Source: an optimization exercise on an open RTL-to-GDS flow (aim: small area and a short achievable clock period). Production flows keep margins and buffers that such runs may drop. Function was checked by simulation only, so behaviour that the tests miss may differ from the original. Not every run is shown, and edits may drop behaviour that the tests do not exercise.

Figure 1. Logic cells by family (run 1).
(4 px per um)
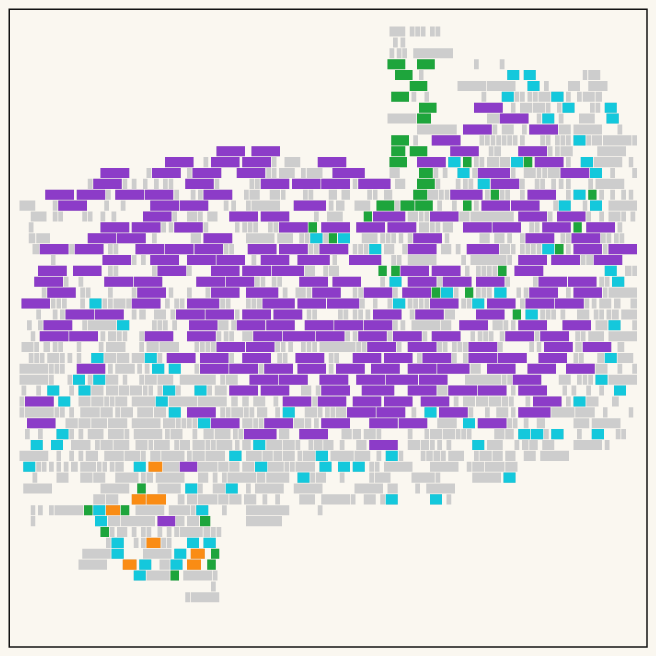
Figure 2. Signal wires on met3 (run 1).
(3 px per um)
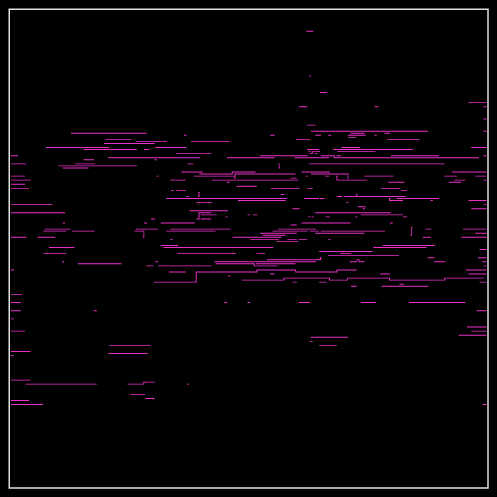
Figure 3. Placed standard cells (run 1).
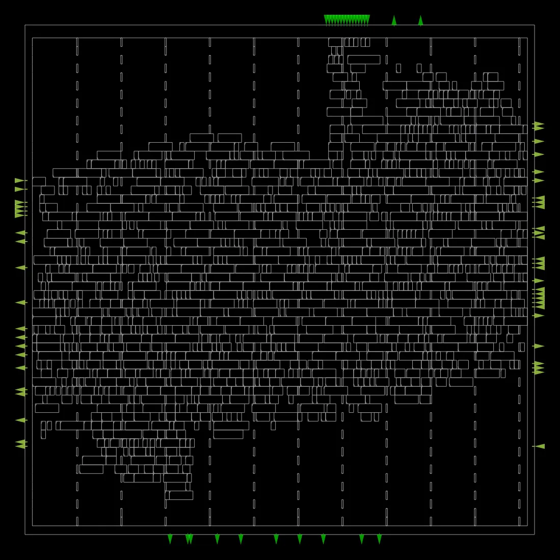
Figure 4. Nets reached from selected ports (run 1).
(3 px per um)
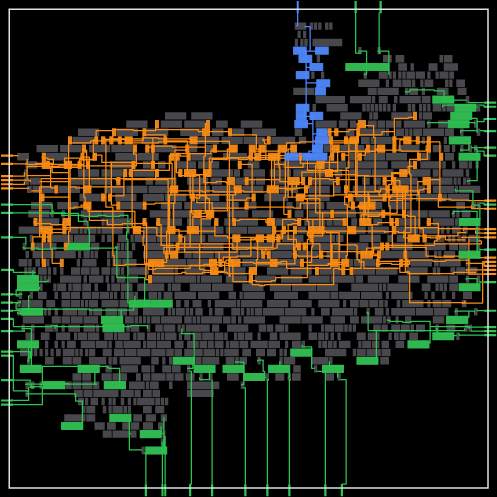
==> design/flow/design.v <==
`timescale 1ns/1ps
module ALU(X, B, R, y, valid_in, clk);
    input [15:0] X, B;
    input clk;
    input R;
    input valid_in;
    output reg [38:0] y;
  wire [6:0] yh;
  wire [6:0] hi;
  wire n1;
  c_f0 u_n1 (.i0(B[0]), .i1(valid_in), .i2(R), .o0(n1));
  wire n2;
  c_f0 u_n2 (.i0(B[1]), .i1(valid_in), .i2(R), .o0(n2));
  wire n3;
  c_f0 u_n3 (.i0(B[2]), .i1(valid_in), .i2(R), .o0(n3));
  wire n4;
  c_f0 u_n4 (.i0(B[3]), .i1(valid_in), .i2(R), .o0(n4));
  wire n5;
  c_f0 u_n5 (.i0(B[4]), .i1(valid_in), .i2(R), .o0(n5));
  wire n6;
  c_f0 u_n6 (.i0(B[5]), .i1(valid_in), .i2(R), .o0(n6));
  wire n7;
  c_f0 u_n7 (.i0(B[6]), .i1(valid_in), .i2(R), .o0(n7));
  wire n8;
  c_f0 u_n8 (.i0(B[7]), .i1(valid_in), .i2(R), .o0(n8));
  wire n9;
  c_f0 u_n9 (.i0(B[8]), .i1(valid_in), .i2(R), .o0(n9));
  wire n10;
  c_f0 u_n10 (.i0(B[9]), .i1(valid_in), .i2(R), .o0(n10));
  wire n11;
  c_f0 u_n11 (.i0(B[10]), .i1(valid_in), .i2(R), .o0(n11));
  wire n12;
  c_f0 u_n12 (.i0(B[11]), .i1(valid_in), .i2(R), .o0(n12));
  wire n13;
  c_f0 u_n13 (.i0(B[12]), .i1(valid_in), .i2(R), .o0(n13));
  wire n14;
  c_f0 u_n14 (.i0(B[13]), .i1(valid_in), .i2(R), .o0(n14));
  wire n15;
  c_f0 u_n15 (.i0(B[14]), .i1(valid_in), .i2(R), .o0(n15));
  wire n16;
  c_f0 u_n16 (.i0(B[15]), .i1(valid_in), .i2(R), .o0(n16));
  wire n17;
  c_f1 u_n17 (.i0(X[0]), .i1(n1), .o0(n17));
  wire n18;
  c_f1 u_n18 (.i0(X[0]), .i1(n2), .o0(n18));
  wire n19;
  c_f1 u_n19 (.i0(X[0]), .i1(n3), .o0(n19));
  wire n20;
  c_f1 u_n20 (.i0(X[0]), .i1(n4), .o0(n20));
  wire n21;
  c_f1 u_n21 (.i0(X[0]), .i1(n5), .o0(n21));
  wire n22;
  c_f1 u_n22 (.i0(X[0]), .i1(n6), .o0(n22));
  wire n23;
  c_f1 u_n23 (.i0(X[0]), .i1(n7), .o0(n23));
  wire n24;
  c_f1 u_n24 (.i0(X[0]), .i1(n8), .o0(n24));
  wire n25;
  c_f1 u_n25 (.i0(X[0]), .i1(n9), .o0(n25));
  wire n26;
  c_f1 u_n26 (.i0(X[0]), .i1(n10), .o0(n26));
  wire n27;
  c_f1 u_n27 (.i0(X[0]), .i1(n11), .o0(n27));
  wire n28;
  c_f1 u_n28 (.i0(X[0]), .i1(n12), .o0(n28));
  wire n29;
  c_f1 u_n29 (.i0(X[0]), .i1(n13), .o0(n29));
  wire n30;
  c_f1 u_n30 (.i0(X[0]), .i1(n14), .o0(n30));
  wire n31;
  c_f1 u_n31 (.i0(X[0]), .i1(n15), .o0(n31));
  wire n32;
  c_f1 u_n32 (.i0(X[0]), .i1(n16), .o0(n32));
  wire n33;
  c_f1 u_n33 (.i0(X[1]), .i1(n1), .o0(n33));
  wire n34;
  c_f1 u_n34 (.i0(X[1]), .i1(n2), .o0(n34));
  wire n35;
  c_f1 u_n35 (.i0(X[1]), .i1(n3), .o0(n35));
  wire n36;
  c_f1 u_n36 (.i0(X[1]), .i1(n4), .o0(n36));
  wire n37;
  c_f1 u_n37 (.i0(X[1]), .i1(n5), .o0(n37));
  wire n38;
  c_f1 u_n38 (.i0(X[1]), .i1(n6), .o0(n38));
  wire n39;
  c_f1 u_n39 (.i0(X[1]), .i1(n7), .o0(n39));
  wire n40;
  c_f1 u_n40 (.i0(X[1]), .i1(n8), .o0(n40));
  wire n41;
  c_f1 u_n41 (.i0(X[1]), .i1(n9), .o0(n41));
  wire n42;
  c_f1 u_n42 (.i0(X[1]), .i1(n10), .o0(n42));
  wire n43;
  c_f1 u_n43 (.i0(X[1]), .i1(n11), .o0(n43));
  wire n44;
  c_f1 u_n44 (.i0(X[1]), .i1(n12), .o0(n44));
  wire n45;
  c_f1 u_n45 (.i0(X[1]), .i1(n13), .o0(n45));
  wire n46;
  c_f1 u_n46 (.i0(X[1]), .i1(n14), .o0(n46));
  wire n47;
  c_f1 u_n47 (.i0(X[1]), .i1(n15), .o0(n47));
  wire n48;
  c_f1 u_n48 (.i0(X[1]), .i1(n16), .o0(n48));
  wire n49;
  c_f1 u_n49 (.i0(X[2]), .i1(n1), .o0(n49));
  wire n50;
  c_f1 u_n50 (.i0(X[2]), .i1(n2), .o0(n50));
  wire n51;
  c_f1 u_n51 (.i0(X[2]), .i1(n3), .o0(n51));
  wire n52;
  c_f1 u_n52 (.i0(X[2]), .i1(n4), .o0(n52));
  wire n53;
  c_f1 u_n53 (.i0(X[2]), .i1(n5), .o0(n53));
  wire n54;
  c_f1 u_n54 (.i0(X[2]), .i1(n6), .o0(n54));
  wire n55;
  c_f1 u_n55 (.i0(X[2]), .i1(n7), .o0(n55));
  wire n56;
  c_f1 u_n56 (.i0(X[2]), .i1(n8), .o0(n56));
  wire n57;
  c_f1 u_n57 (.i0(X[2]), .i1(n9), .o0(n57));
  wire n58;
  c_f1 u_n58 (.i0(X[2]), .i1(n10), .o0(n58));
  wire n59;
  c_f1 u_n59 (.i0(X[2]), .i1(n11), .o0(n59));
  wire n60;
  c_f1 u_n60 (.i0(X[2]), .i1(n12), .o0(n60));
  wire n61;
  c_f1 u_n61 (.i0(X[2]), .i1(n13), .o0(n61));
  wire n62;
  c_f1 u_n62 (.i0(X[2]), .i1(n14), .o0(n62));
  wire n63;
  c_f1 u_n63 (.i0(X[2]), .i1(n15), .o0(n63));
  wire n64;
  c_f1 u_n64 (.i0(X[2]), .i1(n16), .o0(n64));
  wire n65;
  c_f1 u_n65 (.i0(X[3]), .i1(n1), .o0(n65));
  wire n66;
  c_f1 u_n66 (.i0(X[3]), .i1(n2), .o0(n66));
  wire n67;
  c_f1 u_n67 (.i0(X[3]), .i1(n3), .o0(n67));
  wire n68;
  c_f1 u_n68 (.i0(X[3]), .i1(n4), .o0(n68));
  wire n69;
  c_f1 u_n69 (.i0(X[3]), .i1(n5), .o0(n69));
  wire n70;
  c_f1 u_n70 (.i0(X[3]), .i1(n6), .o0(n70));
  wire n71;
  c_f1 u_n71 (.i0(X[3]), .i1(n7), .o0(n71));
  wire n72;
  c_f1 u_n72 (.i0(X[3]), .i1(n8), .o0(n72));
  wire n73;
  c_f1 u_n73 (.i0(X[3]), .i1(n9), .o0(n73));
  wire n74;
  c_f1 u_n74 (.i0(X[3]), .i1(n10), .o0(n74));
  wire n75;
  c_f1 u_n75 (.i0(X[3]), .i1(n11), .o0(n75));
  wire n76;
  c_f1 u_n76 (.i0(X[3]), .i1(n12), .o0(n76));
  wire n77;
  c_f1 u_n77 (.i0(X[3]), .i1(n13), .o0(n77));
  wire n78;
  c_f1 u_n78 (.i0(X[3]), .i1(n14), .o0(n78));
  wire n79;
  c_f1 u_n79 (.i0(X[3]), .i1(n15), .o0(n79));
  wire n80;
  c_f1 u_n80 (.i0(X[3]), .i1(n16), .o0(n80));
  wire n81;
  c_f1 u_n81 (.i0(X[4]), .i1(n1), .o0(n81));
  wire n82;
  c_f1 u_n82 (.i0(X[4]), .i1(n2), .o0(n82));
  wire n83;
  c_f1 u_n83 (.i0(X[4]), .i1(n3), .o0(n83));
  wire n84;
  c_f1 u_n84 (.i0(X[4]), .i1(n4), .o0(n84));
  wire n85;
  c_f1 u_n85 (.i0(X[4]), .i1(n5), .o0(n85));
  wire n86;
  c_f1 u_n86 (.i0(X[4]), .i1(n6), .o0(n86));
  wire n87;
  c_f1 u_n87 (.i0(X[4]), .i1(n7), .o0(n87));
  wire n88;
  c_f1 u_n88 (.i0(X[4]), .i1(n8), .o0(n88));
  wire n89;
  c_f1 u_n89 (.i0(X[4]), .i1(n9), .o0(n89));
  wire n90;
  c_f1 u_n90 (.i0(X[4]), .i1(n10), .o0(n90));
  wire n91;
  c_f1 u_n91 (.i0(X[4]), .i1(n11), .o0(n91));
  wire n92;
  c_f1 u_n92 (.i0(X[4]), .i1(n12), .o0(n92));
  wire n93;
  c_f1 u_n93 (.i0(X[4]), .i1(n13), .o0(n93));
  wire n94;
  c_f1 u_n94 (.i0(X[4]), .i1(n14), .o0(n94));
  wire n95;
  c_f1 u_n95 (.i0(X[4]), .i1(n15), .o0(n95));
  wire n96;
  c_f1 u_n96 (.i0(X[4]), .i1(n16), .o0(n96));
  wire n97;
  c_f1 u_n97 (.i0(X[5]), .i1(n1), .o0(n97));
  wire n98;
  c_f1 u_n98 (.i0(X[5]), .i1(n2), .o0(n98));
  wire n99;
  c_f1 u_n99 (.i0(X[5]), .i1(n3), .o0(n99));
  wire n100;
  c_f1 u_n100 (.i0(X[5]), .i1(n4), .o0(n100));
  wire n101;
  c_f1 u_n101 (.i0(X[5]), .i1(n5), .o0(n101));
  wire n102;
  c_f1 u_n102 (.i0(X[5]), .i1(n6), .o0(n102));
  wire n103;
  c_f1 u_n103 (.i0(X[5]), .i1(n7), .o0(n103));
  wire n104;
  c_f1 u_n104 (.i0(X[5]), .i1(n8), .o0(n104));
  wire n105;
  c_f1 u_n105 (.i0(X[5]), .i1(n9), .o0(n105));
  wire n106;
  c_f1 u_n106 (.i0(X[5]), .i1(n10), .o0(n106));
  wire n107;
  c_f1 u_n107 (.i0(X[5]), .i1(n11), .o0(n107));
  wire n108;
  c_f1 u_n108 (.i0(X[5]), .i1(n12), .o0(n108));
  wire n109;
  c_f1 u_n109 (.i0(X[5]), .i1(n13), .o0(n109));
  wire n110;
  c_f1 u_n110 (.i0(X[5]), .i1(n14), .o0(n110));
  wire n111;
  c_f1 u_n111 (.i0(X[5]), .i1(n15), .o0(n111));
  wire n112;
  c_f1 u_n112 (.i0(X[5]), .i1(n16), .o0(n112));
  wire n113;
  c_f1 u_n113 (.i0(X[6]), .i1(n1), .o0(n113));
  wire n114;
  c_f1 u_n114 (.i0(X[6]), .i1(n2), .o0(n114));
  wire n115;
  c_f1 u_n115 (.i0(X[6]), .i1(n3), .o0(n115));
  wire n116;
  c_f1 u_n116 (.i0(X[6]), .i1(n4), .o0(n116));
  wire n117;
  c_f1 u_n117 (.i0(X[6]), .i1(n5), .o0(n117));
  wire n118;
  c_f1 u_n118 (.i0(X[6]), .i1(n6), .o0(n118));
  wire n119;
  c_f1 u_n119 (.i0(X[6]), .i1(n7), .o0(n119));
  wire n120;
  c_f1 u_n120 (.i0(X[6]), .i1(n8), .o0(n120));
  wire n121;
  c_f1 u_n121 (.i0(X[6]), .i1(n9), .o0(n121));
  wire n122;
  c_f1 u_n122 (.i0(X[6]), .i1(n10), .o0(n122));
  wire n123;
  c_f1 u_n123 (.i0(X[6]), .i1(n11), .o0(n123));
  wire n124;
  c_f1 u_n124 (.i0(X[6]), .i1(n12), .o0(n124));
  wire n125;
  c_f1 u_n125 (.i0(X[6]), .i1(n13), .o0(n125));
  wire n126;
  c_f1 u_n126 (.i0(X[6]), .i1(n14), .o0(n126));
  wire n127;
  c_f1 u_n127 (.i0(X[6]), .i1(n15), .o0(n127));
  wire n128;
  c_f1 u_n128 (.i0(X[6]), .i1(n16), .o0(n128));
  wire n129;
  c_f1 u_n129 (.i0(X[7]), .i1(n1), .o0(n129));
  wire n130;
  c_f1 u_n130 (.i0(X[7]), .i1(n2), .o0(n130));
  wire n131;
  c_f1 u_n131 (.i0(X[7]), .i1(n3), .o0(n131));
  wire n132;
  c_f1 u_n132 (.i0(X[7]), .i1(n4), .o0(n132));
  wire n133;
  c_f1 u_n133 (.i0(X[7]), .i1(n5), .o0(n133));
  wire n134;
  c_f1 u_n134 (.i0(X[7]), .i1(n6), .o0(n134));
  wire n135;
  c_f1 u_n135 (.i0(X[7]), .i1(n7), .o0(n135));
  wire n136;
  c_f1 u_n136 (.i0(X[7]), .i1(n8), .o0(n136));
  wire n137;
  c_f1 u_n137 (.i0(X[7]), .i1(n9), .o0(n137));
  wire n138;
  c_f1 u_n138 (.i0(X[7]), .i1(n10), .o0(n138));
  wire n139;
  c_f1 u_n139 (.i0(X[7]), .i1(n11), .o0(n139));
  wire n140;
  c_f1 u_n140 (.i0(X[7]), .i1(n12), .o0(n140));
  wire n141;
  c_f1 u_n141 (.i0(X[7]), .i1(n13), .o0(n141));
  wire n142;
  c_f1 u_n142 (.i0(X[7]), .i1(n14), .o0(n142));
  wire n143;
  c_f1 u_n143 (.i0(X[7]), .i1(n15), .o0(n143));
  wire n144;
  c_f1 u_n144 (.i0(X[7]), .i1(n16), .o0(n144));
  wire n145;
  c_f1 u_n145 (.i0(X[8]), .i1(n1), .o0(n145));
  wire n146;
  c_f1 u_n146 (.i0(X[8]), .i1(n2), .o0(n146));
  wire n147;
  c_f1 u_n147 (.i0(X[8]), .i1(n3), .o0(n147));
  wire n148;
  c_f1 u_n148 (.i0(X[8]), .i1(n4), .o0(n148));
  wire n149;
  c_f1 u_n149 (.i0(X[8]), .i1(n5), .o0(n149));
  wire n150;
  c_f1 u_n150 (.i0(X[8]), .i1(n6), .o0(n150));
  wire n151;
  c_f1 u_n151 (.i0(X[8]), .i1(n7), .o0(n151));
  wire n152;
  c_f1 u_n152 (.i0(X[8]), .i1(n8), .o0(n152));
  wire n153;
  c_f1 u_n153 (.i0(X[8]), .i1(n9), .o0(n153));
  wire n154;
  c_f1 u_n154 (.i0(X[8]), .i1(n10), .o0(n154));
  wire n155;
  c_f1 u_n155 (.i0(X[8]), .i1(n11), .o0(n155));
  wire n156;
  c_f1 u_n156 (.i0(X[8]), .i1(n12), .o0(n156));
  wire n157;
  c_f1 u_n157 (.i0(X[8]), .i1(n13), .o0(n157));
  wire n158;
  c_f1 u_n158 (.i0(X[8]), .i1(n14), .o0(n158));
  wire n159;
  c_f1 u_n159 (.i0(X[8]), .i1(n15), .o0(n159));
  wire n160;
  c_f1 u_n160 (.i0(X[8]), .i1(n16), .o0(n160));
  wire n161;
  c_f1 u_n161 (.i0(X[9]), .i1(n1), .o0(n161));
  wire n162;
  c_f1 u_n162 (.i0(X[9]), .i1(n2), .o0(n162));
  wire n163;
  c_f1 u_n163 (.i0(X[9]), .i1(n3), .o0(n163));
  wire n164;
  c_f1 u_n164 (.i0(X[9]), .i1(n4), .o0(n164));
  wire n165;
  c_f1 u_n165 (.i0(X[9]), .i1(n5), .o0(n165));
  wire n166;
  c_f1 u_n166 (.i0(X[9]), .i1(n6), .o0(n166));
  wire n167;
  c_f1 u_n167 (.i0(X[9]), .i1(n7), .o0(n167));
  wire n168;
  c_f1 u_n168 (.i0(X[9]), .i1(n8), .o0(n168));
  wire n169;
  c_f1 u_n169 (.i0(X[9]), .i1(n9), .o0(n169));
  wire n170;
  c_f1 u_n170 (.i0(X[9]), .i1(n10), .o0(n170));
  wire n171;
  c_f1 u_n171 (.i0(X[9]), .i1(n11), .o0(n171));
  wire n172;
  c_f1 u_n172 (.i0(X[9]), .i1(n12), .o0(n172));
  wire n173;
  c_f1 u_n173 (.i0(X[9]), .i1(n13), .o0(n173));
  wire n174;
  c_f1 u_n174 (.i0(X[9]), .i1(n14), .o0(n174));
  wire n175;
  c_f1 u_n175 (.i0(X[9]), .i1(n15), .o0(n175));
  wire n176;
  c_f1 u_n176 (.i0(X[9]), .i1(n16), .o0(n176));
  wire n177;
  c_f1 u_n177 (.i0(X[10]), .i1(n1), .o0(n177));
  wire n178;
  c_f1 u_n178 (.i0(X[10]), .i1(n2), .o0(n178));
  wire n179;
  c_f1 u_n179 (.i0(X[10]), .i1(n3), .o0(n179));
  wire n180;
  c_f1 u_n180 (.i0(X[10]), .i1(n4), .o0(n180));
  wire n181;
  c_f1 u_n181 (.i0(X[10]), .i1(n5), .o0(n181));
  wire n182;
  c_f1 u_n182 (.i0(X[10]), .i1(n6), .o0(n182));
  wire n183;
  c_f1 u_n183 (.i0(X[10]), .i1(n7), .o0(n183));
  wire n184;
  c_f1 u_n184 (.i0(X[10]), .i1(n8), .o0(n184));
  wire n185;
  c_f1 u_n185 (.i0(X[10]), .i1(n9), .o0(n185));
  wire n186;
  c_f1 u_n186 (.i0(X[10]), .i1(n10), .o0(n186));
  wire n187;
  c_f1 u_n187 (.i0(X[10]), .i1(n11), .o0(n187));
  wire n188;
  c_f1 u_n188 (.i0(X[10]), .i1(n12), .o0(n188));
  wire n189;
  c_f1 u_n189 (.i0(X[10]), .i1(n13), .o0(n189));
  wire n190;
  c_f1 u_n190 (.i0(X[10]), .i1(n14), .o0(n190));
  wire n191;
  c_f1 u_n191 (.i0(X[10]), .i1(n15), .o0(n191));
  wire n192;
  c_f1 u_n192 (.i0(X[10]), .i1(n16), .o0(n192));
  wire n193;
  c_f1 u_n193 (.i0(X[11]), .i1(n1), .o0(n193));
  wire n194;
  c_f1 u_n194 (.i0(X[11]), .i1(n2), .o0(n194));
  wire n195;
  c_f1 u_n195 (.i0(X[11]), .i1(n3), .o0(n195));
  wire n196;
  c_f1 u_n196 (.i0(X[11]), .i1(n4), .o0(n196));
  wire n197;
  c_f1 u_n197 (.i0(X[11]), .i1(n5), .o0(n197));
  wire n198;
  c_f1 u_n198 (.i0(X[11]), .i1(n6), .o0(n198));
  wire n199;
  c_f1 u_n199 (.i0(X[11]), .i1(n7), .o0(n199));
  wire n200;
  c_f1 u_n200 (.i0(X[11]), .i1(n8), .o0(n200));
  wire n201;
  c_f1 u_n201 (.i0(X[11]), .i1(n9), .o0(n201));
  wire n202;
  c_f1 u_n202 (.i0(X[11]), .i1(n10), .o0(n202));
  wire n203;
  c_f1 u_n203 (.i0(X[11]), .i1(n11), .o0(n203));
  wire n204;
  c_f1 u_n204 (.i0(X[11]), .i1(n12), .o0(n204));
  wire n205;
  c_f1 u_n205 (.i0(X[11]), .i1(n13), .o0(n205));
  wire n206;
  c_f1 u_n206 (.i0(X[11]), .i1(n14), .o0(n206));
  wire n207;
  c_f1 u_n207 (.i0(X[11]), .i1(n15), .o0(n207));
  wire n208;
  c_f1 u_n208 (.i0(X[11]), .i1(n16), .o0(n208));
  wire n209;
  c_f1 u_n209 (.i0(X[12]), .i1(n1), .o0(n209));
  wire n210;
  c_f1 u_n210 (.i0(X[12]), .i1(n2), .o0(n210));
  wire n211;
  c_f1 u_n211 (.i0(X[12]), .i1(n3), .o0(n211));
  wire n212;
  c_f1 u_n212 (.i0(X[12]), .i1(n4), .o0(n212));
  wire n213;
  c_f1 u_n213 (.i0(X[12]), .i1(n5), .o0(n213));
  wire n214;
  c_f1 u_n214 (.i0(X[12]), .i1(n6), .o0(n214));
  wire n215;
  c_f1 u_n215 (.i0(X[12]), .i1(n7), .o0(n215));
  wire n216;
  c_f1 u_n216 (.i0(X[12]), .i1(n8), .o0(n216));
  wire n217;
  c_f1 u_n217 (.i0(X[12]), .i1(n9), .o0(n217));
  wire n218;
  c_f1 u_n218 (.i0(X[12]), .i1(n10), .o0(n218));
  wire n219;
  c_f1 u_n219 (.i0(X[12]), .i1(n11), .o0(n219));
  wire n220;
  c_f1 u_n220 (.i0(X[12]), .i1(n12), .o0(n220));
  wire n221;
  c_f1 u_n221 (.i0(X[12]), .i1(n13), .o0(n221));
  wire n222;
  c_f1 u_n222 (.i0(X[12]), .i1(n14), .o0(n222));
  wire n223;
  c_f1 u_n223 (.i0(X[12]), .i1(n15), .o0(n223));
  wire n224;
  c_f1 u_n224 (.i0(X[12]), .i1(n16), .o0(n224));
  wire n225;
  c_f1 u_n225 (.i0(X[13]), .i1(n1), .o0(n225));
  wire n226;
  c_f1 u_n226 (.i0(X[13]), .i1(n2), .o0(n226));
  wire n227;
  c_f1 u_n227 (.i0(X[13]), .i1(n3), .o0(n227));
  wire n228;
  c_f1 u_n228 (.i0(X[13]), .i1(n4), .o0(n228));
  wire n229;
  c_f1 u_n229 (.i0(X[13]), .i1(n5), .o0(n229));
  wire n230;
  c_f1 u_n230 (.i0(X[13]), .i1(n6), .o0(n230));
  wire n231;
  c_f1 u_n231 (.i0(X[13]), .i1(n7), .o0(n231));
  wire n232;
  c_f1 u_n232 (.i0(X[13]), .i1(n8), .o0(n232));
  wire n233;
  c_f1 u_n233 (.i0(X[13]), .i1(n9), .o0(n233));
  wire n234;
  c_f1 u_n234 (.i0(X[13]), .i1(n10), .o0(n234));
  wire n235;
  c_f1 u_n235 (.i0(X[13]), .i1(n11), .o0(n235));
  wire n236;
  c_f1 u_n236 (.i0(X[13]), .i1(n12), .o0(n236));
  wire n237;
  c_f1 u_n237 (.i0(X[13]), .i1(n13), .o0(n237));
  wire n238;
  c_f1 u_n238 (.i0(X[13]), .i1(n14), .o0(n238));
  wire n239;
  c_f1 u_n239 (.i0(X[13]), .i1(n15), .o0(n239));
  wire n240;
  c_f1 u_n240 (.i0(X[13]), .i1(n16), .o0(n240));
  wire n241;
  c_f1 u_n241 (.i0(X[14]), .i1(n1), .o0(n241));
  wire n242;
  c_f1 u_n242 (.i0(X[14]), .i1(n2), .o0(n242));
  wire n243;
  c_f1 u_n243 (.i0(X[14]), .i1(n3), .o0(n243));
  wire n244;
  c_f1 u_n244 (.i0(X[14]), .i1(n4), .o0(n244));
  wire n245;
  c_f1 u_n245 (.i0(X[14]), .i1(n5), .o0(n245));
  wire n246;
  c_f1 u_n246 (.i0(X[14]), .i1(n6), .o0(n246));
  wire n247;
  c_f1 u_n247 (.i0(X[14]), .i1(n7), .o0(n247));
  wire n248;
  c_f1 u_n248 (.i0(X[14]), .i1(n8), .o0(n248));
  wire n249;
  c_f1 u_n249 (.i0(X[14]), .i1(n9), .o0(n249));
  wire n250;
  c_f1 u_n250 (.i0(X[14]), .i1(n10), .o0(n250));
  wire n251;
  c_f1 u_n251 (.i0(X[14]), .i1(n11), .o0(n251));
  wire n252;
  c_f1 u_n252 (.i0(X[14]), .i1(n12), .o0(n252));
  wire n253;
  c_f1 u_n253 (.i0(X[14]), .i1(n13), .o0(n253));
  wire n254;
  c_f1 u_n254 (.i0(X[14]), .i1(n14), .o0(n254));
  wire n255;
  c_f1 u_n255 (.i0(X[14]), .i1(n15), .o0(n255));
  wire n256;
  c_f1 u_n256 (.i0(X[14]), .i1(n16), .o0(n256));
  wire n257;
  c_f1 u_n257 (.i0(X[15]), .i1(n1), .o0(n257));
  wire n258;
  c_f1 u_n258 (.i0(X[15]), .i1(n2), .o0(n258));
  wire n259;
  c_f1 u_n259 (.i0(X[15]), .i1(n3), .o0(n259));
  wire n260;
  c_f1 u_n260 (.i0(X[15]), .i1(n4), .o0(n260));
  wire n261;
  c_f1 u_n261 (.i0(X[15]), .i1(n5), .o0(n261));
  wire n262;
  c_f1 u_n262 (.i0(X[15]), .i1(n6), .o0(n262));
  wire n263;
  c_f1 u_n263 (.i0(X[15]), .i1(n7), .o0(n263));
  wire n264;
  c_f1 u_n264 (.i0(X[15]), .i1(n8), .o0(n264));
  wire n265;
  c_f1 u_n265 (.i0(X[15]), .i1(n9), .o0(n265));
  wire n266;
  c_f1 u_n266 (.i0(X[15]), .i1(n10), .o0(n266));
  wire n267;
  c_f1 u_n267 (.i0(X[15]), .i1(n11), .o0(n267));
  wire n268;
  c_f1 u_n268 (.i0(X[15]), .i1(n12), .o0(n268));
  wire n269;
  c_f1 u_n269 (.i0(X[15]), .i1(n13), .o0(n269));
  wire n270;
  c_f1 u_n270 (.i0(X[15]), .i1(n14), .o0(n270));
  wire n271;
  c_f1 u_n271 (.i0(X[15]), .i1(n15), .o0(n271));
  wire n272;
  c_f1 u_n272 (.i0(X[15]), .i1(n16), .o0(n272));
  wire n273;
  c_f2 u_n273 (.i0(n30), .i1(n45), .o0(n273));
  wire n274;
  c_f3 u_n274 (.i0(n30), .i1(n45), .o0(n274));
  wire n275, n276;
  c_f4 u_n275 (.i0(n31), .i1(n46), .i2(n61), .o0(n275), .o1(n276));
  wire n277;
  c_f2 u_n277 (.i0(n76), .i1(n91), .o0(n277));
  wire n278;
  c_f3 u_n278 (.i0(n76), .i1(n91), .o0(n278));
  wire n279, n280;
  c_f4 u_n279 (.i0(n32), .i1(n47), .i2(n62), .o0(n279), .o1(n280));
  wire n281, n282;
  c_f4 u_n281 (.i0(n77), .i1(n92), .i2(n107), .o0(n281), .o1(n282));
  wire n283;
  c_f2 u_n283 (.i0(n122), .i1(n137), .o0(n283));
  wire n284;
  c_f3 u_n284 (.i0(n122), .i1(n137), .o0(n284));
  wire n285, n286;
  c_f4 u_n285 (.i0(n48), .i1(n63), .i2(n78), .o0(n285), .o1(n286));
  wire n287, n288;
  c_f4 u_n287 (.i0(n93), .i1(n108), .i2(n123), .o0(n287), .o1(n288));
  wire n289;
  c_f2 u_n289 (.i0(n138), .i1(n153), .o0(n289));
  wire n290;
  c_f3 u_n290 (.i0(n138), .i1(n153), .o0(n290));
  wire n291, n292;
  c_f4 u_n291 (.i0(n64), .i1(n79), .i2(n94), .o0(n291), .o1(n292));
  wire n293, n294;
  c_f4 u_n293 (.i0(n109), .i1(n124), .i2(n139), .o0(n293), .o1(n294));
  wire n295, n296;
  c_f4 u_n295 (.i0(n80), .i1(n95), .i2(n110), .o0(n295), .o1(n296));
  wire n297;
  c_f2 u_n297 (.i0(n26), .i1(n41), .o0(n297));
  wire n298;
  c_f3 u_n298 (.i0(n26), .i1(n41), .o0(n298));
  wire n299, n300;
  c_f4 u_n299 (.i0(n27), .i1(n42), .i2(n57), .o0(n299), .o1(n300));
  wire n301;
  c_f2 u_n301 (.i0(n72), .i1(n87), .o0(n301));
  wire n302;
  c_f3 u_n302 (.i0(n72), .i1(n87), .o0(n302));
  wire n303, n304;
  c_f4 u_n303 (.i0(n28), .i1(n43), .i2(n58), .o0(n303), .o1(n304));
  wire n305, n306;
  c_f4 u_n305 (.i0(n73), .i1(n88), .i2(n103), .o0(n305), .o1(n306));
  wire n307;
  c_f2 u_n307 (.i0(n118), .i1(n133), .o0(n307));
  wire n308;
  c_f3 u_n308 (.i0(n118), .i1(n133), .o0(n308));
  wire n309, n310;
  c_f4 u_n309 (.i0(n29), .i1(n44), .i2(n59), .o0(n309), .o1(n310));
  wire n311, n312;
  c_f4 u_n311 (.i0(n74), .i1(n89), .i2(n104), .o0(n311), .o1(n312));
  wire n313, n314;
  c_f4 u_n313 (.i0(n119), .i1(n134), .i2(n149), .o0(n313), .o1(n314));
  wire n315;
  c_f2 u_n315 (.i0(n164), .i1(n179), .o0(n315));
  wire n316;
  c_f3 u_n316 (.i0(n164), .i1(n179), .o0(n316));
  wire n317, n318;
  c_f4 u_n317 (.i0(n60), .i1(n75), .i2(n90), .o0(n317), .o1(n318));
  wire n319, n320;
  c_f4 u_n319 (.i0(n105), .i1(n120), .i2(n135), .o0(n319), .o1(n320));
  wire n321, n322;
  c_f4 u_n321 (.i0(n150), .i1(n165), .i2(n180), .o0(n321), .o1(n322));
  wire n323, n324;
  c_f4 u_n323 (.i0(n195), .i1(n210), .i2(n225), .o0(n323), .o1(n324));
  wire n325, n326;
  c_f4 u_n325 (.i0(n106), .i1(n121), .i2(n136), .o0(n325), .o1(n326));
  wire n327, n328;
  c_f4 u_n327 (.i0(n151), .i1(n166), .i2(n181), .o0(n327), .o1(n328));
  wire n329, n330;
  c_f4 u_n329 (.i0(n196), .i1(n211), .i2(n226), .o0(n329), .o1(n330));
  wire n331, n332;
  c_f4 u_n331 (.i0(n241), .i1(n277), .i2(n274), .o0(n331), .o1(n332));
  wire n333, n334;
  c_f4 u_n333 (.i0(n152), .i1(n167), .i2(n182), .o0(n333), .o1(n334));
  wire n335, n336;
  c_f4 u_n335 (.i0(n197), .i1(n212), .i2(n227), .o0(n335), .o1(n336));
  wire n337, n338;
  c_f4 u_n337 (.i0(n242), .i1(n257), .i2(n283), .o0(n337), .o1(n338));
  wire n339, n340;
  c_f4 u_n339 (.i0(n278), .i1(n276), .i2(n279), .o0(n339), .o1(n340));
  wire n341, n342;
  c_f4 u_n341 (.i0(n168), .i1(n183), .i2(n198), .o0(n341), .o1(n342));
  wire n343, n344;
  c_f4 u_n343 (.i0(n213), .i1(n228), .i2(n243), .o0(n343), .o1(n344));
  wire n345, n346;
  c_f4 u_n345 (.i0(n258), .i1(n289), .i2(n284), .o0(n345), .o1(n346));
  wire n347, n348;
  c_f4 u_n347 (.i0(n280), .i1(n282), .i2(n285), .o0(n347), .o1(n348));
  wire n349, n350;
  c_f4 u_n349 (.i0(n154), .i1(n169), .i2(n184), .o0(n349), .o1(n350));
  wire n351, n352;
  c_f4 u_n351 (.i0(n199), .i1(n214), .i2(n229), .o0(n351), .o1(n352));
  wire n353, n354;
  c_f4 u_n353 (.i0(n244), .i1(n259), .i2(n290), .o0(n353), .o1(n354));
  wire n355, n356;
  c_f4 u_n355 (.i0(n286), .i1(n288), .i2(n291), .o0(n355), .o1(n356));
  wire n357, n358;
  c_f4 u_n357 (.i0(n125), .i1(n140), .i2(n155), .o0(n357), .o1(n358));
  wire n359, n360;
  c_f4 u_n359 (.i0(n170), .i1(n185), .i2(n200), .o0(n359), .o1(n360));
  wire n361, n362;
  c_f4 u_n361 (.i0(n215), .i1(n230), .i2(n245), .o0(n361), .o1(n362));
  wire n363, n364;
  c_f4 u_n363 (.i0(n260), .i1(n292), .i2(n294), .o0(n363), .o1(n364));
  wire n365, n366;
  c_f4 u_n365 (.i0(n96), .i1(n111), .i2(n126), .o0(n365), .o1(n366));
  wire n367, n368;
  c_f4 u_n367 (.i0(n141), .i1(n156), .i2(n171), .o0(n367), .o1(n368));
  wire n369, n370;
  c_f4 u_n369 (.i0(n186), .i1(n201), .i2(n216), .o0(n369), .o1(n370));
  wire n371, n372;
  c_f4 u_n371 (.i0(n231), .i1(n246), .i2(n261), .o0(n371), .o1(n372));
  wire n373, n374;
  c_f4 u_n373 (.i0(n112), .i1(n127), .i2(n142), .o0(n373), .o1(n374));
  wire n375, n376;
  c_f4 u_n375 (.i0(n157), .i1(n172), .i2(n187), .o0(n375), .o1(n376));
  wire n377, n378;
  c_f4 u_n377 (.i0(n202), .i1(n217), .i2(n232), .o0(n377), .o1(n378));
  wire n379, n380;
  c_f4 u_n379 (.i0(n128), .i1(n143), .i2(n158), .o0(n379), .o1(n380));
  wire n381, n382;
  c_f4 u_n381 (.i0(n173), .i1(n188), .i2(n203), .o0(n381), .o1(n382));
  wire n383, n384;
  c_f4 u_n383 (.i0(n144), .i1(n159), .i2(n174), .o0(n383), .o1(n384));
  wire n385;
  c_f2 u_n385 (.i0(n23), .i1(n38), .o0(n385));
  wire n386;
  c_f3 u_n386 (.i0(n23), .i1(n38), .o0(n386));
  wire n387, n388;
  c_f4 u_n387 (.i0(n24), .i1(n39), .i2(n54), .o0(n387), .o1(n388));
  wire n389;
  c_f2 u_n389 (.i0(n69), .i1(n84), .o0(n389));
  wire n390;
  c_f3 u_n390 (.i0(n69), .i1(n84), .o0(n390));
  wire n391, n392;
  c_f4 u_n391 (.i0(n25), .i1(n40), .i2(n55), .o0(n391), .o1(n392));
  wire n393, n394;
  c_f4 u_n393 (.i0(n70), .i1(n85), .i2(n100), .o0(n393), .o1(n394));
  wire n395;
  c_f2 u_n395 (.i0(n115), .i1(n130), .o0(n395));
  wire n396;
  c_f3 u_n396 (.i0(n115), .i1(n130), .o0(n396));
  wire n397, n398;
  c_f4 u_n397 (.i0(n56), .i1(n71), .i2(n86), .o0(n397), .o1(n398));
  wire n399, n400;
  c_f4 u_n399 (.i0(n101), .i1(n116), .i2(n131), .o0(n399), .o1(n400));
  wire n401, n402;
  c_f4 u_n401 (.i0(n146), .i1(n161), .i2(n297), .o0(n401), .o1(n402));
  wire n403, n404;
  c_f4 u_n403 (.i0(n102), .i1(n117), .i2(n132), .o0(n403), .o1(n404));
  wire n405, n406;
  c_f4 u_n405 (.i0(n147), .i1(n162), .i2(n177), .o0(n405), .o1(n406));
  wire n407, n408;
  c_f4 u_n407 (.i0(n301), .i1(n298), .i2(n299), .o0(n407), .o1(n408));
  wire n409, n410;
  c_f4 u_n409 (.i0(n148), .i1(n163), .i2(n178), .o0(n409), .o1(n410));
  wire n411, n412;
  c_f4 u_n411 (.i0(n193), .i1(n307), .i2(n302), .o0(n411), .o1(n412));
  wire n413, n414;
  c_f4 u_n413 (.i0(n300), .i1(n303), .i2(n305), .o0(n413), .o1(n414));
  wire n415, n416;
  c_f4 u_n415 (.i0(n194), .i1(n209), .i2(n315), .o0(n415), .o1(n416));
  wire n417, n418;
  c_f4 u_n417 (.i0(n308), .i1(n304), .i2(n306), .o0(n417), .o1(n418));
  wire n419, n420;
  c_f4 u_n419 (.i0(n309), .i1(n311), .i2(n313), .o0(n419), .o1(n420));
  wire n421, n422;
  c_f4 u_n421 (.i0(n273), .i1(n316), .i2(n310), .o0(n421), .o1(n422));
  wire n423, n424;
  c_f4 u_n423 (.i0(n312), .i1(n314), .i2(n317), .o0(n423), .o1(n424));
  wire n425, n426;
  c_f4 u_n425 (.i0(n319), .i1(n321), .i2(n323), .o0(n425), .o1(n426));
  wire n427, n428;
  c_f4 u_n427 (.i0(n318), .i1(n320), .i2(n322), .o0(n427), .o1(n428));
  wire n429, n430;
  c_f4 u_n429 (.i0(n324), .i1(n325), .i2(n327), .o0(n429), .o1(n430));
  wire n431, n432;
  c_f4 u_n431 (.i0(n329), .i1(n275), .i2(n331), .o0(n431), .o1(n432));
  wire n433, n434;
  c_f4 u_n433 (.i0(n326), .i1(n328), .i2(n330), .o0(n433), .o1(n434));
  wire n435, n436;
  c_f4 u_n435 (.i0(n333), .i1(n335), .i2(n281), .o0(n435), .o1(n436));
  wire n437, n438;
  c_f4 u_n437 (.i0(n332), .i1(n337), .i2(n339), .o0(n437), .o1(n438));
  wire n439, n440;
  c_f4 u_n439 (.i0(n334), .i1(n336), .i2(n341), .o0(n439), .o1(n440));
  wire n441, n442;
  c_f4 u_n441 (.i0(n343), .i1(n287), .i2(n338), .o0(n441), .o1(n442));
  wire n443, n444;
  c_f4 u_n443 (.i0(n345), .i1(n340), .i2(n347), .o0(n443), .o1(n444));
  wire n445, n446;
  c_f4 u_n445 (.i0(n342), .i1(n344), .i2(n349), .o0(n445), .o1(n446));
  wire n447, n448;
  c_f4 u_n447 (.i0(n351), .i1(n293), .i2(n346), .o0(n447), .o1(n448));
  wire n449, n450;
  c_f4 u_n449 (.i0(n353), .i1(n348), .i2(n355), .o0(n449), .o1(n450));
  wire n451, n452;
  c_f4 u_n451 (.i0(n350), .i1(n352), .i2(n357), .o0(n451), .o1(n452));
  wire n453, n454;
  c_f4 u_n453 (.i0(n359), .i1(n361), .i2(n295), .o0(n453), .o1(n454));
  wire n455, n456;
  c_f4 u_n455 (.i0(n354), .i1(n356), .i2(n363), .o0(n455), .o1(n456));
  wire n457, n458;
  c_f4 u_n457 (.i0(n358), .i1(n360), .i2(n362), .o0(n457), .o1(n458));
  wire n459, n460;
  c_f4 u_n459 (.i0(n296), .i1(n365), .i2(n367), .o0(n459), .o1(n460));
  wire n461, n462;
  c_f4 u_n461 (.i0(n369), .i1(n371), .i2(n364), .o0(n461), .o1(n462));
  wire n463, n464;
  c_f4 u_n463 (.i0(n247), .i1(n262), .i2(n366), .o0(n463), .o1(n464));
  wire n465, n466;
  c_f4 u_n465 (.i0(n368), .i1(n370), .i2(n372), .o0(n465), .o1(n466));
  wire n467, n468;
  c_f4 u_n467 (.i0(n373), .i1(n375), .i2(n377), .o0(n467), .o1(n468));
  wire n469, n470;
  c_f4 u_n469 (.i0(n218), .i1(n233), .i2(n248), .o0(n469), .o1(n470));
  wire n471, n472;
  c_f4 u_n471 (.i0(n263), .i1(n374), .i2(n376), .o0(n471), .o1(n472));
  wire n473, n474;
  c_f4 u_n473 (.i0(n378), .i1(n379), .i2(n381), .o0(n473), .o1(n474));
  wire n475, n476;
  c_f4 u_n475 (.i0(n189), .i1(n204), .i2(n219), .o0(n475), .o1(n476));
  wire n477, n478;
  c_f4 u_n477 (.i0(n234), .i1(n249), .i2(n264), .o0(n477), .o1(n478));
  wire n479, n480;
  c_f4 u_n479 (.i0(n380), .i1(n382), .i2(n383), .o0(n479), .o1(n480));
  wire n481, n482;
  c_f4 u_n481 (.i0(n160), .i1(n175), .i2(n190), .o0(n481), .o1(n482));
  wire n483, n484;
  c_f4 u_n483 (.i0(n205), .i1(n220), .i2(n235), .o0(n483), .o1(n484));
  wire n485, n486;
  c_f4 u_n485 (.i0(n250), .i1(n265), .i2(n384), .o0(n485), .o1(n486));
  wire n487, n488;
  c_f4 u_n487 (.i0(n176), .i1(n191), .i2(n206), .o0(n487), .o1(n488));
  wire n489, n490;
  c_f4 u_n489 (.i0(n221), .i1(n236), .i2(n251), .o0(n489), .o1(n490));
  wire n491, n492;
  c_f4 u_n491 (.i0(n192), .i1(n207), .i2(n222), .o0(n491), .o1(n492));
  wire n493;
  c_f2 u_n493 (.i0(n21), .i1(n36), .o0(n493));
  wire n494;
  c_f3 u_n494 (.i0(n21), .i1(n36), .o0(n494));
  wire n495, n496;
  c_f4 u_n495 (.i0(n22), .i1(n37), .i2(n52), .o0(n495), .o1(n496));
  wire n497;
  c_f2 u_n497 (.i0(n67), .i1(n82), .o0(n497));
  wire n498;
  c_f3 u_n498 (.i0(n67), .i1(n82), .o0(n498));
  wire n499, n500;
  c_f4 u_n499 (.i0(n53), .i1(n68), .i2(n83), .o0(n499), .o1(n500));
  wire n501, n502;
  c_f4 u_n501 (.i0(n98), .i1(n113), .i2(n385), .o0(n501), .o1(n502));
  wire n503, n504;
  c_f4 u_n503 (.i0(n99), .i1(n114), .i2(n129), .o0(n503), .o1(n504));
  wire n505, n506;
  c_f4 u_n505 (.i0(n389), .i1(n386), .i2(n387), .o0(n505), .o1(n506));
  wire n507, n508;
  c_f4 u_n507 (.i0(n145), .i1(n395), .i2(n390), .o0(n507), .o1(n508));
  wire n509, n510;
  c_f4 u_n509 (.i0(n388), .i1(n391), .i2(n393), .o0(n509), .o1(n510));
  wire n511, n512;
  c_f4 u_n511 (.i0(n396), .i1(n392), .i2(n394), .o0(n511), .o1(n512));
  wire n513, n514;
  c_f4 u_n513 (.i0(n397), .i1(n399), .i2(n401), .o0(n513), .o1(n514));
  wire n515, n516;
  c_f4 u_n515 (.i0(n398), .i1(n400), .i2(n403), .o0(n515), .o1(n516));
  wire n517, n518;
  c_f4 u_n517 (.i0(n405), .i1(n402), .i2(n407), .o0(n517), .o1(n518));
  wire n519, n520;
  c_f4 u_n519 (.i0(n404), .i1(n406), .i2(n409), .o0(n519), .o1(n520));
  wire n521, n522;
  c_f4 u_n521 (.i0(n411), .i1(n408), .i2(n413), .o0(n521), .o1(n522));
  wire n523, n524;
  c_f4 u_n523 (.i0(n410), .i1(n412), .i2(n415), .o0(n523), .o1(n524));
  wire n525, n526;
  c_f4 u_n525 (.i0(n414), .i1(n417), .i2(n419), .o0(n525), .o1(n526));
  wire n527, n528;
  c_f4 u_n527 (.i0(n416), .i1(n418), .i2(n420), .o0(n527), .o1(n528));
  wire n529, n530;
  c_f4 u_n529 (.i0(n421), .i1(n423), .i2(n425), .o0(n529), .o1(n530));
  wire n531, n532;
  c_f4 u_n531 (.i0(n422), .i1(n424), .i2(n426), .o0(n531), .o1(n532));
  wire n533, n534;
  c_f4 u_n533 (.i0(n427), .i1(n429), .i2(n431), .o0(n533), .o1(n534));
  wire n535, n536;
  c_f4 u_n535 (.i0(n428), .i1(n430), .i2(n433), .o0(n535), .o1(n536));
  wire n537, n538;
  c_f4 u_n537 (.i0(n435), .i1(n432), .i2(n437), .o0(n537), .o1(n538));
  wire n539, n540;
  c_f4 u_n539 (.i0(n434), .i1(n436), .i2(n439), .o0(n539), .o1(n540));
  wire n541, n542;
  c_f4 u_n541 (.i0(n441), .i1(n438), .i2(n443), .o0(n541), .o1(n542));
  wire n543, n544;
  c_f4 u_n543 (.i0(n440), .i1(n445), .i2(n442), .o0(n543), .o1(n544));
  wire n545, n546;
  c_f4 u_n545 (.i0(n447), .i1(n444), .i2(n449), .o0(n545), .o1(n546));
  wire n547, n548;
  c_f4 u_n547 (.i0(n446), .i1(n451), .i2(n453), .o0(n547), .o1(n548));
  wire n549, n550;
  c_f4 u_n549 (.i0(n448), .i1(n450), .i2(n455), .o0(n549), .o1(n550));
  wire n551, n552;
  c_f4 u_n551 (.i0(n452), .i1(n454), .i2(n457), .o0(n551), .o1(n552));
  wire n553, n554;
  c_f4 u_n553 (.i0(n459), .i1(n456), .i2(n461), .o0(n553), .o1(n554));
  wire n555, n556;
  c_f4 u_n555 (.i0(n458), .i1(n460), .i2(n463), .o0(n555), .o1(n556));
  wire n557, n558;
  c_f4 u_n557 (.i0(n465), .i1(n467), .i2(n462), .o0(n557), .o1(n558));
  wire n559, n560;
  c_f4 u_n559 (.i0(n469), .i1(n464), .i2(n466), .o0(n559), .o1(n560));
  wire n561, n562;
  c_f4 u_n561 (.i0(n468), .i1(n471), .i2(n473), .o0(n561), .o1(n562));
  wire n563, n564;
  c_f4 u_n563 (.i0(n470), .i1(n475), .i2(n477), .o0(n563), .o1(n564));
  wire n565, n566;
  c_f4 u_n565 (.i0(n472), .i1(n474), .i2(n479), .o0(n565), .o1(n566));
  wire n567, n568;
  c_f4 u_n567 (.i0(n476), .i1(n478), .i2(n481), .o0(n567), .o1(n568));
  wire n569, n570;
  c_f4 u_n569 (.i0(n483), .i1(n480), .i2(n485), .o0(n569), .o1(n570));
  wire n571, n572;
  c_f4 u_n571 (.i0(n266), .i1(n482), .i2(n484), .o0(n571), .o1(n572));
  wire n573, n574;
  c_f4 u_n573 (.i0(n487), .i1(n489), .i2(n486), .o0(n573), .o1(n574));
  wire n575, n576;
  c_f4 u_n575 (.i0(n237), .i1(n252), .i2(n267), .o0(n575), .o1(n576));
  wire n577, n578;
  c_f4 u_n577 (.i0(n488), .i1(n490), .i2(n491), .o0(n577), .o1(n578));
  wire n579, n580;
  c_f4 u_n579 (.i0(n208), .i1(n223), .i2(n238), .o0(n579), .o1(n580));
  wire n581, n582;
  c_f4 u_n581 (.i0(n253), .i1(n268), .i2(n492), .o0(n581), .o1(n582));
  wire n583, n584;
  c_f4 u_n583 (.i0(n224), .i1(n239), .i2(n254), .o0(n583), .o1(n584));
  wire n585;
  c_f2 u_n585 (.i0(n20), .i1(n35), .o0(n585));
  wire n586;
  c_f3 u_n586 (.i0(n20), .i1(n35), .o0(n586));
  wire n587, n588;
  c_f4 u_n587 (.i0(n51), .i1(n66), .i2(n81), .o0(n587), .o1(n588));
  wire n589, n590;
  c_f4 u_n589 (.i0(n97), .i1(n497), .i2(n494), .o0(n589), .o1(n590));
  wire n591, n592;
  c_f4 u_n591 (.i0(n498), .i1(n496), .i2(n499), .o0(n591), .o1(n592));
  wire n593, n594;
  c_f4 u_n593 (.i0(n500), .i1(n503), .i2(n502), .o0(n593), .o1(n594));
  wire n595, n596;
  c_f4 u_n595 (.i0(n504), .i1(n507), .i2(n506), .o0(n595), .o1(n596));
  wire n597, n598;
  c_f4 u_n597 (.i0(n508), .i1(n510), .i2(n511), .o0(n597), .o1(n598));
  wire n599, n600;
  c_f4 u_n599 (.i0(n512), .i1(n515), .i2(n514), .o0(n599), .o1(n600));
  wire n601, n602;
  c_f4 u_n601 (.i0(n516), .i1(n519), .i2(n518), .o0(n601), .o1(n602));
  wire n603, n604;
  c_f4 u_n603 (.i0(n520), .i1(n523), .i2(n522), .o0(n603), .o1(n604));
  wire n605, n606;
  c_f4 u_n605 (.i0(n524), .i1(n526), .i2(n527), .o0(n605), .o1(n606));
  wire n607, n608;
  c_f4 u_n607 (.i0(n528), .i1(n530), .i2(n531), .o0(n607), .o1(n608));
  wire n609, n610;
  c_f4 u_n609 (.i0(n532), .i1(n535), .i2(n534), .o0(n609), .o1(n610));
  wire n611, n612;
  c_f4 u_n611 (.i0(n536), .i1(n539), .i2(n538), .o0(n611), .o1(n612));
  wire n613, n614;
  c_f4 u_n613 (.i0(n540), .i1(n543), .i2(n542), .o0(n613), .o1(n614));
  wire n615, n616;
  c_f4 u_n615 (.i0(n544), .i1(n547), .i2(n546), .o0(n615), .o1(n616));
  wire n617, n618;
  c_f4 u_n617 (.i0(n548), .i1(n551), .i2(n550), .o0(n617), .o1(n618));
  wire n619, n620;
  c_f4 u_n619 (.i0(n552), .i1(n555), .i2(n554), .o0(n619), .o1(n620));
  wire n621, n622;
  c_f4 u_n621 (.i0(n556), .i1(n559), .i2(n561), .o0(n621), .o1(n622));
  wire n623, n624;
  c_f4 u_n623 (.i0(n563), .i1(n560), .i2(n562), .o0(n623), .o1(n624));
  wire n625, n626;
  c_f4 u_n625 (.i0(n564), .i1(n567), .i2(n566), .o0(n625), .o1(n626));
  wire n627, n628;
  c_f4 u_n627 (.i0(n568), .i1(n571), .i2(n570), .o0(n627), .o1(n628));
  wire n629, n630;
  c_f4 u_n629 (.i0(n575), .i1(n572), .i2(n577), .o0(n629), .o1(n630));
  wire n631, n632;
  c_f4 u_n631 (.i0(n576), .i1(n579), .i2(n578), .o0(n631), .o1(n632));
  wire n633, n634;
  c_f4 u_n633 (.i0(n269), .i1(n580), .i2(n583), .o0(n633), .o1(n634));
  wire n635, n636;
  c_f4 u_n635 (.i0(n240), .i1(n255), .i2(n270), .o0(n635), .o1(n636));
  wire n637;
  c_f2 u_n637 (.i0(n19), .i1(n34), .o0(n637));
  wire n638;
  c_f3 u_n638 (.i0(n19), .i1(n34), .o0(n638));
  wire n639, n640;
  c_f4 u_n639 (.i0(n50), .i1(n65), .i2(n585), .o0(n639), .o1(n640));
  wire n641, n642;
  c_f4 u_n641 (.i0(n493), .i1(n586), .i2(n587), .o0(n641), .o1(n642));
  wire n643, n644;
  c_f4 u_n643 (.i0(n588), .i1(n495), .i2(n589), .o0(n643), .o1(n644));
  wire n645, n646;
  c_f4 u_n645 (.i0(n590), .i1(n501), .i2(n591), .o0(n645), .o1(n646));
  wire n647, n648;
  c_f4 u_n647 (.i0(n592), .i1(n505), .i2(n593), .o0(n647), .o1(n648));
  wire n649, n650;
  c_f4 u_n649 (.i0(n509), .i1(n594), .i2(n595), .o0(n649), .o1(n650));
  wire n651, n652;
  c_f4 u_n651 (.i0(n513), .i1(n596), .i2(n597), .o0(n651), .o1(n652));
  wire n653, n654;
  c_f4 u_n653 (.i0(n598), .i1(n517), .i2(n599), .o0(n653), .o1(n654));
  wire n655, n656;
  c_f4 u_n655 (.i0(n521), .i1(n600), .i2(n601), .o0(n655), .o1(n656));
  wire n657, n658;
  c_f4 u_n657 (.i0(n525), .i1(n602), .i2(n603), .o0(n657), .o1(n658));
  wire n659, n660;
  c_f4 u_n659 (.i0(n529), .i1(n604), .i2(n605), .o0(n659), .o1(n660));
  wire n661, n662;
  c_f4 u_n661 (.i0(n533), .i1(n606), .i2(n607), .o0(n661), .o1(n662));
  wire n663, n664;
  c_f4 u_n663 (.i0(n608), .i1(n537), .i2(n609), .o0(n663), .o1(n664));
  wire n665, n666;
  c_f4 u_n665 (.i0(n541), .i1(n610), .i2(n611), .o0(n665), .o1(n666));
  wire n667, n668;
  c_f4 u_n667 (.i0(n545), .i1(n612), .i2(n613), .o0(n667), .o1(n668));
  wire n669, n670;
  c_f4 u_n669 (.i0(n549), .i1(n614), .i2(n615), .o0(n669), .o1(n670));
  wire n671, n672;
  c_f4 u_n671 (.i0(n553), .i1(n616), .i2(n617), .o0(n671), .o1(n672));
  wire n673, n674;
  c_f4 u_n673 (.i0(n557), .i1(n618), .i2(n619), .o0(n673), .o1(n674));
  wire n675, n676;
  c_f4 u_n675 (.i0(n558), .i1(n621), .i2(n620), .o0(n675), .o1(n676));
  wire n677, n678;
  c_f4 u_n677 (.i0(n565), .i1(n622), .i2(n623), .o0(n677), .o1(n678));
  wire n679, n680;
  c_f4 u_n679 (.i0(n569), .i1(n624), .i2(n625), .o0(n679), .o1(n680));
  wire n681, n682;
  c_f4 u_n681 (.i0(n573), .i1(n626), .i2(n627), .o0(n681), .o1(n682));
  wire n683, n684;
  c_f4 u_n683 (.i0(n574), .i1(n629), .i2(n628), .o0(n683), .o1(n684));
  wire n685, n686;
  c_f4 u_n685 (.i0(n581), .i1(n630), .i2(n631), .o0(n685), .o1(n686));
  wire n687, n688;
  c_f4 u_n687 (.i0(n582), .i1(n633), .i2(n632), .o0(n687), .o1(n688));
  wire n689, n690;
  c_f4 u_n689 (.i0(n584), .i1(n635), .i2(n634), .o0(n689), .o1(n690));
  wire n691, n692;
  c_f4 u_n691 (.i0(n256), .i1(n271), .i2(n636), .o0(n691), .o1(n692));
  wire n693;
  c_f5 u_n693 (.i0(R), .o0(n693));
  wire n694;
  c_f1 u_n694 (.i0(y[0]), .i1(n693), .o0(n694));
  wire n695;
  c_f1 u_n695 (.i0(y[1]), .i1(n693), .o0(n695));
  wire n696;
  c_f1 u_n696 (.i0(y[2]), .i1(n693), .o0(n696));
  wire n697;
  c_f1 u_n697 (.i0(y[3]), .i1(n693), .o0(n697));
  wire n698;
  c_f1 u_n698 (.i0(y[4]), .i1(n693), .o0(n698));
  wire n699;
  c_f1 u_n699 (.i0(y[5]), .i1(n693), .o0(n699));
  wire n700;
  c_f1 u_n700 (.i0(y[6]), .i1(n693), .o0(n700));
  wire n701;
  c_f1 u_n701 (.i0(y[7]), .i1(n693), .o0(n701));
  wire n702;
  c_f1 u_n702 (.i0(y[8]), .i1(n693), .o0(n702));
  wire n703;
  c_f1 u_n703 (.i0(y[9]), .i1(n693), .o0(n703));
  wire n704;
  c_f1 u_n704 (.i0(y[10]), .i1(n693), .o0(n704));
  wire n705;
  c_f1 u_n705 (.i0(y[11]), .i1(n693), .o0(n705));
  wire n706;
  c_f1 u_n706 (.i0(y[12]), .i1(n693), .o0(n706));
  wire n707;
  c_f1 u_n707 (.i0(y[13]), .i1(n693), .o0(n707));
  wire n708;
  c_f1 u_n708 (.i0(y[14]), .i1(n693), .o0(n708));
  wire n709;
  c_f1 u_n709 (.i0(y[15]), .i1(n693), .o0(n709));
  wire n710;
  c_f1 u_n710 (.i0(y[16]), .i1(n693), .o0(n710));
  wire n711;
  c_f1 u_n711 (.i0(y[17]), .i1(n693), .o0(n711));
  wire n712;
  c_f1 u_n712 (.i0(y[18]), .i1(n693), .o0(n712));
  wire n713;
  c_f1 u_n713 (.i0(y[19]), .i1(n693), .o0(n713));
  wire n714;
  c_f1 u_n714 (.i0(y[20]), .i1(n693), .o0(n714));
  wire n715;
  c_f1 u_n715 (.i0(y[21]), .i1(n693), .o0(n715));
  wire n716;
  c_f1 u_n716 (.i0(y[22]), .i1(n693), .o0(n716));
  wire n717;
  c_f1 u_n717 (.i0(y[23]), .i1(n693), .o0(n717));
  wire n718;
  c_f1 u_n718 (.i0(y[24]), .i1(n693), .o0(n718));
  wire n719;
  c_f1 u_n719 (.i0(y[25]), .i1(n693), .o0(n719));
  wire n720;
  c_f1 u_n720 (.i0(y[26]), .i1(n693), .o0(n720));
  wire n721;
  c_f1 u_n721 (.i0(y[27]), .i1(n693), .o0(n721));
  wire n722;
  c_f1 u_n722 (.i0(y[28]), .i1(n693), .o0(n722));
  wire n723;
  c_f1 u_n723 (.i0(y[29]), .i1(n693), .o0(n723));
  wire n724;
  c_f1 u_n724 (.i0(y[30]), .i1(n693), .o0(n724));
  wire n725;
  c_f1 u_n725 (.i0(y[31]), .i1(n693), .o0(n725));
  wire n726;
  c_f1 u_n726 (.i0(y[32]), .i1(n693), .o0(n726));
  wire n727;
  c_f1 u_n727 (.i0(y[33]), .i1(n693), .o0(n727));
  wire n728;
  c_f1 u_n728 (.i0(y[34]), .i1(n693), .o0(n728));
  wire n729;
  c_f1 u_n729 (.i0(y[35]), .i1(n693), .o0(n729));
  wire n730;
  c_f1 u_n730 (.i0(y[36]), .i1(n693), .o0(n730));
  wire n731;
  c_f1 u_n731 (.i0(y[37]), .i1(n693), .o0(n731));
  wire n732;
  c_f1 u_n732 (.i0(y[38]), .i1(n693), .o0(n732));
  wire n733;
  c_f2 u_n733 (.i0(n694), .i1(n17), .o0(n733));
  wire n734;
  c_f3 u_n734 (.i0(n694), .i1(n17), .o0(n734));
  wire n735, n736;
  c_f4 u_n735 (.i0(n695), .i1(n18), .i2(n33), .o0(n735), .o1(n736));
  wire n737, n738;
  c_f4 u_n737 (.i0(n696), .i1(n49), .i2(n637), .o0(n737), .o1(n738));
  wire n739, n740;
  c_f4 u_n739 (.i0(n697), .i1(n638), .i2(n639), .o0(n739), .o1(n740));
  wire n741, n742;
  c_f4 u_n741 (.i0(n698), .i1(n640), .i2(n641), .o0(n741), .o1(n742));
  wire n743, n744;
  c_f4 u_n743 (.i0(n699), .i1(n642), .i2(n643), .o0(n743), .o1(n744));
  wire n745, n746;
  c_f4 u_n745 (.i0(n700), .i1(n644), .i2(n645), .o0(n745), .o1(n746));
  wire n747, n748;
  c_f4 u_n747 (.i0(n701), .i1(n646), .i2(n647), .o0(n747), .o1(n748));
  wire n749, n750;
  c_f4 u_n749 (.i0(n702), .i1(n648), .i2(n649), .o0(n749), .o1(n750));
  wire n751, n752;
  c_f4 u_n751 (.i0(n703), .i1(n650), .i2(n651), .o0(n751), .o1(n752));
  wire n753, n754;
  c_f4 u_n753 (.i0(n704), .i1(n652), .i2(n653), .o0(n753), .o1(n754));
  wire n755, n756;
  c_f4 u_n755 (.i0(n705), .i1(n654), .i2(n655), .o0(n755), .o1(n756));
  wire n757, n758;
  c_f4 u_n757 (.i0(n706), .i1(n656), .i2(n657), .o0(n757), .o1(n758));
  wire n759, n760;
  c_f4 u_n759 (.i0(n707), .i1(n658), .i2(n659), .o0(n759), .o1(n760));
  wire n761, n762;
  c_f4 u_n761 (.i0(n708), .i1(n660), .i2(n661), .o0(n761), .o1(n762));
  wire n763, n764;
  c_f4 u_n763 (.i0(n709), .i1(n662), .i2(n663), .o0(n763), .o1(n764));
  wire n765, n766;
  c_f4 u_n765 (.i0(n710), .i1(n664), .i2(n665), .o0(n765), .o1(n766));
  wire n767, n768;
  c_f4 u_n767 (.i0(n711), .i1(n666), .i2(n667), .o0(n767), .o1(n768));
  wire n769, n770;
  c_f4 u_n769 (.i0(n712), .i1(n668), .i2(n669), .o0(n769), .o1(n770));
  wire n771, n772;
  c_f4 u_n771 (.i0(n713), .i1(n670), .i2(n671), .o0(n771), .o1(n772));
  wire n773, n774;
  c_f4 u_n773 (.i0(n714), .i1(n672), .i2(n673), .o0(n773), .o1(n774));
  wire n775, n776;
  c_f4 u_n775 (.i0(n715), .i1(n674), .i2(n675), .o0(n775), .o1(n776));
  wire n777, n778;
  c_f4 u_n777 (.i0(n716), .i1(n677), .i2(n676), .o0(n777), .o1(n778));
  wire n779, n780;
  c_f4 u_n779 (.i0(n717), .i1(n678), .i2(n679), .o0(n779), .o1(n780));
  wire n781, n782;
  c_f4 u_n781 (.i0(n718), .i1(n680), .i2(n681), .o0(n781), .o1(n782));
  wire n783, n784;
  c_f4 u_n783 (.i0(n719), .i1(n682), .i2(n683), .o0(n783), .o1(n784));
  wire n785, n786;
  c_f4 u_n785 (.i0(n720), .i1(n685), .i2(n684), .o0(n785), .o1(n786));
  wire n787, n788;
  c_f4 u_n787 (.i0(n721), .i1(n686), .i2(n687), .o0(n787), .o1(n788));
  wire n789, n790;
  c_f4 u_n789 (.i0(n722), .i1(n689), .i2(n688), .o0(n789), .o1(n790));
  wire n791, n792;
  c_f4 u_n791 (.i0(n723), .i1(n691), .i2(n690), .o0(n791), .o1(n792));
  wire n793, n794;
  c_f4 u_n793 (.i0(n724), .i1(n272), .i2(n692), .o0(n793), .o1(n794));
  wire n795;
  c_f6 u_n795 (.i0(n735), .i1(n734), .o0(n795));
  wire n796;
  c_f1 u_n796 (.i0(n735), .i1(n734), .o0(n796));
  wire n797;
  c_f7 u_n797 (.i0(n735), .i1(n734), .o0(n797));
  wire n798;
  c_f6 u_n798 (.i0(n737), .i1(n736), .o0(n798));
  wire n799;
  c_f1 u_n799 (.i0(n737), .i1(n736), .o0(n799));
  wire n800;
  c_f7 u_n800 (.i0(n737), .i1(n736), .o0(n800));
  wire n801;
  c_f6 u_n801 (.i0(n739), .i1(n738), .o0(n801));
  wire n802;
  c_f1 u_n802 (.i0(n739), .i1(n738), .o0(n802));
  wire n803;
  c_f7 u_n803 (.i0(n739), .i1(n738), .o0(n803));
  wire n804;
  c_f6 u_n804 (.i0(n741), .i1(n740), .o0(n804));
  wire n805;
  c_f1 u_n805 (.i0(n741), .i1(n740), .o0(n805));
  wire n806;
  c_f7 u_n806 (.i0(n741), .i1(n740), .o0(n806));
  wire n807;
  c_f6 u_n807 (.i0(n743), .i1(n742), .o0(n807));
  wire n808;
  c_f1 u_n808 (.i0(n743), .i1(n742), .o0(n808));
  wire n809;
  c_f7 u_n809 (.i0(n743), .i1(n742), .o0(n809));
  wire n810;
  c_f6 u_n810 (.i0(n745), .i1(n744), .o0(n810));
  wire n811;
  c_f1 u_n811 (.i0(n745), .i1(n744), .o0(n811));
  wire n812;
  c_f7 u_n812 (.i0(n745), .i1(n744), .o0(n812));
  wire n813;
  c_f6 u_n813 (.i0(n747), .i1(n746), .o0(n813));
  wire n814;
  c_f1 u_n814 (.i0(n747), .i1(n746), .o0(n814));
  wire n815;
  c_f7 u_n815 (.i0(n747), .i1(n746), .o0(n815));
  wire n816;
  c_f6 u_n816 (.i0(n749), .i1(n748), .o0(n816));
  wire n817;
  c_f1 u_n817 (.i0(n749), .i1(n748), .o0(n817));
  wire n818;
  c_f7 u_n818 (.i0(n749), .i1(n748), .o0(n818));
  wire n819;
  c_f6 u_n819 (.i0(n751), .i1(n750), .o0(n819));
  wire n820;
  c_f1 u_n820 (.i0(n751), .i1(n750), .o0(n820));
  wire n821;
  c_f7 u_n821 (.i0(n751), .i1(n750), .o0(n821));
  wire n822;
  c_f6 u_n822 (.i0(n753), .i1(n752), .o0(n822));
  wire n823;
  c_f1 u_n823 (.i0(n753), .i1(n752), .o0(n823));
  wire n824;
  c_f7 u_n824 (.i0(n753), .i1(n752), .o0(n824));
  wire n825;
  c_f6 u_n825 (.i0(n755), .i1(n754), .o0(n825));
  wire n826;
  c_f1 u_n826 (.i0(n755), .i1(n754), .o0(n826));
  wire n827;
  c_f7 u_n827 (.i0(n755), .i1(n754), .o0(n827));
  wire n828;
  c_f6 u_n828 (.i0(n757), .i1(n756), .o0(n828));
  wire n829;
  c_f1 u_n829 (.i0(n757), .i1(n756), .o0(n829));
  wire n830;
  c_f7 u_n830 (.i0(n757), .i1(n756), .o0(n830));
  wire n831;
  c_f6 u_n831 (.i0(n759), .i1(n758), .o0(n831));
  wire n832;
  c_f1 u_n832 (.i0(n759), .i1(n758), .o0(n832));
  wire n833;
  c_f7 u_n833 (.i0(n759), .i1(n758), .o0(n833));
  wire n834;
  c_f6 u_n834 (.i0(n761), .i1(n760), .o0(n834));
  wire n835;
  c_f1 u_n835 (.i0(n761), .i1(n760), .o0(n835));
  wire n836;
  c_f7 u_n836 (.i0(n761), .i1(n760), .o0(n836));
  wire n837;
  c_f6 u_n837 (.i0(n763), .i1(n762), .o0(n837));
  wire n838;
  c_f1 u_n838 (.i0(n763), .i1(n762), .o0(n838));
  wire n839;
  c_f7 u_n839 (.i0(n763), .i1(n762), .o0(n839));
  wire n840;
  c_f6 u_n840 (.i0(n765), .i1(n764), .o0(n840));
  wire n841;
  c_f1 u_n841 (.i0(n765), .i1(n764), .o0(n841));
  wire n842;
  c_f7 u_n842 (.i0(n765), .i1(n764), .o0(n842));
  wire n843;
  c_f6 u_n843 (.i0(n767), .i1(n766), .o0(n843));
  wire n844;
  c_f1 u_n844 (.i0(n767), .i1(n766), .o0(n844));
  wire n845;
  c_f7 u_n845 (.i0(n767), .i1(n766), .o0(n845));
  wire n846;
  c_f6 u_n846 (.i0(n769), .i1(n768), .o0(n846));
  wire n847;
  c_f1 u_n847 (.i0(n769), .i1(n768), .o0(n847));
  wire n848;
  c_f7 u_n848 (.i0(n769), .i1(n768), .o0(n848));
  wire n849;
  c_f6 u_n849 (.i0(n771), .i1(n770), .o0(n849));
  wire n850;
  c_f1 u_n850 (.i0(n771), .i1(n770), .o0(n850));
  wire n851;
  c_f7 u_n851 (.i0(n771), .i1(n770), .o0(n851));
  wire n852;
  c_f6 u_n852 (.i0(n773), .i1(n772), .o0(n852));
  wire n853;
  c_f1 u_n853 (.i0(n773), .i1(n772), .o0(n853));
  wire n854;
  c_f7 u_n854 (.i0(n773), .i1(n772), .o0(n854));
  wire n855;
  c_f6 u_n855 (.i0(n775), .i1(n774), .o0(n855));
  wire n856;
  c_f1 u_n856 (.i0(n775), .i1(n774), .o0(n856));
  wire n857;
  c_f7 u_n857 (.i0(n775), .i1(n774), .o0(n857));
  wire n858;
  c_f6 u_n858 (.i0(n777), .i1(n776), .o0(n858));
  wire n859;
  c_f1 u_n859 (.i0(n777), .i1(n776), .o0(n859));
  wire n860;
  c_f7 u_n860 (.i0(n777), .i1(n776), .o0(n860));
  wire n861;
  c_f6 u_n861 (.i0(n779), .i1(n778), .o0(n861));
  wire n862;
  c_f1 u_n862 (.i0(n779), .i1(n778), .o0(n862));
  wire n863;
  c_f7 u_n863 (.i0(n779), .i1(n778), .o0(n863));
  wire n864;
  c_f6 u_n864 (.i0(n781), .i1(n780), .o0(n864));
  wire n865;
  c_f1 u_n865 (.i0(n781), .i1(n780), .o0(n865));
  wire n866;
  c_f7 u_n866 (.i0(n781), .i1(n780), .o0(n866));
  wire n867;
  c_f6 u_n867 (.i0(n783), .i1(n782), .o0(n867));
  wire n868;
  c_f1 u_n868 (.i0(n783), .i1(n782), .o0(n868));
  wire n869;
  c_f7 u_n869 (.i0(n783), .i1(n782), .o0(n869));
  wire n870;
  c_f6 u_n870 (.i0(n785), .i1(n784), .o0(n870));
  wire n871;
  c_f1 u_n871 (.i0(n785), .i1(n784), .o0(n871));
  wire n872;
  c_f7 u_n872 (.i0(n785), .i1(n784), .o0(n872));
  wire n873;
  c_f6 u_n873 (.i0(n787), .i1(n786), .o0(n873));
  wire n874;
  c_f1 u_n874 (.i0(n787), .i1(n786), .o0(n874));
  wire n875;
  c_f7 u_n875 (.i0(n787), .i1(n786), .o0(n875));
  wire n876;
  c_f6 u_n876 (.i0(n789), .i1(n788), .o0(n876));
  wire n877;
  c_f1 u_n877 (.i0(n789), .i1(n788), .o0(n877));
  wire n878;
  c_f7 u_n878 (.i0(n789), .i1(n788), .o0(n878));
  wire n879;
  c_f6 u_n879 (.i0(n791), .i1(n790), .o0(n879));
  wire n880;
  c_f1 u_n880 (.i0(n791), .i1(n790), .o0(n880));
  wire n881;
  c_f7 u_n881 (.i0(n791), .i1(n790), .o0(n881));
  wire n882;
  c_f6 u_n882 (.i0(n793), .i1(n792), .o0(n882));
  wire n883;
  c_f1 u_n883 (.i0(n793), .i1(n792), .o0(n883));
  wire n884;
  c_f7 u_n884 (.i0(n793), .i1(n792), .o0(n884));
  wire n885;
  c_f6 u_n885 (.i0(n725), .i1(n794), .o0(n885));
  wire n886;
  c_f1 u_n886 (.i0(n725), .i1(n794), .o0(n886));
  wire n887;
  c_f7 u_n887 (.i0(n725), .i1(n794), .o0(n887));
  wire n888;
  c_f8 u_n888 (.i0(n801), .i1(n802), .i2(n798), .o0(n888));
  wire n889;
  c_f1 u_n889 (.i0(n802), .i1(n799), .o0(n889));
  wire n890;
  c_f8 u_n890 (.i0(n807), .i1(n808), .i2(n804), .o0(n890));
  wire n891;
  c_f1 u_n891 (.i0(n808), .i1(n805), .o0(n891));
  wire n892;
  c_f8 u_n892 (.i0(n813), .i1(n814), .i2(n810), .o0(n892));
  wire n893;
  c_f1 u_n893 (.i0(n814), .i1(n811), .o0(n893));
  wire n894;
  c_f8 u_n894 (.i0(n819), .i1(n820), .i2(n816), .o0(n894));
  wire n895;
  c_f1 u_n895 (.i0(n820), .i1(n817), .o0(n895));
  wire n896;
  c_f8 u_n896 (.i0(n825), .i1(n826), .i2(n822), .o0(n896));
  wire n897;
  c_f1 u_n897 (.i0(n826), .i1(n823), .o0(n897));
  wire n898;
  c_f8 u_n898 (.i0(n831), .i1(n832), .i2(n828), .o0(n898));
  wire n899;
  c_f1 u_n899 (.i0(n832), .i1(n829), .o0(n899));
  wire n900;
  c_f8 u_n900 (.i0(n837), .i1(n838), .i2(n834), .o0(n900));
  wire n901;
  c_f1 u_n901 (.i0(n838), .i1(n835), .o0(n901));
  wire n902;
  c_f8 u_n902 (.i0(n843), .i1(n844), .i2(n840), .o0(n902));
  wire n903;
  c_f1 u_n903 (.i0(n844), .i1(n841), .o0(n903));
  wire n904;
  c_f8 u_n904 (.i0(n849), .i1(n850), .i2(n846), .o0(n904));
  wire n905;
  c_f1 u_n905 (.i0(n850), .i1(n847), .o0(n905));
  wire n906;
  c_f8 u_n906 (.i0(n855), .i1(n856), .i2(n852), .o0(n906));
  wire n907;
  c_f1 u_n907 (.i0(n856), .i1(n853), .o0(n907));
  wire n908;
  c_f8 u_n908 (.i0(n861), .i1(n862), .i2(n858), .o0(n908));
  wire n909;
  c_f1 u_n909 (.i0(n862), .i1(n859), .o0(n909));
  wire n910;
  c_f8 u_n910 (.i0(n867), .i1(n868), .i2(n864), .o0(n910));
  wire n911;
  c_f1 u_n911 (.i0(n868), .i1(n865), .o0(n911));
  wire n912;
  c_f8 u_n912 (.i0(n873), .i1(n874), .i2(n870), .o0(n912));
  wire n913;
  c_f1 u_n913 (.i0(n874), .i1(n871), .o0(n913));
  wire n914;
  c_f8 u_n914 (.i0(n879), .i1(n880), .i2(n876), .o0(n914));
  wire n915;
  c_f1 u_n915 (.i0(n880), .i1(n877), .o0(n915));
  wire n916;
  c_f8 u_n916 (.i0(n885), .i1(n886), .i2(n882), .o0(n916));
  wire n917;
  c_f1 u_n917 (.i0(n886), .i1(n883), .o0(n917));
  wire n918;
  c_f8 u_n918 (.i0(n798), .i1(n799), .i2(n795), .o0(n918));
  wire n919;
  c_f9 u_n919 (.i0(n888), .i1(n889), .i2(n795), .o0(n919));
  wire n920;
  c_f10 u_n920 (.i0(n810), .i1(n811), .i2(n890), .o0(n920));
  wire n921;
  c_f11 u_n921 (.i0(n811), .i1(n891), .o0(n921));
  wire n922;
  c_f12 u_n922 (.i0(n892), .i1(n893), .i2(n890), .o0(n922));
  wire n923;
  c_f13 u_n923 (.i0(n893), .i1(n891), .o0(n923));
  wire n924;
  c_f10 u_n924 (.i0(n822), .i1(n823), .i2(n894), .o0(n924));
  wire n925;
  c_f11 u_n925 (.i0(n823), .i1(n895), .o0(n925));
  wire n926;
  c_f12 u_n926 (.i0(n896), .i1(n897), .i2(n894), .o0(n926));
  wire n927;
  c_f13 u_n927 (.i0(n897), .i1(n895), .o0(n927));
  wire n928;
  c_f10 u_n928 (.i0(n834), .i1(n835), .i2(n898), .o0(n928));
  wire n929;
  c_f11 u_n929 (.i0(n835), .i1(n899), .o0(n929));
  wire n930;
  c_f12 u_n930 (.i0(n900), .i1(n901), .i2(n898), .o0(n930));
  wire n931;
  c_f13 u_n931 (.i0(n901), .i1(n899), .o0(n931));
  wire n932;
  c_f10 u_n932 (.i0(n846), .i1(n847), .i2(n902), .o0(n932));
  wire n933;
  c_f11 u_n933 (.i0(n847), .i1(n903), .o0(n933));
  wire n934;
  c_f12 u_n934 (.i0(n904), .i1(n905), .i2(n902), .o0(n934));
  wire n935;
  c_f13 u_n935 (.i0(n905), .i1(n903), .o0(n935));
  wire n936;
  c_f10 u_n936 (.i0(n858), .i1(n859), .i2(n906), .o0(n936));
  wire n937;
  c_f11 u_n937 (.i0(n859), .i1(n907), .o0(n937));
  wire n938;
  c_f12 u_n938 (.i0(n908), .i1(n909), .i2(n906), .o0(n938));
  wire n939;
  c_f13 u_n939 (.i0(n909), .i1(n907), .o0(n939));
  wire n940;
  c_f10 u_n940 (.i0(n870), .i1(n871), .i2(n910), .o0(n940));
  wire n941;
  c_f11 u_n941 (.i0(n871), .i1(n911), .o0(n941));
  wire n942;
  c_f12 u_n942 (.i0(n912), .i1(n913), .i2(n910), .o0(n942));
  wire n943;
  c_f13 u_n943 (.i0(n913), .i1(n911), .o0(n943));
  wire n944;
  c_f10 u_n944 (.i0(n882), .i1(n883), .i2(n914), .o0(n944));
  wire n945;
  c_f11 u_n945 (.i0(n883), .i1(n915), .o0(n945));
  wire n946;
  c_f12 u_n946 (.i0(n916), .i1(n917), .i2(n914), .o0(n946));
  wire n947;
  c_f13 u_n947 (.i0(n917), .i1(n915), .o0(n947));
  wire n948;
  c_f8 u_n948 (.i0(n804), .i1(n805), .i2(n919), .o0(n948));
  wire n949;
  c_f9 u_n949 (.i0(n890), .i1(n891), .i2(n919), .o0(n949));
  wire n950;
  c_f14 u_n950 (.i0(n920), .i1(n921), .i2(n919), .o0(n950));
  wire n951;
  c_f8 u_n951 (.i0(n922), .i1(n923), .i2(n919), .o0(n951));
  wire n952;
  c_f8 u_n952 (.i0(n828), .i1(n829), .i2(n926), .o0(n952));
  wire n953;
  c_f1 u_n953 (.i0(n829), .i1(n927), .o0(n953));
  wire n954;
  c_f9 u_n954 (.i0(n898), .i1(n899), .i2(n926), .o0(n954));
  wire n955;
  c_f15 u_n955 (.i0(n899), .i1(n927), .o0(n955));
  wire n956;
  c_f14 u_n956 (.i0(n928), .i1(n929), .i2(n926), .o0(n956));
  wire n957;
  c_f1 u_n957 (.i0(n929), .i1(n927), .o0(n957));
  wire n958;
  c_f8 u_n958 (.i0(n930), .i1(n931), .i2(n926), .o0(n958));
  wire n959;
  c_f1 u_n959 (.i0(n931), .i1(n927), .o0(n959));
  wire n960;
  c_f8 u_n960 (.i0(n852), .i1(n853), .i2(n934), .o0(n960));
  wire n961;
  c_f1 u_n961 (.i0(n853), .i1(n935), .o0(n961));
  wire n962;
  c_f9 u_n962 (.i0(n906), .i1(n907), .i2(n934), .o0(n962));
  wire n963;
  c_f15 u_n963 (.i0(n907), .i1(n935), .o0(n963));
  wire n964;
  c_f14 u_n964 (.i0(n936), .i1(n937), .i2(n934), .o0(n964));
  wire n965;
  c_f1 u_n965 (.i0(n937), .i1(n935), .o0(n965));
  wire n966;
  c_f8 u_n966 (.i0(n938), .i1(n939), .i2(n934), .o0(n966));
  wire n967;
  c_f1 u_n967 (.i0(n939), .i1(n935), .o0(n967));
  wire n968;
  c_f8 u_n968 (.i0(n876), .i1(n877), .i2(n942), .o0(n968));
  wire n969;
  c_f1 u_n969 (.i0(n877), .i1(n943), .o0(n969));
  wire n970;
  c_f9 u_n970 (.i0(n914), .i1(n915), .i2(n942), .o0(n970));
  wire n971;
  c_f15 u_n971 (.i0(n915), .i1(n943), .o0(n971));
  wire n972;
  c_f14 u_n972 (.i0(n944), .i1(n945), .i2(n942), .o0(n972));
  wire n973;
  c_f1 u_n973 (.i0(n945), .i1(n943), .o0(n973));
  wire n974;
  c_f8 u_n974 (.i0(n946), .i1(n947), .i2(n942), .o0(n974));
  wire n975;
  c_f1 u_n975 (.i0(n947), .i1(n943), .o0(n975));
  wire n976;
  c_f10 u_n976 (.i0(n816), .i1(n817), .i2(n951), .o0(n976));
  wire n977;
  c_f12 u_n977 (.i0(n894), .i1(n895), .i2(n951), .o0(n977));
  wire n978;
  c_f16 u_n978 (.i0(n924), .i1(n925), .i2(n951), .o0(n978));
  wire n979;
  c_f10 u_n979 (.i0(n926), .i1(n927), .i2(n951), .o0(n979));
  wire n980;
  c_f12 u_n980 (.i0(n952), .i1(n953), .i2(n951), .o0(n980));
  wire n981;
  c_f10 u_n981 (.i0(n954), .i1(n955), .i2(n951), .o0(n981));
  wire n982;
  c_f12 u_n982 (.i0(n956), .i1(n957), .i2(n951), .o0(n982));
  wire n983;
  c_f12 u_n983 (.i0(n958), .i1(n959), .i2(n951), .o0(n983));
  wire n984;
  c_f10 u_n984 (.i0(n864), .i1(n865), .i2(n966), .o0(n984));
  wire n985;
  c_f11 u_n985 (.i0(n865), .i1(n967), .o0(n985));
  wire n986;
  c_f12 u_n986 (.i0(n910), .i1(n911), .i2(n966), .o0(n986));
  wire n987;
  c_f13 u_n987 (.i0(n911), .i1(n967), .o0(n987));
  wire n988;
  c_f16 u_n988 (.i0(n940), .i1(n941), .i2(n966), .o0(n988));
  wire n989;
  c_f11 u_n989 (.i0(n941), .i1(n967), .o0(n989));
  wire n990;
  c_f10 u_n990 (.i0(n942), .i1(n943), .i2(n966), .o0(n990));
  wire n991;
  c_f11 u_n991 (.i0(n943), .i1(n967), .o0(n991));
  wire n992;
  c_f12 u_n992 (.i0(n968), .i1(n969), .i2(n966), .o0(n992));
  wire n993;
  c_f13 u_n993 (.i0(n969), .i1(n967), .o0(n993));
  wire n994;
  c_f10 u_n994 (.i0(n970), .i1(n971), .i2(n966), .o0(n994));
  wire n995;
  c_f11 u_n995 (.i0(n971), .i1(n967), .o0(n995));
  wire n996;
  c_f12 u_n996 (.i0(n972), .i1(n973), .i2(n966), .o0(n996));
  wire n997;
  c_f13 u_n997 (.i0(n973), .i1(n967), .o0(n997));
  wire n998;
  c_f12 u_n998 (.i0(n974), .i1(n975), .i2(n966), .o0(n998));
  wire n999;
  c_f13 u_n999 (.i0(n975), .i1(n967), .o0(n999));
  wire n1000;
  c_f8 u_n1000 (.i0(n840), .i1(n841), .i2(n983), .o0(n1000));
  wire n1001;
  c_f9 u_n1001 (.i0(n902), .i1(n903), .i2(n983), .o0(n1001));
  wire n1002;
  c_f14 u_n1002 (.i0(n932), .i1(n933), .i2(n983), .o0(n1002));
  wire n1003;
  c_f8 u_n1003 (.i0(n934), .i1(n935), .i2(n983), .o0(n1003));
  wire n1004;
  c_f9 u_n1004 (.i0(n960), .i1(n961), .i2(n983), .o0(n1004));
  wire n1005;
  c_f8 u_n1005 (.i0(n962), .i1(n963), .i2(n983), .o0(n1005));
  wire n1006;
  c_f9 u_n1006 (.i0(n964), .i1(n965), .i2(n983), .o0(n1006));
  wire n1007;
  c_f9 u_n1007 (.i0(n966), .i1(n967), .i2(n983), .o0(n1007));
  wire n1008;
  c_f14 u_n1008 (.i0(n984), .i1(n985), .i2(n983), .o0(n1008));
  wire n1009;
  c_f8 u_n1009 (.i0(n986), .i1(n987), .i2(n983), .o0(n1009));
  wire n1010;
  c_f8 u_n1010 (.i0(n988), .i1(n989), .i2(n983), .o0(n1010));
  wire n1011;
  c_f14 u_n1011 (.i0(n990), .i1(n991), .i2(n983), .o0(n1011));
  wire n1012;
  c_f8 u_n1012 (.i0(n992), .i1(n993), .i2(n983), .o0(n1012));
  wire n1013;
  c_f14 u_n1013 (.i0(n994), .i1(n995), .i2(n983), .o0(n1013));
  wire n1014;
  c_f8 u_n1014 (.i0(n996), .i1(n997), .i2(n983), .o0(n1014));
  wire n1015;
  c_f8 u_n1015 (.i0(n998), .i1(n999), .i2(n983), .o0(n1015));
  wire n1016;
  c_f7 u_n1016 (.i0(n800), .i1(n795), .o0(n1016));
  wire n1017;
  c_f2 u_n1017 (.i0(n803), .i1(n918), .o0(n1017));
  wire n1018;
  c_f7 u_n1018 (.i0(n806), .i1(n919), .o0(n1018));
  wire n1019;
  c_f2 u_n1019 (.i0(n809), .i1(n948), .o0(n1019));
  wire n1020;
  c_f7 u_n1020 (.i0(n812), .i1(n949), .o0(n1020));
  wire n1021;
  c_f2 u_n1021 (.i0(n815), .i1(n950), .o0(n1021));
  wire n1022;
  c_f2 u_n1022 (.i0(n818), .i1(n951), .o0(n1022));
  wire n1023;
  c_f2 u_n1023 (.i0(n821), .i1(n976), .o0(n1023));
  wire n1024;
  c_f7 u_n1024 (.i0(n824), .i1(n977), .o0(n1024));
  wire n1025;
  c_f7 u_n1025 (.i0(n827), .i1(n978), .o0(n1025));
  wire n1026;
  c_f2 u_n1026 (.i0(n830), .i1(n979), .o0(n1026));
  wire n1027;
  c_f7 u_n1027 (.i0(n833), .i1(n980), .o0(n1027));
  wire n1028;
  c_f2 u_n1028 (.i0(n836), .i1(n981), .o0(n1028));
  wire n1029;
  c_f7 u_n1029 (.i0(n839), .i1(n982), .o0(n1029));
  wire n1030;
  c_f7 u_n1030 (.i0(n842), .i1(n983), .o0(n1030));
  wire n1031;
  c_f2 u_n1031 (.i0(n845), .i1(n1000), .o0(n1031));
  wire n1032;
  c_f7 u_n1032 (.i0(n848), .i1(n1001), .o0(n1032));
  wire n1033;
  c_f2 u_n1033 (.i0(n851), .i1(n1002), .o0(n1033));
  wire n1034;
  c_f2 u_n1034 (.i0(n854), .i1(n1003), .o0(n1034));
  wire n1035;
  c_f7 u_n1035 (.i0(n857), .i1(n1004), .o0(n1035));
  wire n1036;
  c_f2 u_n1036 (.i0(n860), .i1(n1005), .o0(n1036));
  wire n1037;
  c_f7 u_n1037 (.i0(n863), .i1(n1006), .o0(n1037));
  wire n1038;
  c_f7 u_n1038 (.i0(n866), .i1(n1007), .o0(n1038));
  wire n1039;
  c_f2 u_n1039 (.i0(n869), .i1(n1008), .o0(n1039));
  wire n1040;
  c_f2 u_n1040 (.i0(n872), .i1(n1009), .o0(n1040));
  wire n1041;
  c_f2 u_n1041 (.i0(n875), .i1(n1010), .o0(n1041));
  wire n1042;
  c_f2 u_n1042 (.i0(n878), .i1(n1011), .o0(n1042));
  wire n1043;
  c_f2 u_n1043 (.i0(n881), .i1(n1012), .o0(n1043));
  wire n1044;
  c_f2 u_n1044 (.i0(n884), .i1(n1013), .o0(n1044));
  wire n1045;
  c_f2 u_n1045 (.i0(n887), .i1(n1014), .o0(n1045));
  wire n1046;
  c_f6 u_n1046 (.i0(n18), .i1(n33), .o0(n1046));
  wire n1047;
  c_f1 u_n1047 (.i0(n18), .i1(n33), .o0(n1047));
  wire n1048;
  c_f6 u_n1048 (.i0(n49), .i1(n637), .o0(n1048));
  wire n1049;
  c_f1 u_n1049 (.i0(n49), .i1(n637), .o0(n1049));
  wire n1050;
  c_f6 u_n1050 (.i0(n638), .i1(n639), .o0(n1050));
  wire n1051;
  c_f1 u_n1051 (.i0(n638), .i1(n639), .o0(n1051));
  wire n1052;
  c_f6 u_n1052 (.i0(n640), .i1(n641), .o0(n1052));
  wire n1053;
  c_f1 u_n1053 (.i0(n640), .i1(n641), .o0(n1053));
  wire n1054;
  c_f6 u_n1054 (.i0(n642), .i1(n643), .o0(n1054));
  wire n1055;
  c_f1 u_n1055 (.i0(n642), .i1(n643), .o0(n1055));
  wire n1056;
  c_f6 u_n1056 (.i0(n644), .i1(n645), .o0(n1056));
  wire n1057;
  c_f1 u_n1057 (.i0(n644), .i1(n645), .o0(n1057));
  wire n1058;
  c_f6 u_n1058 (.i0(n646), .i1(n647), .o0(n1058));
  wire n1059;
  c_f1 u_n1059 (.i0(n646), .i1(n647), .o0(n1059));
  wire n1060;
  c_f6 u_n1060 (.i0(n648), .i1(n649), .o0(n1060));
  wire n1061;
  c_f1 u_n1061 (.i0(n648), .i1(n649), .o0(n1061));
  wire n1062;
  c_f6 u_n1062 (.i0(n650), .i1(n651), .o0(n1062));
  wire n1063;
  c_f1 u_n1063 (.i0(n650), .i1(n651), .o0(n1063));
  wire n1064;
  c_f6 u_n1064 (.i0(n652), .i1(n653), .o0(n1064));
  wire n1065;
  c_f1 u_n1065 (.i0(n652), .i1(n653), .o0(n1065));
  wire n1066;
  c_f6 u_n1066 (.i0(n654), .i1(n655), .o0(n1066));
  wire n1067;
  c_f1 u_n1067 (.i0(n654), .i1(n655), .o0(n1067));
  wire n1068;
  c_f6 u_n1068 (.i0(n656), .i1(n657), .o0(n1068));
  wire n1069;
  c_f1 u_n1069 (.i0(n656), .i1(n657), .o0(n1069));
  wire n1070;
  c_f6 u_n1070 (.i0(n658), .i1(n659), .o0(n1070));
  wire n1071;
  c_f1 u_n1071 (.i0(n658), .i1(n659), .o0(n1071));
  wire n1072;
  c_f6 u_n1072 (.i0(n660), .i1(n661), .o0(n1072));
  wire n1073;
  c_f1 u_n1073 (.i0(n660), .i1(n661), .o0(n1073));
  wire n1074;
  c_f6 u_n1074 (.i0(n662), .i1(n663), .o0(n1074));
  wire n1075;
  c_f1 u_n1075 (.i0(n662), .i1(n663), .o0(n1075));
  wire n1076;
  c_f6 u_n1076 (.i0(n664), .i1(n665), .o0(n1076));
  wire n1077;
  c_f1 u_n1077 (.i0(n664), .i1(n665), .o0(n1077));
  wire n1078;
  c_f6 u_n1078 (.i0(n666), .i1(n667), .o0(n1078));
  wire n1079;
  c_f1 u_n1079 (.i0(n666), .i1(n667), .o0(n1079));
  wire n1080;
  c_f6 u_n1080 (.i0(n668), .i1(n669), .o0(n1080));
  wire n1081;
  c_f1 u_n1081 (.i0(n668), .i1(n669), .o0(n1081));
  wire n1082;
  c_f6 u_n1082 (.i0(n670), .i1(n671), .o0(n1082));
  wire n1083;
  c_f1 u_n1083 (.i0(n670), .i1(n671), .o0(n1083));
  wire n1084;
  c_f6 u_n1084 (.i0(n672), .i1(n673), .o0(n1084));
  wire n1085;
  c_f1 u_n1085 (.i0(n672), .i1(n673), .o0(n1085));
  wire n1086;
  c_f6 u_n1086 (.i0(n674), .i1(n675), .o0(n1086));
  wire n1087;
  c_f1 u_n1087 (.i0(n674), .i1(n675), .o0(n1087));
  wire n1088;
  c_f6 u_n1088 (.i0(n677), .i1(n676), .o0(n1088));
  wire n1089;
  c_f1 u_n1089 (.i0(n677), .i1(n676), .o0(n1089));
  wire n1090;
  c_f6 u_n1090 (.i0(n678), .i1(n679), .o0(n1090));
  wire n1091;
  c_f1 u_n1091 (.i0(n678), .i1(n679), .o0(n1091));
  wire n1092;
  c_f6 u_n1092 (.i0(n680), .i1(n681), .o0(n1092));
  wire n1093;
  c_f1 u_n1093 (.i0(n680), .i1(n681), .o0(n1093));
  wire n1094;
  c_f6 u_n1094 (.i0(n682), .i1(n683), .o0(n1094));
  wire n1095;
  c_f1 u_n1095 (.i0(n682), .i1(n683), .o0(n1095));
  wire n1096;
  c_f6 u_n1096 (.i0(n685), .i1(n684), .o0(n1096));
  wire n1097;
  c_f1 u_n1097 (.i0(n685), .i1(n684), .o0(n1097));
  wire n1098;
  c_f6 u_n1098 (.i0(n686), .i1(n687), .o0(n1098));
  wire n1099;
  c_f1 u_n1099 (.i0(n686), .i1(n687), .o0(n1099));
  wire n1100;
  c_f6 u_n1100 (.i0(n689), .i1(n688), .o0(n1100));
  wire n1101;
  c_f1 u_n1101 (.i0(n689), .i1(n688), .o0(n1101));
  wire n1102;
  c_f6 u_n1102 (.i0(n691), .i1(n690), .o0(n1102));
  wire n1103;
  c_f1 u_n1103 (.i0(n691), .i1(n690), .o0(n1103));
  wire n1104;
  c_f6 u_n1104 (.i0(n272), .i1(n692), .o0(n1104));
  wire n1105;
  c_f1 u_n1105 (.i0(n272), .i1(n692), .o0(n1105));
  wire n1106;
  c_f8 u_n1106 (.i0(n1104), .i1(n1105), .i2(n1102), .o0(n1106));
  wire n1107;
  c_f1 u_n1107 (.i0(n1105), .i1(n1103), .o0(n1107));
  wire n1108;
  c_f8 u_n1108 (.i0(n1100), .i1(n1101), .i2(n1098), .o0(n1108));
  wire n1109;
  c_f1 u_n1109 (.i0(n1101), .i1(n1099), .o0(n1109));
  wire n1110;
  c_f12 u_n1110 (.i0(n1106), .i1(n1107), .i2(n1108), .o0(n1110));
  wire n1111;
  c_f13 u_n1111 (.i0(n1107), .i1(n1109), .o0(n1111));
  wire n1112;
  c_f8 u_n1112 (.i0(n1096), .i1(n1097), .i2(n1094), .o0(n1112));
  wire n1113;
  c_f1 u_n1113 (.i0(n1097), .i1(n1095), .o0(n1113));
  wire n1114;
  c_f8 u_n1114 (.i0(n1092), .i1(n1093), .i2(n1090), .o0(n1114));
  wire n1115;
  c_f1 u_n1115 (.i0(n1093), .i1(n1091), .o0(n1115));
  wire n1116;
  c_f12 u_n1116 (.i0(n1112), .i1(n1113), .i2(n1114), .o0(n1116));
  wire n1117;
  c_f13 u_n1117 (.i0(n1113), .i1(n1115), .o0(n1117));
  wire n1118;
  c_f8 u_n1118 (.i0(n1110), .i1(n1111), .i2(n1116), .o0(n1118));
  wire n1119;
  c_f1 u_n1119 (.i0(n1111), .i1(n1117), .o0(n1119));
  wire n1120;
  c_f8 u_n1120 (.i0(n1088), .i1(n1089), .i2(n1086), .o0(n1120));
  wire n1121;
  c_f1 u_n1121 (.i0(n1089), .i1(n1087), .o0(n1121));
  wire n1122;
  c_f8 u_n1122 (.i0(n1084), .i1(n1085), .i2(n1082), .o0(n1122));
  wire n1123;
  c_f1 u_n1123 (.i0(n1085), .i1(n1083), .o0(n1123));
  wire n1124;
  c_f12 u_n1124 (.i0(n1120), .i1(n1121), .i2(n1122), .o0(n1124));
  wire n1125;
  c_f13 u_n1125 (.i0(n1121), .i1(n1123), .o0(n1125));
  wire n1126;
  c_f8 u_n1126 (.i0(n1080), .i1(n1081), .i2(n1078), .o0(n1126));
  wire n1127;
  c_f1 u_n1127 (.i0(n1081), .i1(n1079), .o0(n1127));
  wire n1128;
  c_f8 u_n1128 (.i0(n1076), .i1(n1077), .i2(n1074), .o0(n1128));
  wire n1129;
  c_f1 u_n1129 (.i0(n1077), .i1(n1075), .o0(n1129));
  wire n1130;
  c_f12 u_n1130 (.i0(n1126), .i1(n1127), .i2(n1128), .o0(n1130));
  wire n1131;
  c_f13 u_n1131 (.i0(n1127), .i1(n1129), .o0(n1131));
  wire n1132;
  c_f8 u_n1132 (.i0(n1124), .i1(n1125), .i2(n1130), .o0(n1132));
  wire n1133;
  c_f1 u_n1133 (.i0(n1125), .i1(n1131), .o0(n1133));
  wire n1134;
  c_f12 u_n1134 (.i0(n1118), .i1(n1119), .i2(n1132), .o0(n1134));
  wire n1135;
  c_f13 u_n1135 (.i0(n1119), .i1(n1133), .o0(n1135));
  wire n1136;
  c_f8 u_n1136 (.i0(n1072), .i1(n1073), .i2(n1070), .o0(n1136));
  wire n1137;
  c_f1 u_n1137 (.i0(n1073), .i1(n1071), .o0(n1137));
  wire n1138;
  c_f8 u_n1138 (.i0(n1068), .i1(n1069), .i2(n1066), .o0(n1138));
  wire n1139;
  c_f1 u_n1139 (.i0(n1069), .i1(n1067), .o0(n1139));
  wire n1140;
  c_f12 u_n1140 (.i0(n1136), .i1(n1137), .i2(n1138), .o0(n1140));
  wire n1141;
  c_f13 u_n1141 (.i0(n1137), .i1(n1139), .o0(n1141));
  wire n1142;
  c_f8 u_n1142 (.i0(n1064), .i1(n1065), .i2(n1062), .o0(n1142));
  wire n1143;
  c_f1 u_n1143 (.i0(n1065), .i1(n1063), .o0(n1143));
  wire n1144;
  c_f8 u_n1144 (.i0(n1060), .i1(n1061), .i2(n1058), .o0(n1144));
  wire n1145;
  c_f1 u_n1145 (.i0(n1061), .i1(n1059), .o0(n1145));
  wire n1146;
  c_f12 u_n1146 (.i0(n1142), .i1(n1143), .i2(n1144), .o0(n1146));
  wire n1147;
  c_f13 u_n1147 (.i0(n1143), .i1(n1145), .o0(n1147));
  wire n1148;
  c_f8 u_n1148 (.i0(n1140), .i1(n1141), .i2(n1146), .o0(n1148));
  wire n1149;
  c_f1 u_n1149 (.i0(n1141), .i1(n1147), .o0(n1149));
  wire n1150;
  c_f8 u_n1150 (.i0(n1056), .i1(n1057), .i2(n1054), .o0(n1150));
  wire n1151;
  c_f1 u_n1151 (.i0(n1057), .i1(n1055), .o0(n1151));
  wire n1152;
  c_f8 u_n1152 (.i0(n1052), .i1(n1053), .i2(n1050), .o0(n1152));
  wire n1153;
  c_f1 u_n1153 (.i0(n1053), .i1(n1051), .o0(n1153));
  wire n1154;
  c_f12 u_n1154 (.i0(n1150), .i1(n1151), .i2(n1152), .o0(n1154));
  wire n1155;
  c_f13 u_n1155 (.i0(n1151), .i1(n1153), .o0(n1155));
  wire n1156;
  c_f8 u_n1156 (.i0(n1048), .i1(n1049), .i2(n1046), .o0(n1156));
  wire n1157;
  c_f1 u_n1157 (.i0(n1049), .i1(n1047), .o0(n1157));
  wire n1158;
  c_f10 u_n1158 (.i0(n1154), .i1(n1155), .i2(n1156), .o0(n1158));
  wire n1159;
  c_f12 u_n1159 (.i0(n1148), .i1(n1149), .i2(n1158), .o0(n1159));
  wire n1160;
  c_f8 u_n1160 (.i0(n1134), .i1(n1135), .i2(n1159), .o0(n1160));
  wire n1161;
  c_f5 u_n1161 (.i0(n733), .o0(n1161));
  wire n1162;
  c_f5 u_n1162 (.i0(n1160), .o0(n1162));
  wire n1163;
  c_f17 u_n1163 (.i0(n1015), .i1(h0[0]), .i2(h1[0]), .o0(n1163));
  wire n1164;
  c_f17 u_n1164 (.i0(n1015), .i1(h0[1]), .i2(h1[1]), .o0(n1164));
  wire n1165;
  c_f17 u_n1165 (.i0(n1015), .i1(h0[2]), .i2(h1[2]), .o0(n1165));
  wire n1166;
  c_f17 u_n1166 (.i0(n1015), .i1(h0[3]), .i2(h1[3]), .o0(n1166));
  wire n1167;
  c_f17 u_n1167 (.i0(n1015), .i1(h0[4]), .i2(h1[4]), .o0(n1167));
  wire n1168;
  c_f17 u_n1168 (.i0(n1015), .i1(h0[5]), .i2(h1[5]), .o0(n1168));
  wire n1169;
  c_f17 u_n1169 (.i0(n1015), .i1(h0[6]), .i2(h1[6]), .o0(n1169));
  assign yh = y[38:32] & {7{n693}};
  wire [31:0] lo;
  assign lo[0] = n1161;
  assign lo[1] = n797;
  assign lo[2] = n1016;
  assign lo[3] = n1017;
  assign lo[4] = n1018;
  assign lo[5] = n1019;
  assign lo[6] = n1020;
  assign lo[7] = n1021;
  assign lo[8] = n1022;
  assign lo[9] = n1023;
  assign lo[10] = n1024;
  assign lo[11] = n1025;
  assign lo[12] = n1026;
  assign lo[13] = n1027;
  assign lo[14] = n1028;
  assign lo[15] = n1029;
  assign lo[16] = n1030;
  assign lo[17] = n1031;
  assign lo[18] = n1032;
  assign lo[19] = n1033;
  assign lo[20] = n1034;
  assign lo[21] = n1035;
  assign lo[22] = n1036;
  assign lo[23] = n1037;
  assign lo[24] = n1038;
  assign lo[25] = n1039;
  assign lo[26] = n1040;
  assign lo[27] = n1041;
  assign lo[28] = n1042;
  assign lo[29] = n1043;
  assign lo[30] = n1044;
  assign lo[31] = n1045;
  wire [6:0] h1, h0;
  c_hipre u_hipre (.yh(yh), .a1(1'b0), .b0(n1162), .b1(1'b0), .h1(h1), .h0(h0));
  assign hi[0] = n1163;
  assign hi[1] = n1164;
  assign hi[2] = n1165;
  assign hi[3] = n1166;
  assign hi[4] = n1167;
  assign hi[5] = n1168;
  assign hi[6] = n1169;
  always @(posedge clk)
    y <= {hi, lo};
endmodule
module c_hipre(yh, a1, b0, b1, h1, h0);
  input [6:0] yh;
  input a1, b0, b1;
  output [6:0] h1, h0;
  wire [6:0] yinc = yh + 7'd1;
  wire [6:0] ydec = yh - 7'd1;
  wire [6:0] m = b0 ? yh : yinc;
  assign h1 = ~m;
  assign h0 = ~(a1 ? m : b0 ? ydec : yh);
endmodule
module c_f0(i0, i1, i2, o0);
  input i0, i1, i2;
  output o0;
  assign o0 = i0 & i1 & ~i2;
endmodule
module c_f1(i0, i1, o0);
  input i0, i1;
  output o0;
  assign o0 = ~(i0 & i1);
endmodule
module c_f2(i0, i1, o0);
  input i0, i1;
  output o0;
  assign o0 = ~(i0 ^ i1);
endmodule
module c_f3(i0, i1, o0);
  input i0, i1;
  output o0;
  assign o0 = i0 | i1;
endmodule
module c_f4(i0, i1, i2, o0, o1);
  input i0, i1, i2;
  output o0, o1;
  assign o0 = i0 ^ i1 ^ i2; assign o1 = (i0 & i1) | (i2 & (i0 ^ i1));
endmodule
module c_f5(i0, o0);
  input i0;
  output o0;
  assign o0 = ~i0;
endmodule
module c_f6(i0, i1, o0);
  input i0, i1;
  output o0;
  assign o0 = ~(i0 | i1);
endmodule
module c_f7(i0, i1, o0);
  input i0, i1;
  output o0;
  assign o0 = i0 ^ i1;
endmodule
module c_f8(i0, i1, i2, o0);
  input i0, i1, i2;
  output o0;
  assign o0 = ~(i0 | (i1 & i2));
endmodule
module c_f9(i0, i1, i2, o0);
  input i0, i1, i2;
  output o0;
  assign o0 = (~i0 | (~i1 & i2));
endmodule
module c_f10(i0, i1, i2, o0);
  input i0, i1, i2;
  output o0;
  assign o0 = ~(i0 | (i1 & ~i2));
endmodule
module c_f11(i0, i1, o0);
  input i0, i1;
  output o0;
  assign o0 = (i0 & ~i1);
endmodule
module c_f12(i0, i1, i2, o0);
  input i0, i1, i2;
  output o0;
  assign o0 = (~i0 | (~i1 & ~i2));
endmodule
module c_f13(i0, i1, o0);
  input i0, i1;
  output o0;
  assign o0 = (~i0 & ~i1);
endmodule
module c_f14(i0, i1, i2, o0);
  input i0, i1, i2;
  output o0;
  assign o0 = ~(~i0 | (i1 & i2));
endmodule
module c_f15(i0, i1, o0);
  input i0, i1;
  output o0;
  assign o0 = (~i0 & i1);
endmodule
module c_f16(i0, i1, i2, o0);
  input i0, i1, i2;
  output o0;
  assign o0 = (~i0 | (i1 & ~i2));
endmodule
module c_f17(i0, i1, i2, o0);
  input i0, i1, i2;
  output o0;
  assign o0 = ~(i0 ? i1 : i2);
endmodule
==> design/flow/flow/run.sh <==
#!/bin/bash
# The standard layout, with every input and output port buffered by a
# plain buffer (buf_1) instead of the default delay-cell buffer; the
# resizer may then size these buffers like any other.
set -euo pipefail
cd "$(dirname "$0")/.."
export BUFFER_PORTS_ARGS="-buffer_cell sky130_fd_sc_hd__buf_1"
bash standard.sh > flow_standard.log 2>&1
==> design/flow/standard.sh <==
#!/bin/bash
# synth_recipe.tcl (not shown) runs the flow's synth.tcl, then flattens the netlist and writes it again
# the make line also repeats each setting of config.mk as NAME=value (left out here)
make -C /OpenROAD-flow-scripts/flow DESIGN_CONFIG=/design/flow/config.mk WORK_HOME=/design/flow/orfs CLKGATE_MAP_FILE= SYNTH_SCRIPT=/design/flow/synth_recipe.tcl "${@:-finish}"
==> design/flow/config.mk <==
export PLATFORM = sky130hd
export DESIGN_NAME = ALU
export DESIGN_NICKNAME = ALU
export VERILOG_FILES = /design/flow/design.v
export SDC_FILE = /design/flow/constraint.sdc
export NUM_CORES = 4
export LEC_CHECK = 0
export CAP_MARGIN = 20
export CORE_MARGIN = 2
export CORE_UTILIZATION = 40
export PLACE_DENSITY = 0.8
export SETUP_SLACK_MARGIN = 3.25
export SLEW_MARGIN = 20
export SYNTH_HIERARCHICAL = 1
export SYNTH_MINIMUM_KEEP_SIZE = 0
==> design/flow/constraint.sdc <==
create_clock -name core_clock -period 10.0 [get_ports {clk}]
set_input_delay 2.0000 -clock core_clock [delete_from_list [all_inputs] [get_ports {clk}]]
set_output_delay 2.0000 -clock core_clock [all_outputs]
set_load 0.01 [all_outputs]
==> results.env, run 1 <==
RESULT_OF_THE_RUN='finished clean'
TRITONCTS_CLOCK_TREE='built'
DETAIL_ROUTE.VIAS_PER_CELL=5.33
REGISTER_WITH_THE_HIGHEST_FLOP_COUNT='y'
N_SEQUENTIAL_CELL=39
ANTENNA_LEFT=0
HPWL_UM=19400
CRITPATHKIND='in2reg'
ANTENNA-DIODE-COUNT=0
LAYOUT.CELLS.MOST_COMMON='nand2_1'
FINAL.CLKBUF_COUNT=5
CLK_ROOT_BUFFER_CELL='clkbuf_16'
CRITICAL-PATH-TOP-CELL-BY-COUNT='fa_1'
GRT_FIRST_PASS_WIRELENGTH_UM=42700
FINAL_PERIOD_MINUS_WORST_SETUP_SLACK_NS=6.91
WIRE_LENGTH_REPORTED_BY_THE_DETAILED_ROUTER_UM=26000
REQUIRED_NS=10.23
GRT.TOTAL_USAGE_PCT=20.8
WORST_SETUP_PATH_START_KIND='primary input'
HOLD_PATH.STARTPOINT='y[0]'
TIMING.FINAL.WS_SETUP_NS=3.09
FILL_CELLS=2152
POSTSYNTHAREAPERCELL_UM2=9.15
DIE_BOUNDARY_WIDTH_UM=159
IO_BUFFER_COUNT=73
RSZ0062_AT_GRT='yes'
FINAL-CLK-CELL-SHARE_PCT=1.66
TIMING.FINAL.MAX_SLEW_VIOLATIONS=0
MULTI_INPUT_AREA_SHARE_PCT=78.0
SLOWEST_DELAY_NS=0.57
DOMINANT_CELLS='multi-input combinational cells'
SYNTH.TOP_CELLS.BY_AREA='fa_1, nand2_1, dfxtp_1'
AREA_GROWTH_SYN_TO_LAYOUT_PCT=20.6
POST-ROUTE-CELL-AREA_MM2=0.0116
WORST_SETUP_HOLD_PATH_CLK_SLEW_NS=0.07
RR_ENDPOINT='y[33]'
SYN-INSTANCE-COUNT=1051
NUMBER_OF_ANTENNA_VIOLATIONS_AT_THE_FIRST_CHECK_IN_GLOBAL_ROUTING=0
SYNTH_TOP_CELLS_BY_COUNT='nand2_1, fa_1, nor2_1'
YOSYS.AREA.TOP_TYPE='fa_1'
SKEW_NS=0.00884
YS_DOMINANT_REG_CELL='dfxtp_1'
PLACE.DETAILED.INSTANCES=1448
TIMING.HOLD.WORST_ENDPOINT='y[0]'
TOTAL_AREA_OF_SEQUENTIAL_CELLS_UM2=781
NUMBER_OF_ENABLE_TYPE_REGISTER_CELLS_IN_THE_SYNTHESIZED_NETLIST=0
NUMBER_OF_SINKS_ON_THE_CLOCK_NET=39
CRITPATHCAPTURE='y[28]'
CP-END-KIND='flop'
H-TREE-DEPTH=2
SYNTHESIS.AREA_MM2=0.00962
MET3_LENGTH_UM=1920
POST_CTS_HOLD_BUFFER_COUNT=0
GLOBALPLACE.CONGESTION=0.842
CORE_AREA_MM2=0.0235
DR_TOTAL_VIAS=8139
NUM_IO_PINS=74
SYNTH.FF_LATCH_COUNT=39
MAX_SLEW_MARGIN_PCT=43.1
YOSYSMOSTFREQUENTCELL='nand2_1'
FIRSTDRTPASSITERS=6
CTS-BUFFERS-INSERTED=5
CLOCK_LATENCY_NS=0.31
FINAL_SETUP_VIOLATING_ENDPOINTS=0
FINALSETUPTNS_NS=0
MAX_CAP_VIOL_COUNT=0
USE_MET1_PCT=25.7
ROUTEDWLPERCELL_UM=17.0
ACHIEVABLE-FREQUENCY_MHz=145
SYNTH-ASYNC-RESET-RATIO_PCT=0
DRT_ITER0_MARKERS=455
SEQ_AREA_FRAC_SYNTH_PCT=8.12
FIN_CRIT_SH_PCT=69.1
GLOBALROUTE.BUSIESTLAYER='met2'
ROUTE.DETAILED.DRC=0
DIE-AREA_MM2=0.0253
WORST-R2R-CELL-COUNT=12
DP_WORST_SETUP_SLACK_NS=1.99
NUMBER_OF_FLIP_FLOPS_UNDER_THE_LARGEST_REGISTER_NAME=39
REG2REG_FROM='y[1]'
POST_SYNTH_XOR_AREA_FRACTION_PCT=8.20
TIGHTEST_SLEW_NS=0.854
POSTCTSSETUPBUFFERS=47
WORSTPATHARRIVAL_NS=7.14
CTSLONGESTPATHBUFFERS=2
GRT_USE_MET2_PCT=36.8
MULTI_INPUT_GATES=986
SYNTH-WARNING-COUNT=7
CPLARGESTDELAYFAMILY='adder cells'
SYNTH.TOP_CELL.AREA_SHARE_PCT=46.8
GRT_PASS1_VIAS=8784
SIGNAL_BUFFERS=145
CP_CELL_SEQUENCE='buf_12, and3b_4, buf_6, nand2_1, fa_1, fa_1, fa_1, fa_1, fa_1, fa_1, nand2_1, a21oi_2, o21ai_4, a21oi_4, buf_6, inv_1, a21oi_2, a21boi_2, xnor2_1'
LAYOUT-DRIVE-GT1-SHARE_PCT=22.7
CRITICAL_PATH_CELL_COUNT=19
FINAL_REPORT_HOLD_VIOLATION_COUNT=0
CTS_RESIZED=84
CLASS_OF_THE_TIGHTEST_HOLD_OR_REMOVAL_CHECK='reg2reg'
CRIT_FANOUT=12
TIMING.CRITICAL_PATH.SLOWEST_STAGE_CELL='fa_1'
SYNTH.AREA.MUX_SHARE_PCT=0.833
FINAL.SIGNAL_INVERTER_COUNT=31
YOSYS.CELL_TYPES.COUNT=32
SYNTH_ADDER_AREA_SHARE_PCT=47.1
INITIAL_UTILIZATION_PCT=40.9
BUF_SHARE_PCT=9.12
GROUTE.LAYER.MET3.USAGE_PCT=3.41
FINALNETCOUNT=1470
WORST_HOLD_PATH.NUM_CELLS=3
WORST-R2R-SETUP-SLACK_NS=7.30
CRIT_PATH_START='R'
FRACTION_OF_THE_MAPPED_NETLIST_AREA_IN_COMPOUND_GATES_PCT=9.80
## Picture notes: Figure 1
- green: and/or cells (cells 41)
- orange: mux cells (cells 8; where lower left)
- cyan: xor and xnor cells (cells 90)
- purple: fa/ha/maj cells (cells 227)

## Picture notes: Figure 2
- wire length on this layer: 1920 um
- nets with wire on the layer: 138
- main direction: horizontal
- share of all routed wire: 7.4%

## Picture notes: Figure 3
cell row count: 56
tap cell instance count: 319
number of standard cells in the layout, taps in and fillers out: 1528
share of the final layout cell area in sequential cells: 6.73%
utilization of the core after routing: 49.3%

## Picture notes: Figure 4
- blue: valid_in (bits 1; direction input; edge top; end cells 17; buffers 1; wire 103 um)
- orange: X (bits 16; direction input; edge 10 right, 6 left; end cells 256; buffers 16; wire 3910 um)
- green: y (bits 39; direction output; edge 14 left, 13 right, 10 bottom, 2 top; end cells 39; buffers 39; wire 1330 um)

--- run 2 (diff from run 1) ---
--- a/design/flow/config.mk
+++ b/design/flow/config.mk
@@ -11,3 +11,3 @@
 export PLACE_DENSITY = 0.8
-export SETUP_SLACK_MARGIN = 3.25
+export SETUP_SLACK_MARGIN = 2.25
 export SLEW_MARGIN = 20
==> run 2 against run 1 <==
Clock-buffer cell count did not move. Design area decreased by 7.6%. Still clean on timing, DRC and antenna. Largest cell class unchanged. Utilization shrank 3.7 points. Synthesized cell count did not move.
==> results.env, run 2 <==
RESULT_OF_THE_RUN='finished clean'
FINAL.SIGNAL_INVERTER_COUNT=31
SYNTH.AREA.MUX_SHARE_PCT=0.833
POST-ROUTE-CELL-AREA_MM2=0.0107
GLOBALPLACE.CONGESTION=0.834
N_SEQUENTIAL_CELL=39
SYNTH_TOP_CELLS_BY_COUNT='nand2_1, fa_1, nor2_1'
CRIT_FANOUT=16
FRACTION_OF_THE_MAPPED_NETLIST_AREA_IN_COMPOUND_GATES_PCT=9.80
NUMBER_OF_FLIP_FLOPS_UNDER_THE_LARGEST_REGISTER_NAME=39
WORSTPATHARRIVAL_NS=7.77
GRT_PASS1_VIAS=8325
REQUIRED_NS=10.23
HOLD_PATH.STARTPOINT='y[0]'
CRITICAL_PATH_CELL_COUNT=18
TIMING.FINAL.MAX_SLEW_VIOLATIONS=0
WIRE_LENGTH_REPORTED_BY_THE_DETAILED_ROUTER_UM=24000
NUMBER_OF_SINKS_ON_THE_CLOCK_NET=39
CTS-BUFFERS-INSERTED=5
CRITPATHCAPTURE='y[28]'
SYNTH.TOP_CELLS.BY_AREA='fa_1, nand2_1, dfxtp_1'
GLOBALROUTE.BUSIESTLAYER='met2'
NUMBER_OF_ANTENNA_VIOLATIONS_AT_THE_FIRST_CHECK_IN_GLOBAL_ROUTING=0
FINALNETCOUNT=1418
DR_TOTAL_VIAS=7810
TRITONCTS_CLOCK_TREE='built'
IO_BUFFER_COUNT=73
AREA.SHARE.SEQUENTIAL_PCT=7.28
UTILIZATION_PCT=45.5
SYNTHESIS.AREA_MM2=0.00962
DIE_BOUNDARY_WIDTH_UM=159
GRT.TOTAL_USAGE_PCT=19.8
POST_SYNTH_XOR_AREA_FRACTION_PCT=8.20
FINAL-INSTANCE-COUNT-EXCL-FILL=1476
FIN_CRIT_SH_PCT=75.4
ROUTEDWLPERCELL_UM=16.3
WORST_SETUP_PATH_START_KIND='primary input'
FILL_CELLS=2275
DETAIL_ROUTE.VIAS_PER_CELL=5.29
CLOCK_LATENCY_NS=0.31
LAYOUT.CELLS.MOST_COMMON='nand2_1'
SKEW_NS=0.00876
WORST-R2R-SETUP-SLACK_NS=6.97
CLK_ROOT_BUFFER_CELL='clkbuf_16'
INITIAL_UTILIZATION_PCT=40.9
CRITPATHKIND='in2reg'
NUM_IO_PINS=74
TAP-CELL-COUNT=319
ROUTE.DETAILED.DRC=0
H-TREE-DEPTH=2
YOSYS.CELL_TYPES.COUNT=32
MAX_CAP_VIOL_COUNT=0
CTSLONGESTPATHBUFFERS=2
SYNTH-ASYNC-RESET-RATIO_PCT=0
HPWL_UM=18800
FINAL_REPORT_HOLD_VIOLATION_COUNT=0
FINAL_SETUP_VIOLATING_ENDPOINTS=0
SEQ_AREA_FRAC_SYNTH_PCT=8.12
CORE_AREA_MM2=0.0235
BUF_SHARE_PCT=4.34
POSTSYNTHAREAPERCELL_UM2=9.15
DP_WORST_SETUP_SLACK_NS=1.39
SYNTH.TOP_CELL.AREA_SHARE_PCT=46.8
CPLARGESTDELAYFAMILY='adder cells'
GRT_USE_MET2_PCT=34.6
CRIT_PATH_START='X[4]'
CLASS_OF_THE_TIGHTEST_HOLD_OR_REMOVAL_CHECK='reg2reg'
CP_CELL_SEQUENCE='buf_1, nand2_1, fa_1, fa_1, fa_1, fa_1, fa_1, fa_1, fa_1, nand2_1, nand2_1, o21ai_1, a21oi_4, buf_4, inv_1, a21oi_2, a21boi_2, xnor2_1'
REG2REG_FROM='y[1]'
RR_ENDPOINT='y[24]'
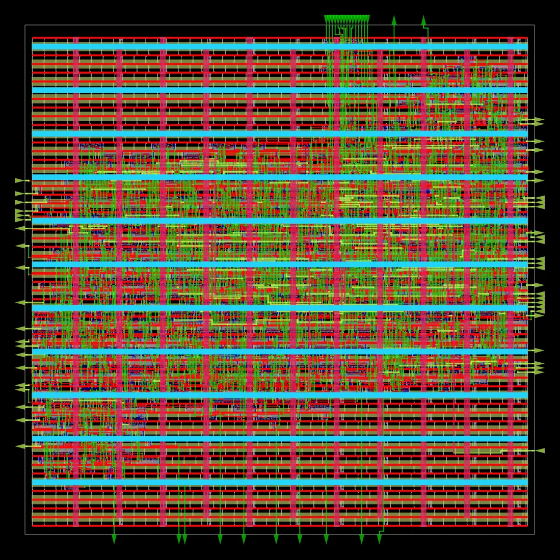
Figure 5: run 2, final layout.
y dimension of the die: 159 um
full die area: 0.0253 mm^2

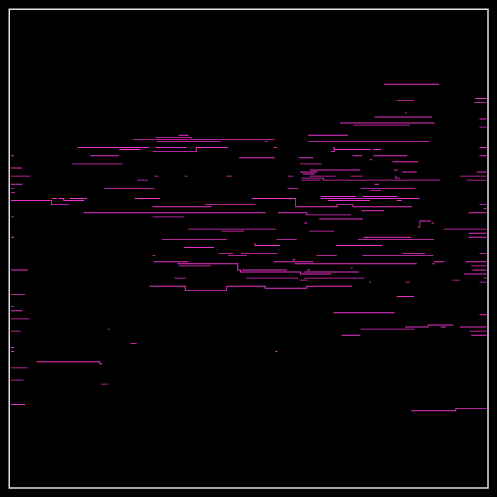
Figure 6: run 2, signal wires on met3.
(3 px per um)
- longest straight run: 60.5 um
- nets with wire on the layer: 108
- wire length on this layer: 1650 um

--- run 3 (diff from run 2) ---
--- a/design/flow/config.mk
+++ b/design/flow/config.mk
@@ -10,4 +10,5 @@
 export CORE_UTILIZATION = 40
+export GPL_ROUTABILITY_DRIVEN = 0
 export PLACE_DENSITY = 0.8
-export SETUP_SLACK_MARGIN = 2.25
+export SETUP_SLACK_MARGIN = 2.75
 export SLEW_MARGIN = 20
==> run 3 against run 2 <==
Clock skew hardly changed. Global-route usage rose by 0.16 points. Clock-buffer cell count is the same. Worst setup slack improved by 0.37 ns. Critical path depth is 1 lower. Utilization is 1.0 points higher. Via count grew 0.36%. Routed wire length increased by 2.1%. Synthesized area did not move. Hold slack better by 0.014 ns. Critical endpoint is now y[26]. Largest cell class unchanged. Highest routed layer unchanged.
==> results.env, run 3 <==
RESULT_OF_THE_RUN='finished clean'
TIGHTEST_SLEW_NS=0.920
ACHIEVABLE-FREQUENCY_MHz=140
WIRE_LENGTH_REPORTED_BY_THE_DETAILED_ROUTER_UM=24500
WORST_SETUP_HOLD_PATH_CLK_SLEW_NS=0.07
CPLARGESTDELAYFAMILY='adder cells'
TOTAL_AREA_OF_SEQUENTIAL_CELLS_UM2=781
FIN_CRIT_SH_PCT=71.7
DRT_ITER0_MARKERS=465
TIMING.CRITICAL_PATH.SLOWEST_STAGE_CELL='buf_1'
CRITPATHCAPTURE='y[26]'
POST_SYNTH_XOR_AREA_FRACTION_PCT=8.20
CTS_RESIZED=35
N_SEQUENTIAL_CELL=39
POST_CTS_HOLD_BUFFER_COUNT=0
SYNTH.TOP_CELL.AREA_SHARE_PCT=46.8
DP_WORST_SETUP_SLACK_NS=1.76
FILL_CELLS=2219
SLOWEST_DELAY_NS=0.67
HOLD_PATH.STARTPOINT='y[0]'
DETAIL_ROUTE.VIAS_PER_CELL=5.29
SYNTH_ADDER_AREA_SHARE_PCT=47.1
TIMING.FINAL.MAX_SLEW_VIOLATIONS=0
TIMING.FINAL.WS_SETUP_NS=2.83
FINAL.SIGNAL_INVERTER_COUNT=31
FINALSETUPTNS_NS=0
GRT.TOTAL_USAGE_PCT=20.0
NUMBER_OF_SINKS_ON_THE_CLOCK_NET=39
CLOCK_LATENCY_NS=0.30
REQUIRED_NS=10.23
ROUTEDWLPERCELL_UM=16.5
REGISTER_WITH_THE_HIGHEST_FLOP_COUNT='y'
MULTI_INPUT_AREA_SHARE_PCT=81.2
CP-END-KIND='flop'
CRIT_FANOUT=16
FIRSTDRTPASSITERS=6
CTS-BUFFERS-INSERTED=5
DR_TOTAL_VIAS=7838
CTSLONGESTPATHBUFFERS=2
AREA.SHARE.SEQUENTIAL_PCT=7.13
MAX_SLEW_MARGIN_PCT=38.7
CP_CELL_SEQUENCE='buf_1, nand2_1, fa_1, fa_1, fa_1, fa_1, fa_1, fa_2, nor2_1, a21oi_4, o21ai_4, a21oi_4, buf_4, buf_4, o21ai_1, a21oi_2, xnor2_1'
LAYOUT.CELLS.MOST_COMMON='nand2_1'
WORSTPATHARRIVAL_NS=7.40
POST-ROUTE-CELL-AREA_MM2=0.0110
FINAL-INSTANCE-COUNT-EXCL-FILL=1483
MET3_LENGTH_UM=1790
MULTI_INPUT_GATES=984
GRT_PASS1_VIAS=8422
TAP-CELL-COUNT=319
SEQ_AREA_FRAC_SYNTH_PCT=8.12
ANTENNA-DIODE-COUNT=0
POSTCTSSETUPBUFFERS=18
CRITICAL_PATH_CELL_COUNT=17
PLACE.DETAILED.INSTANCES=1448
AREA_GROWTH_SYN_TO_LAYOUT_PCT=13.9
WORST-R2R-CELL-COUNT=11
FINAL_PERIOD_MINUS_WORST_SETUP_SLACK_NS=7.17
SYNTH-ASYNC-RESET-RATIO_PCT=0
POSTSYNTHAREAPERCELL_UM2=9.15
GRT_USE_MET2_PCT=35.0
CORE_AREA_MM2=0.0235
CLASS_OF_THE_TIGHTEST_HOLD_OR_REMOVAL_CHECK='reg2reg'
ANTENNA_LEFT=0
SKEW_NS=0.00856
BUF_SHARE_PCT=5.39
GROUTE.LAYER.MET3.USAGE_PCT=2.87
YOSYS.AREA.TOP_TYPE='fa_1'
HPWL_UM=19200
YOSYSMOSTFREQUENTCELL='nand2_1'
TRITONCTS_CLOCK_TREE='built'
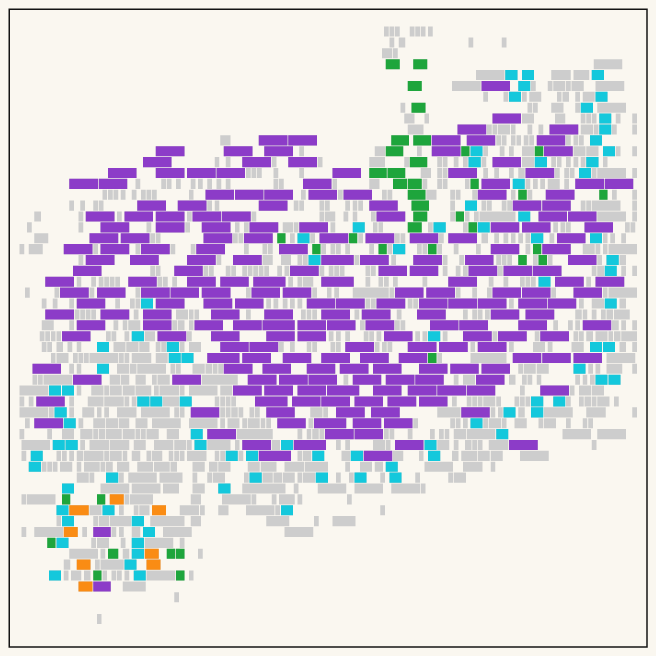
Figure 7: run 3, logic cells by family.
(4 px per um)
- orange: mux cells (cells 8; where lower left)
- cyan: xor and xnor cells (cells 90)
- green: and/or cells (cells 40; where all over the die)
- purple: fa/ha/maj cells (cells 227)

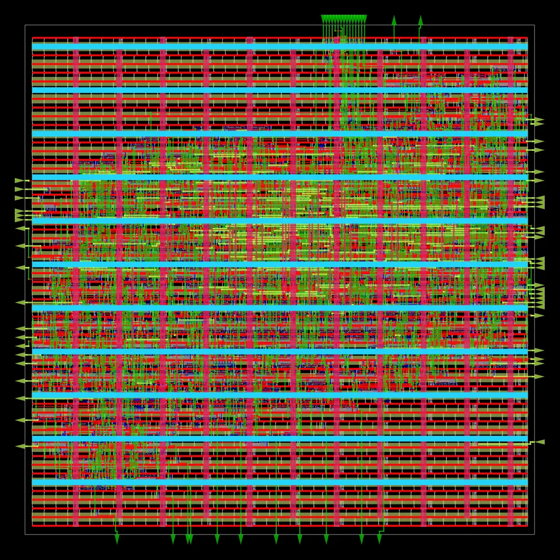
Figure 8: run 3, final layout.
die boundary width: 159 um
number of top-level pins: 74

--- run 4 (diff from run 3) ---
--- a/design/flow/config.mk
+++ b/design/flow/config.mk
@@ -10,3 +10,2 @@
 export CORE_UTILIZATION = 40
-export GPL_ROUTABILITY_DRIVEN = 0
 export PLACE_DENSITY = 0.8
==> run 4 against run 3 <==
Critical path depth unchanged. Sequential share of layout area unchanged. Critical endpoint unchanged. Routed wire length unchanged. Highest routed layer unchanged. Largest cell class unchanged. Synthesized area unchanged. First-iteration DRC count unchanged. Fmax unchanged. Critical path type unchanged. Register-to-register slack about the same. Sequential cell count unchanged.
==> results.env, run 4 <==
SYNTH.TOP_CELLS.BY_AREA='fa_1, nand2_1, dfxtp_1'
GRT_USE_MET2_PCT=35.0
SYNTHESIS.AREA_MM2=0.00962
DIE_BOUNDARY_WIDTH_UM=159
GLOBALROUTE.BUSIESTLAYER='met2'
DOMINANT_CELLS='multi-input combinational cells'
SYNTH_ADDER_AREA_SHARE_PCT=47.1
GRT_PASS1_VIAS=8422
TIMING.FINAL.WS_SETUP_NS=2.83
UTILIZATION_PCT=46.5
FINAL.SIGNAL_INVERTER_COUNT=31
TAP-CELL-COUNT=319
POST_CTS_HOLD_BUFFER_COUNT=0
REG2REG_FROM='y[8]'
FINAL_SETUP_VIOLATING_ENDPOINTS=0
CPLARGESTDELAYFAMILY='adder cells'
YOSYS.CELL_TYPES.COUNT=32
SYN-INSTANCE-COUNT=1051
ACHIEVABLE-FREQUENCY_MHz=140
SIGNAL_BUFFERS=102
YOSYSMOSTFREQUENTCELL='nand2_1'
NUMBER_OF_FLIP_FLOPS_UNDER_THE_LARGEST_REGISTER_NAME=39
NUM_IO_PINS=74
WORST_SETUP_PATH_START_KIND='primary input'
HOLD_PATH.STARTPOINT='y[0]'
MULTI_INPUT_GATE_AREA_IN_THE_FINAL_LAYOUT_MM2=0.00890
TIGHTEST_SLEW_NS=0.920
CP_CELL_SEQUENCE='buf_1, nand2_1, fa_1, fa_1, fa_1, fa_1, fa_1, fa_2, nor2_1, a21oi_4, o21ai_4, a21oi_4, buf_4, buf_4, o21ai_1, a21oi_2, xnor2_1'
RSZ0062_AT_GRT='no'
DETAIL_ROUTE.VIAS_PER_CELL=5.29
SYNTH.TOP_CELL.AREA_SHARE_PCT=46.8
MOST-COMMON-LAYOUT-CELLS='nand2_1, fa_1, nor2_1'
BUF_SHARE_PCT=5.39
ROUTEDWLPERCELL_UM=16.5
LAYOUT.CELLS.MOST_COMMON='nand2_1'
WORST_SETUP_HOLD_PATH_CLK_SLEW_NS=0.07
ROUTE.DETAILED.DRC=0
TIMING.HOLD.WORST_ENDPOINT='y[0]'
CLASS_OF_THE_TIGHTEST_HOLD_OR_REMOVAL_CHECK='reg2reg'
WORST_HOLD_PATH.NUM_CELLS=3
ROWS=56
REQUIRED_NS=10.23
GRT.TOTAL_USAGE_PCT=20.0
CRITPATHKIND='in2reg'
ANTENNA-DIODE-COUNT=0
TIMING.CRITICAL_PATH.SLOWEST_STAGE_CELL='buf_1'
FINAL_PERIOD_MINUS_WORST_SETUP_SLACK_NS=7.17
HPWL_UM=19200
DP_WORST_SETUP_SLACK_NS=1.76
MAX_CAP_VIOL_COUNT=0
SKEW_NS=0.00856
CLOCK_LATENCY_NS=0.30
NUMBER_OF_ENABLE_TYPE_REGISTER_CELLS_IN_THE_SYNTHESIZED_NETLIST=0
TRITONCTS_CLOCK_TREE='built'
CTSLONGESTPATHBUFFERS=2
DRT_ITER0_MARKERS=465
SYNTH_TOP_CELLS_BY_COUNT='nand2_1, fa_1, nor2_1'
YS_DOMINANT_REG_CELL='dfxtp_1'
INITIAL_UTILIZATION_PCT=40.9
FINAL_REPORT_HOLD_VIOLATION_COUNT=0
CRITICAL_PATH_CELL_COUNT=17
RESULT_OF_THE_RUN='finished clean'
SEQ_AREA_FRAC_SYNTH_PCT=8.12
CTS-BUFFERS-INSERTED=5
FINALNETCOUNT=1425
MET3_LENGTH_UM=1790
PATH_BUF_INV=3
SYNTH.FF_LATCH_COUNT=39
SYNTH-WARNING-COUNT=7
USE_MET1_PCT=25.4
WORSTPATHARRIVAL_NS=7.40
WORST-R2R-SETUP-SLACK_NS=7.30
FIN_CRIT_SH_PCT=71.7
AREA_GROWTH_SYN_TO_LAYOUT_PCT=13.9
N_SEQUENTIAL_CELL=39
GLOBALPLACE.CONGESTION=0.893
TOTAL_AREA_OF_SEQUENTIAL_CELLS_UM2=781
CRITPATHCAPTURE='y[26]'
POSTCTSSETUPBUFFERS=18
CP-END-KIND='flop'
CLK_ROOT_BUFFER_CELL='clkbuf_16'
ANTENNA_LEFT=0
GROUTE.LAYER.MET3.USAGE_PCT=2.87
FIRSTDRTPASSITERS=6
CRIT_PATH_START='X[10]'
FRACTION_OF_THE_MAPPED_NETLIST_AREA_IN_COMPOUND_GATES_PCT=9.80
NUMBER_OF_ANTENNA_VIOLATIONS_AT_THE_FIRST_CHECK_IN_GLOBAL_ROUTING=0
POST-ROUTE-CELL-AREA_MM2=0.0110
SYNTH.AREA.MUX_SHARE_PCT=0.833
LAYOUT-DRIVE-GT1-SHARE_PCT=16.9
MULTI_INPUT_GATES=984
PLACE.DETAILED.INSTANCES=1448
H-TREE-DEPTH=2
POST_SYNTH_XOR_AREA_FRACTION_PCT=8.20
DIE-AREA_MM2=0.0253
REGISTER_WITH_THE_HIGHEST_FLOP_COUNT='y'
MAX_SLEW_MARGIN_PCT=38.7
FINAL.CLKBUF_COUNT=5
DR_TOTAL_VIAS=7838
CRIT_FANOUT=16
GRT_FIRST_PASS_WIRELENGTH_UM=41100
YOSYS.AREA.TOP_TYPE='fa_1'
TIMING.FINAL.MAX_SLEW_VIOLATIONS=0
FINALSETUPTNS_NS=0
MULTI_INPUT_AREA_SHARE_PCT=81.2
SLOWEST_DELAY_NS=0.67
DIEHEIGHT_UM=159
IO_BUFFER_COUNT=73
WIRE_LENGTH_REPORTED_BY_THE_DETAILED_ROUTER_UM=24500
WORST-R2R-CELL-COUNT=11
RR_ENDPOINT='y[38]'
CRITICAL-PATH-TOP-CELL-BY-COUNT='fa_1'
CORE_AREA_MM2=0.0235
CTS_RESIZED=35
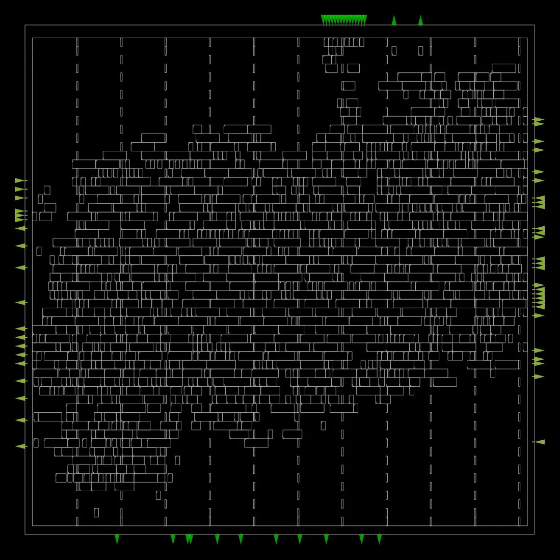
Figure 9: run 4, placed standard cells.
number of standard cells in the layout, taps in and fillers out: 1483
share of the final layout cell area in sequential cells: 7.13%
FILL cells: 2219

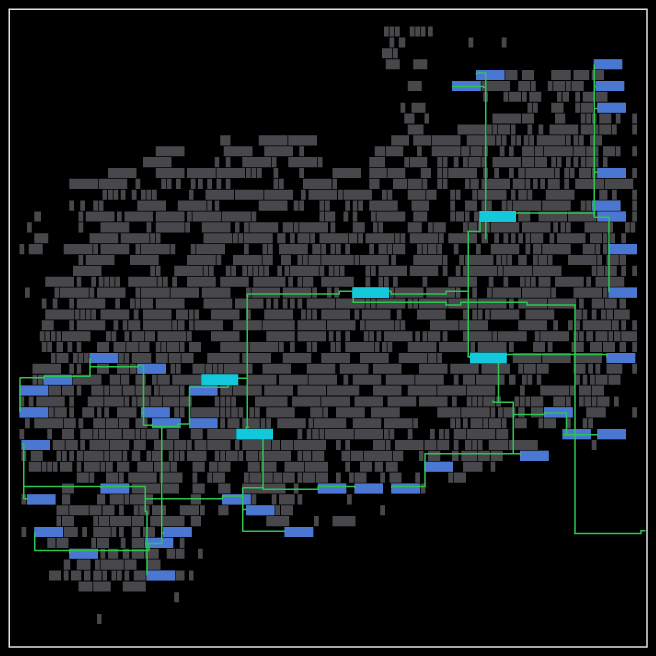
Figure 10: run 4, clock network drawn from the DEF.
(4 px per um)
- cyan: clock drivers (count 5)
- blue: flip-flops (count 39)
- green: clock wires (length 868 um)
- flops lie: all over the die
- routed clock nets: 6

separate check: timing with driven ports:
No port has a modelled driver above. Below, the same layouts with a new extraction and two added sets of constraints. Step 1: set_driving_cell puts a clkbuf_16 on clk and a buf_2 on each other input, an assumption about the parent block. Step 2, shift: input delay + t, output delay - t, t = (earliest + latest rising clock arrival at the registers) / 2. This alone moves slack from input paths to output paths. a / b / c = ideal ports / drivers / drivers and shift; a / b = the first two.
| run | t (ns) | slack for setup (ns) | worst register clock-pin slew, ns | cell pins on the clock port's net |
|---|---|---|---|---|
| run 1 | 0.347 | 3.090 / 3.002 / 2.656 | 0.07 / 0.07 | 1 |
| run 2 | 0.348 | 2.458 / 2.479 / 2.130 | 0.07 / 0.07 | 1 |
| run 3 | 0.346 | 2.832 / 2.846 / 2.501 | 0.07 / 0.07 | 1 |
| run 4 | 0.346 | 2.832 / 2.846 / 2.501 | 0.07 / 0.07 | 1 |
After both steps every run listed still meets setup and hold. For run 1, which loses most, drivers alone change the setup slack by -0.088 ns; drivers and shift together by -0.434 ns.
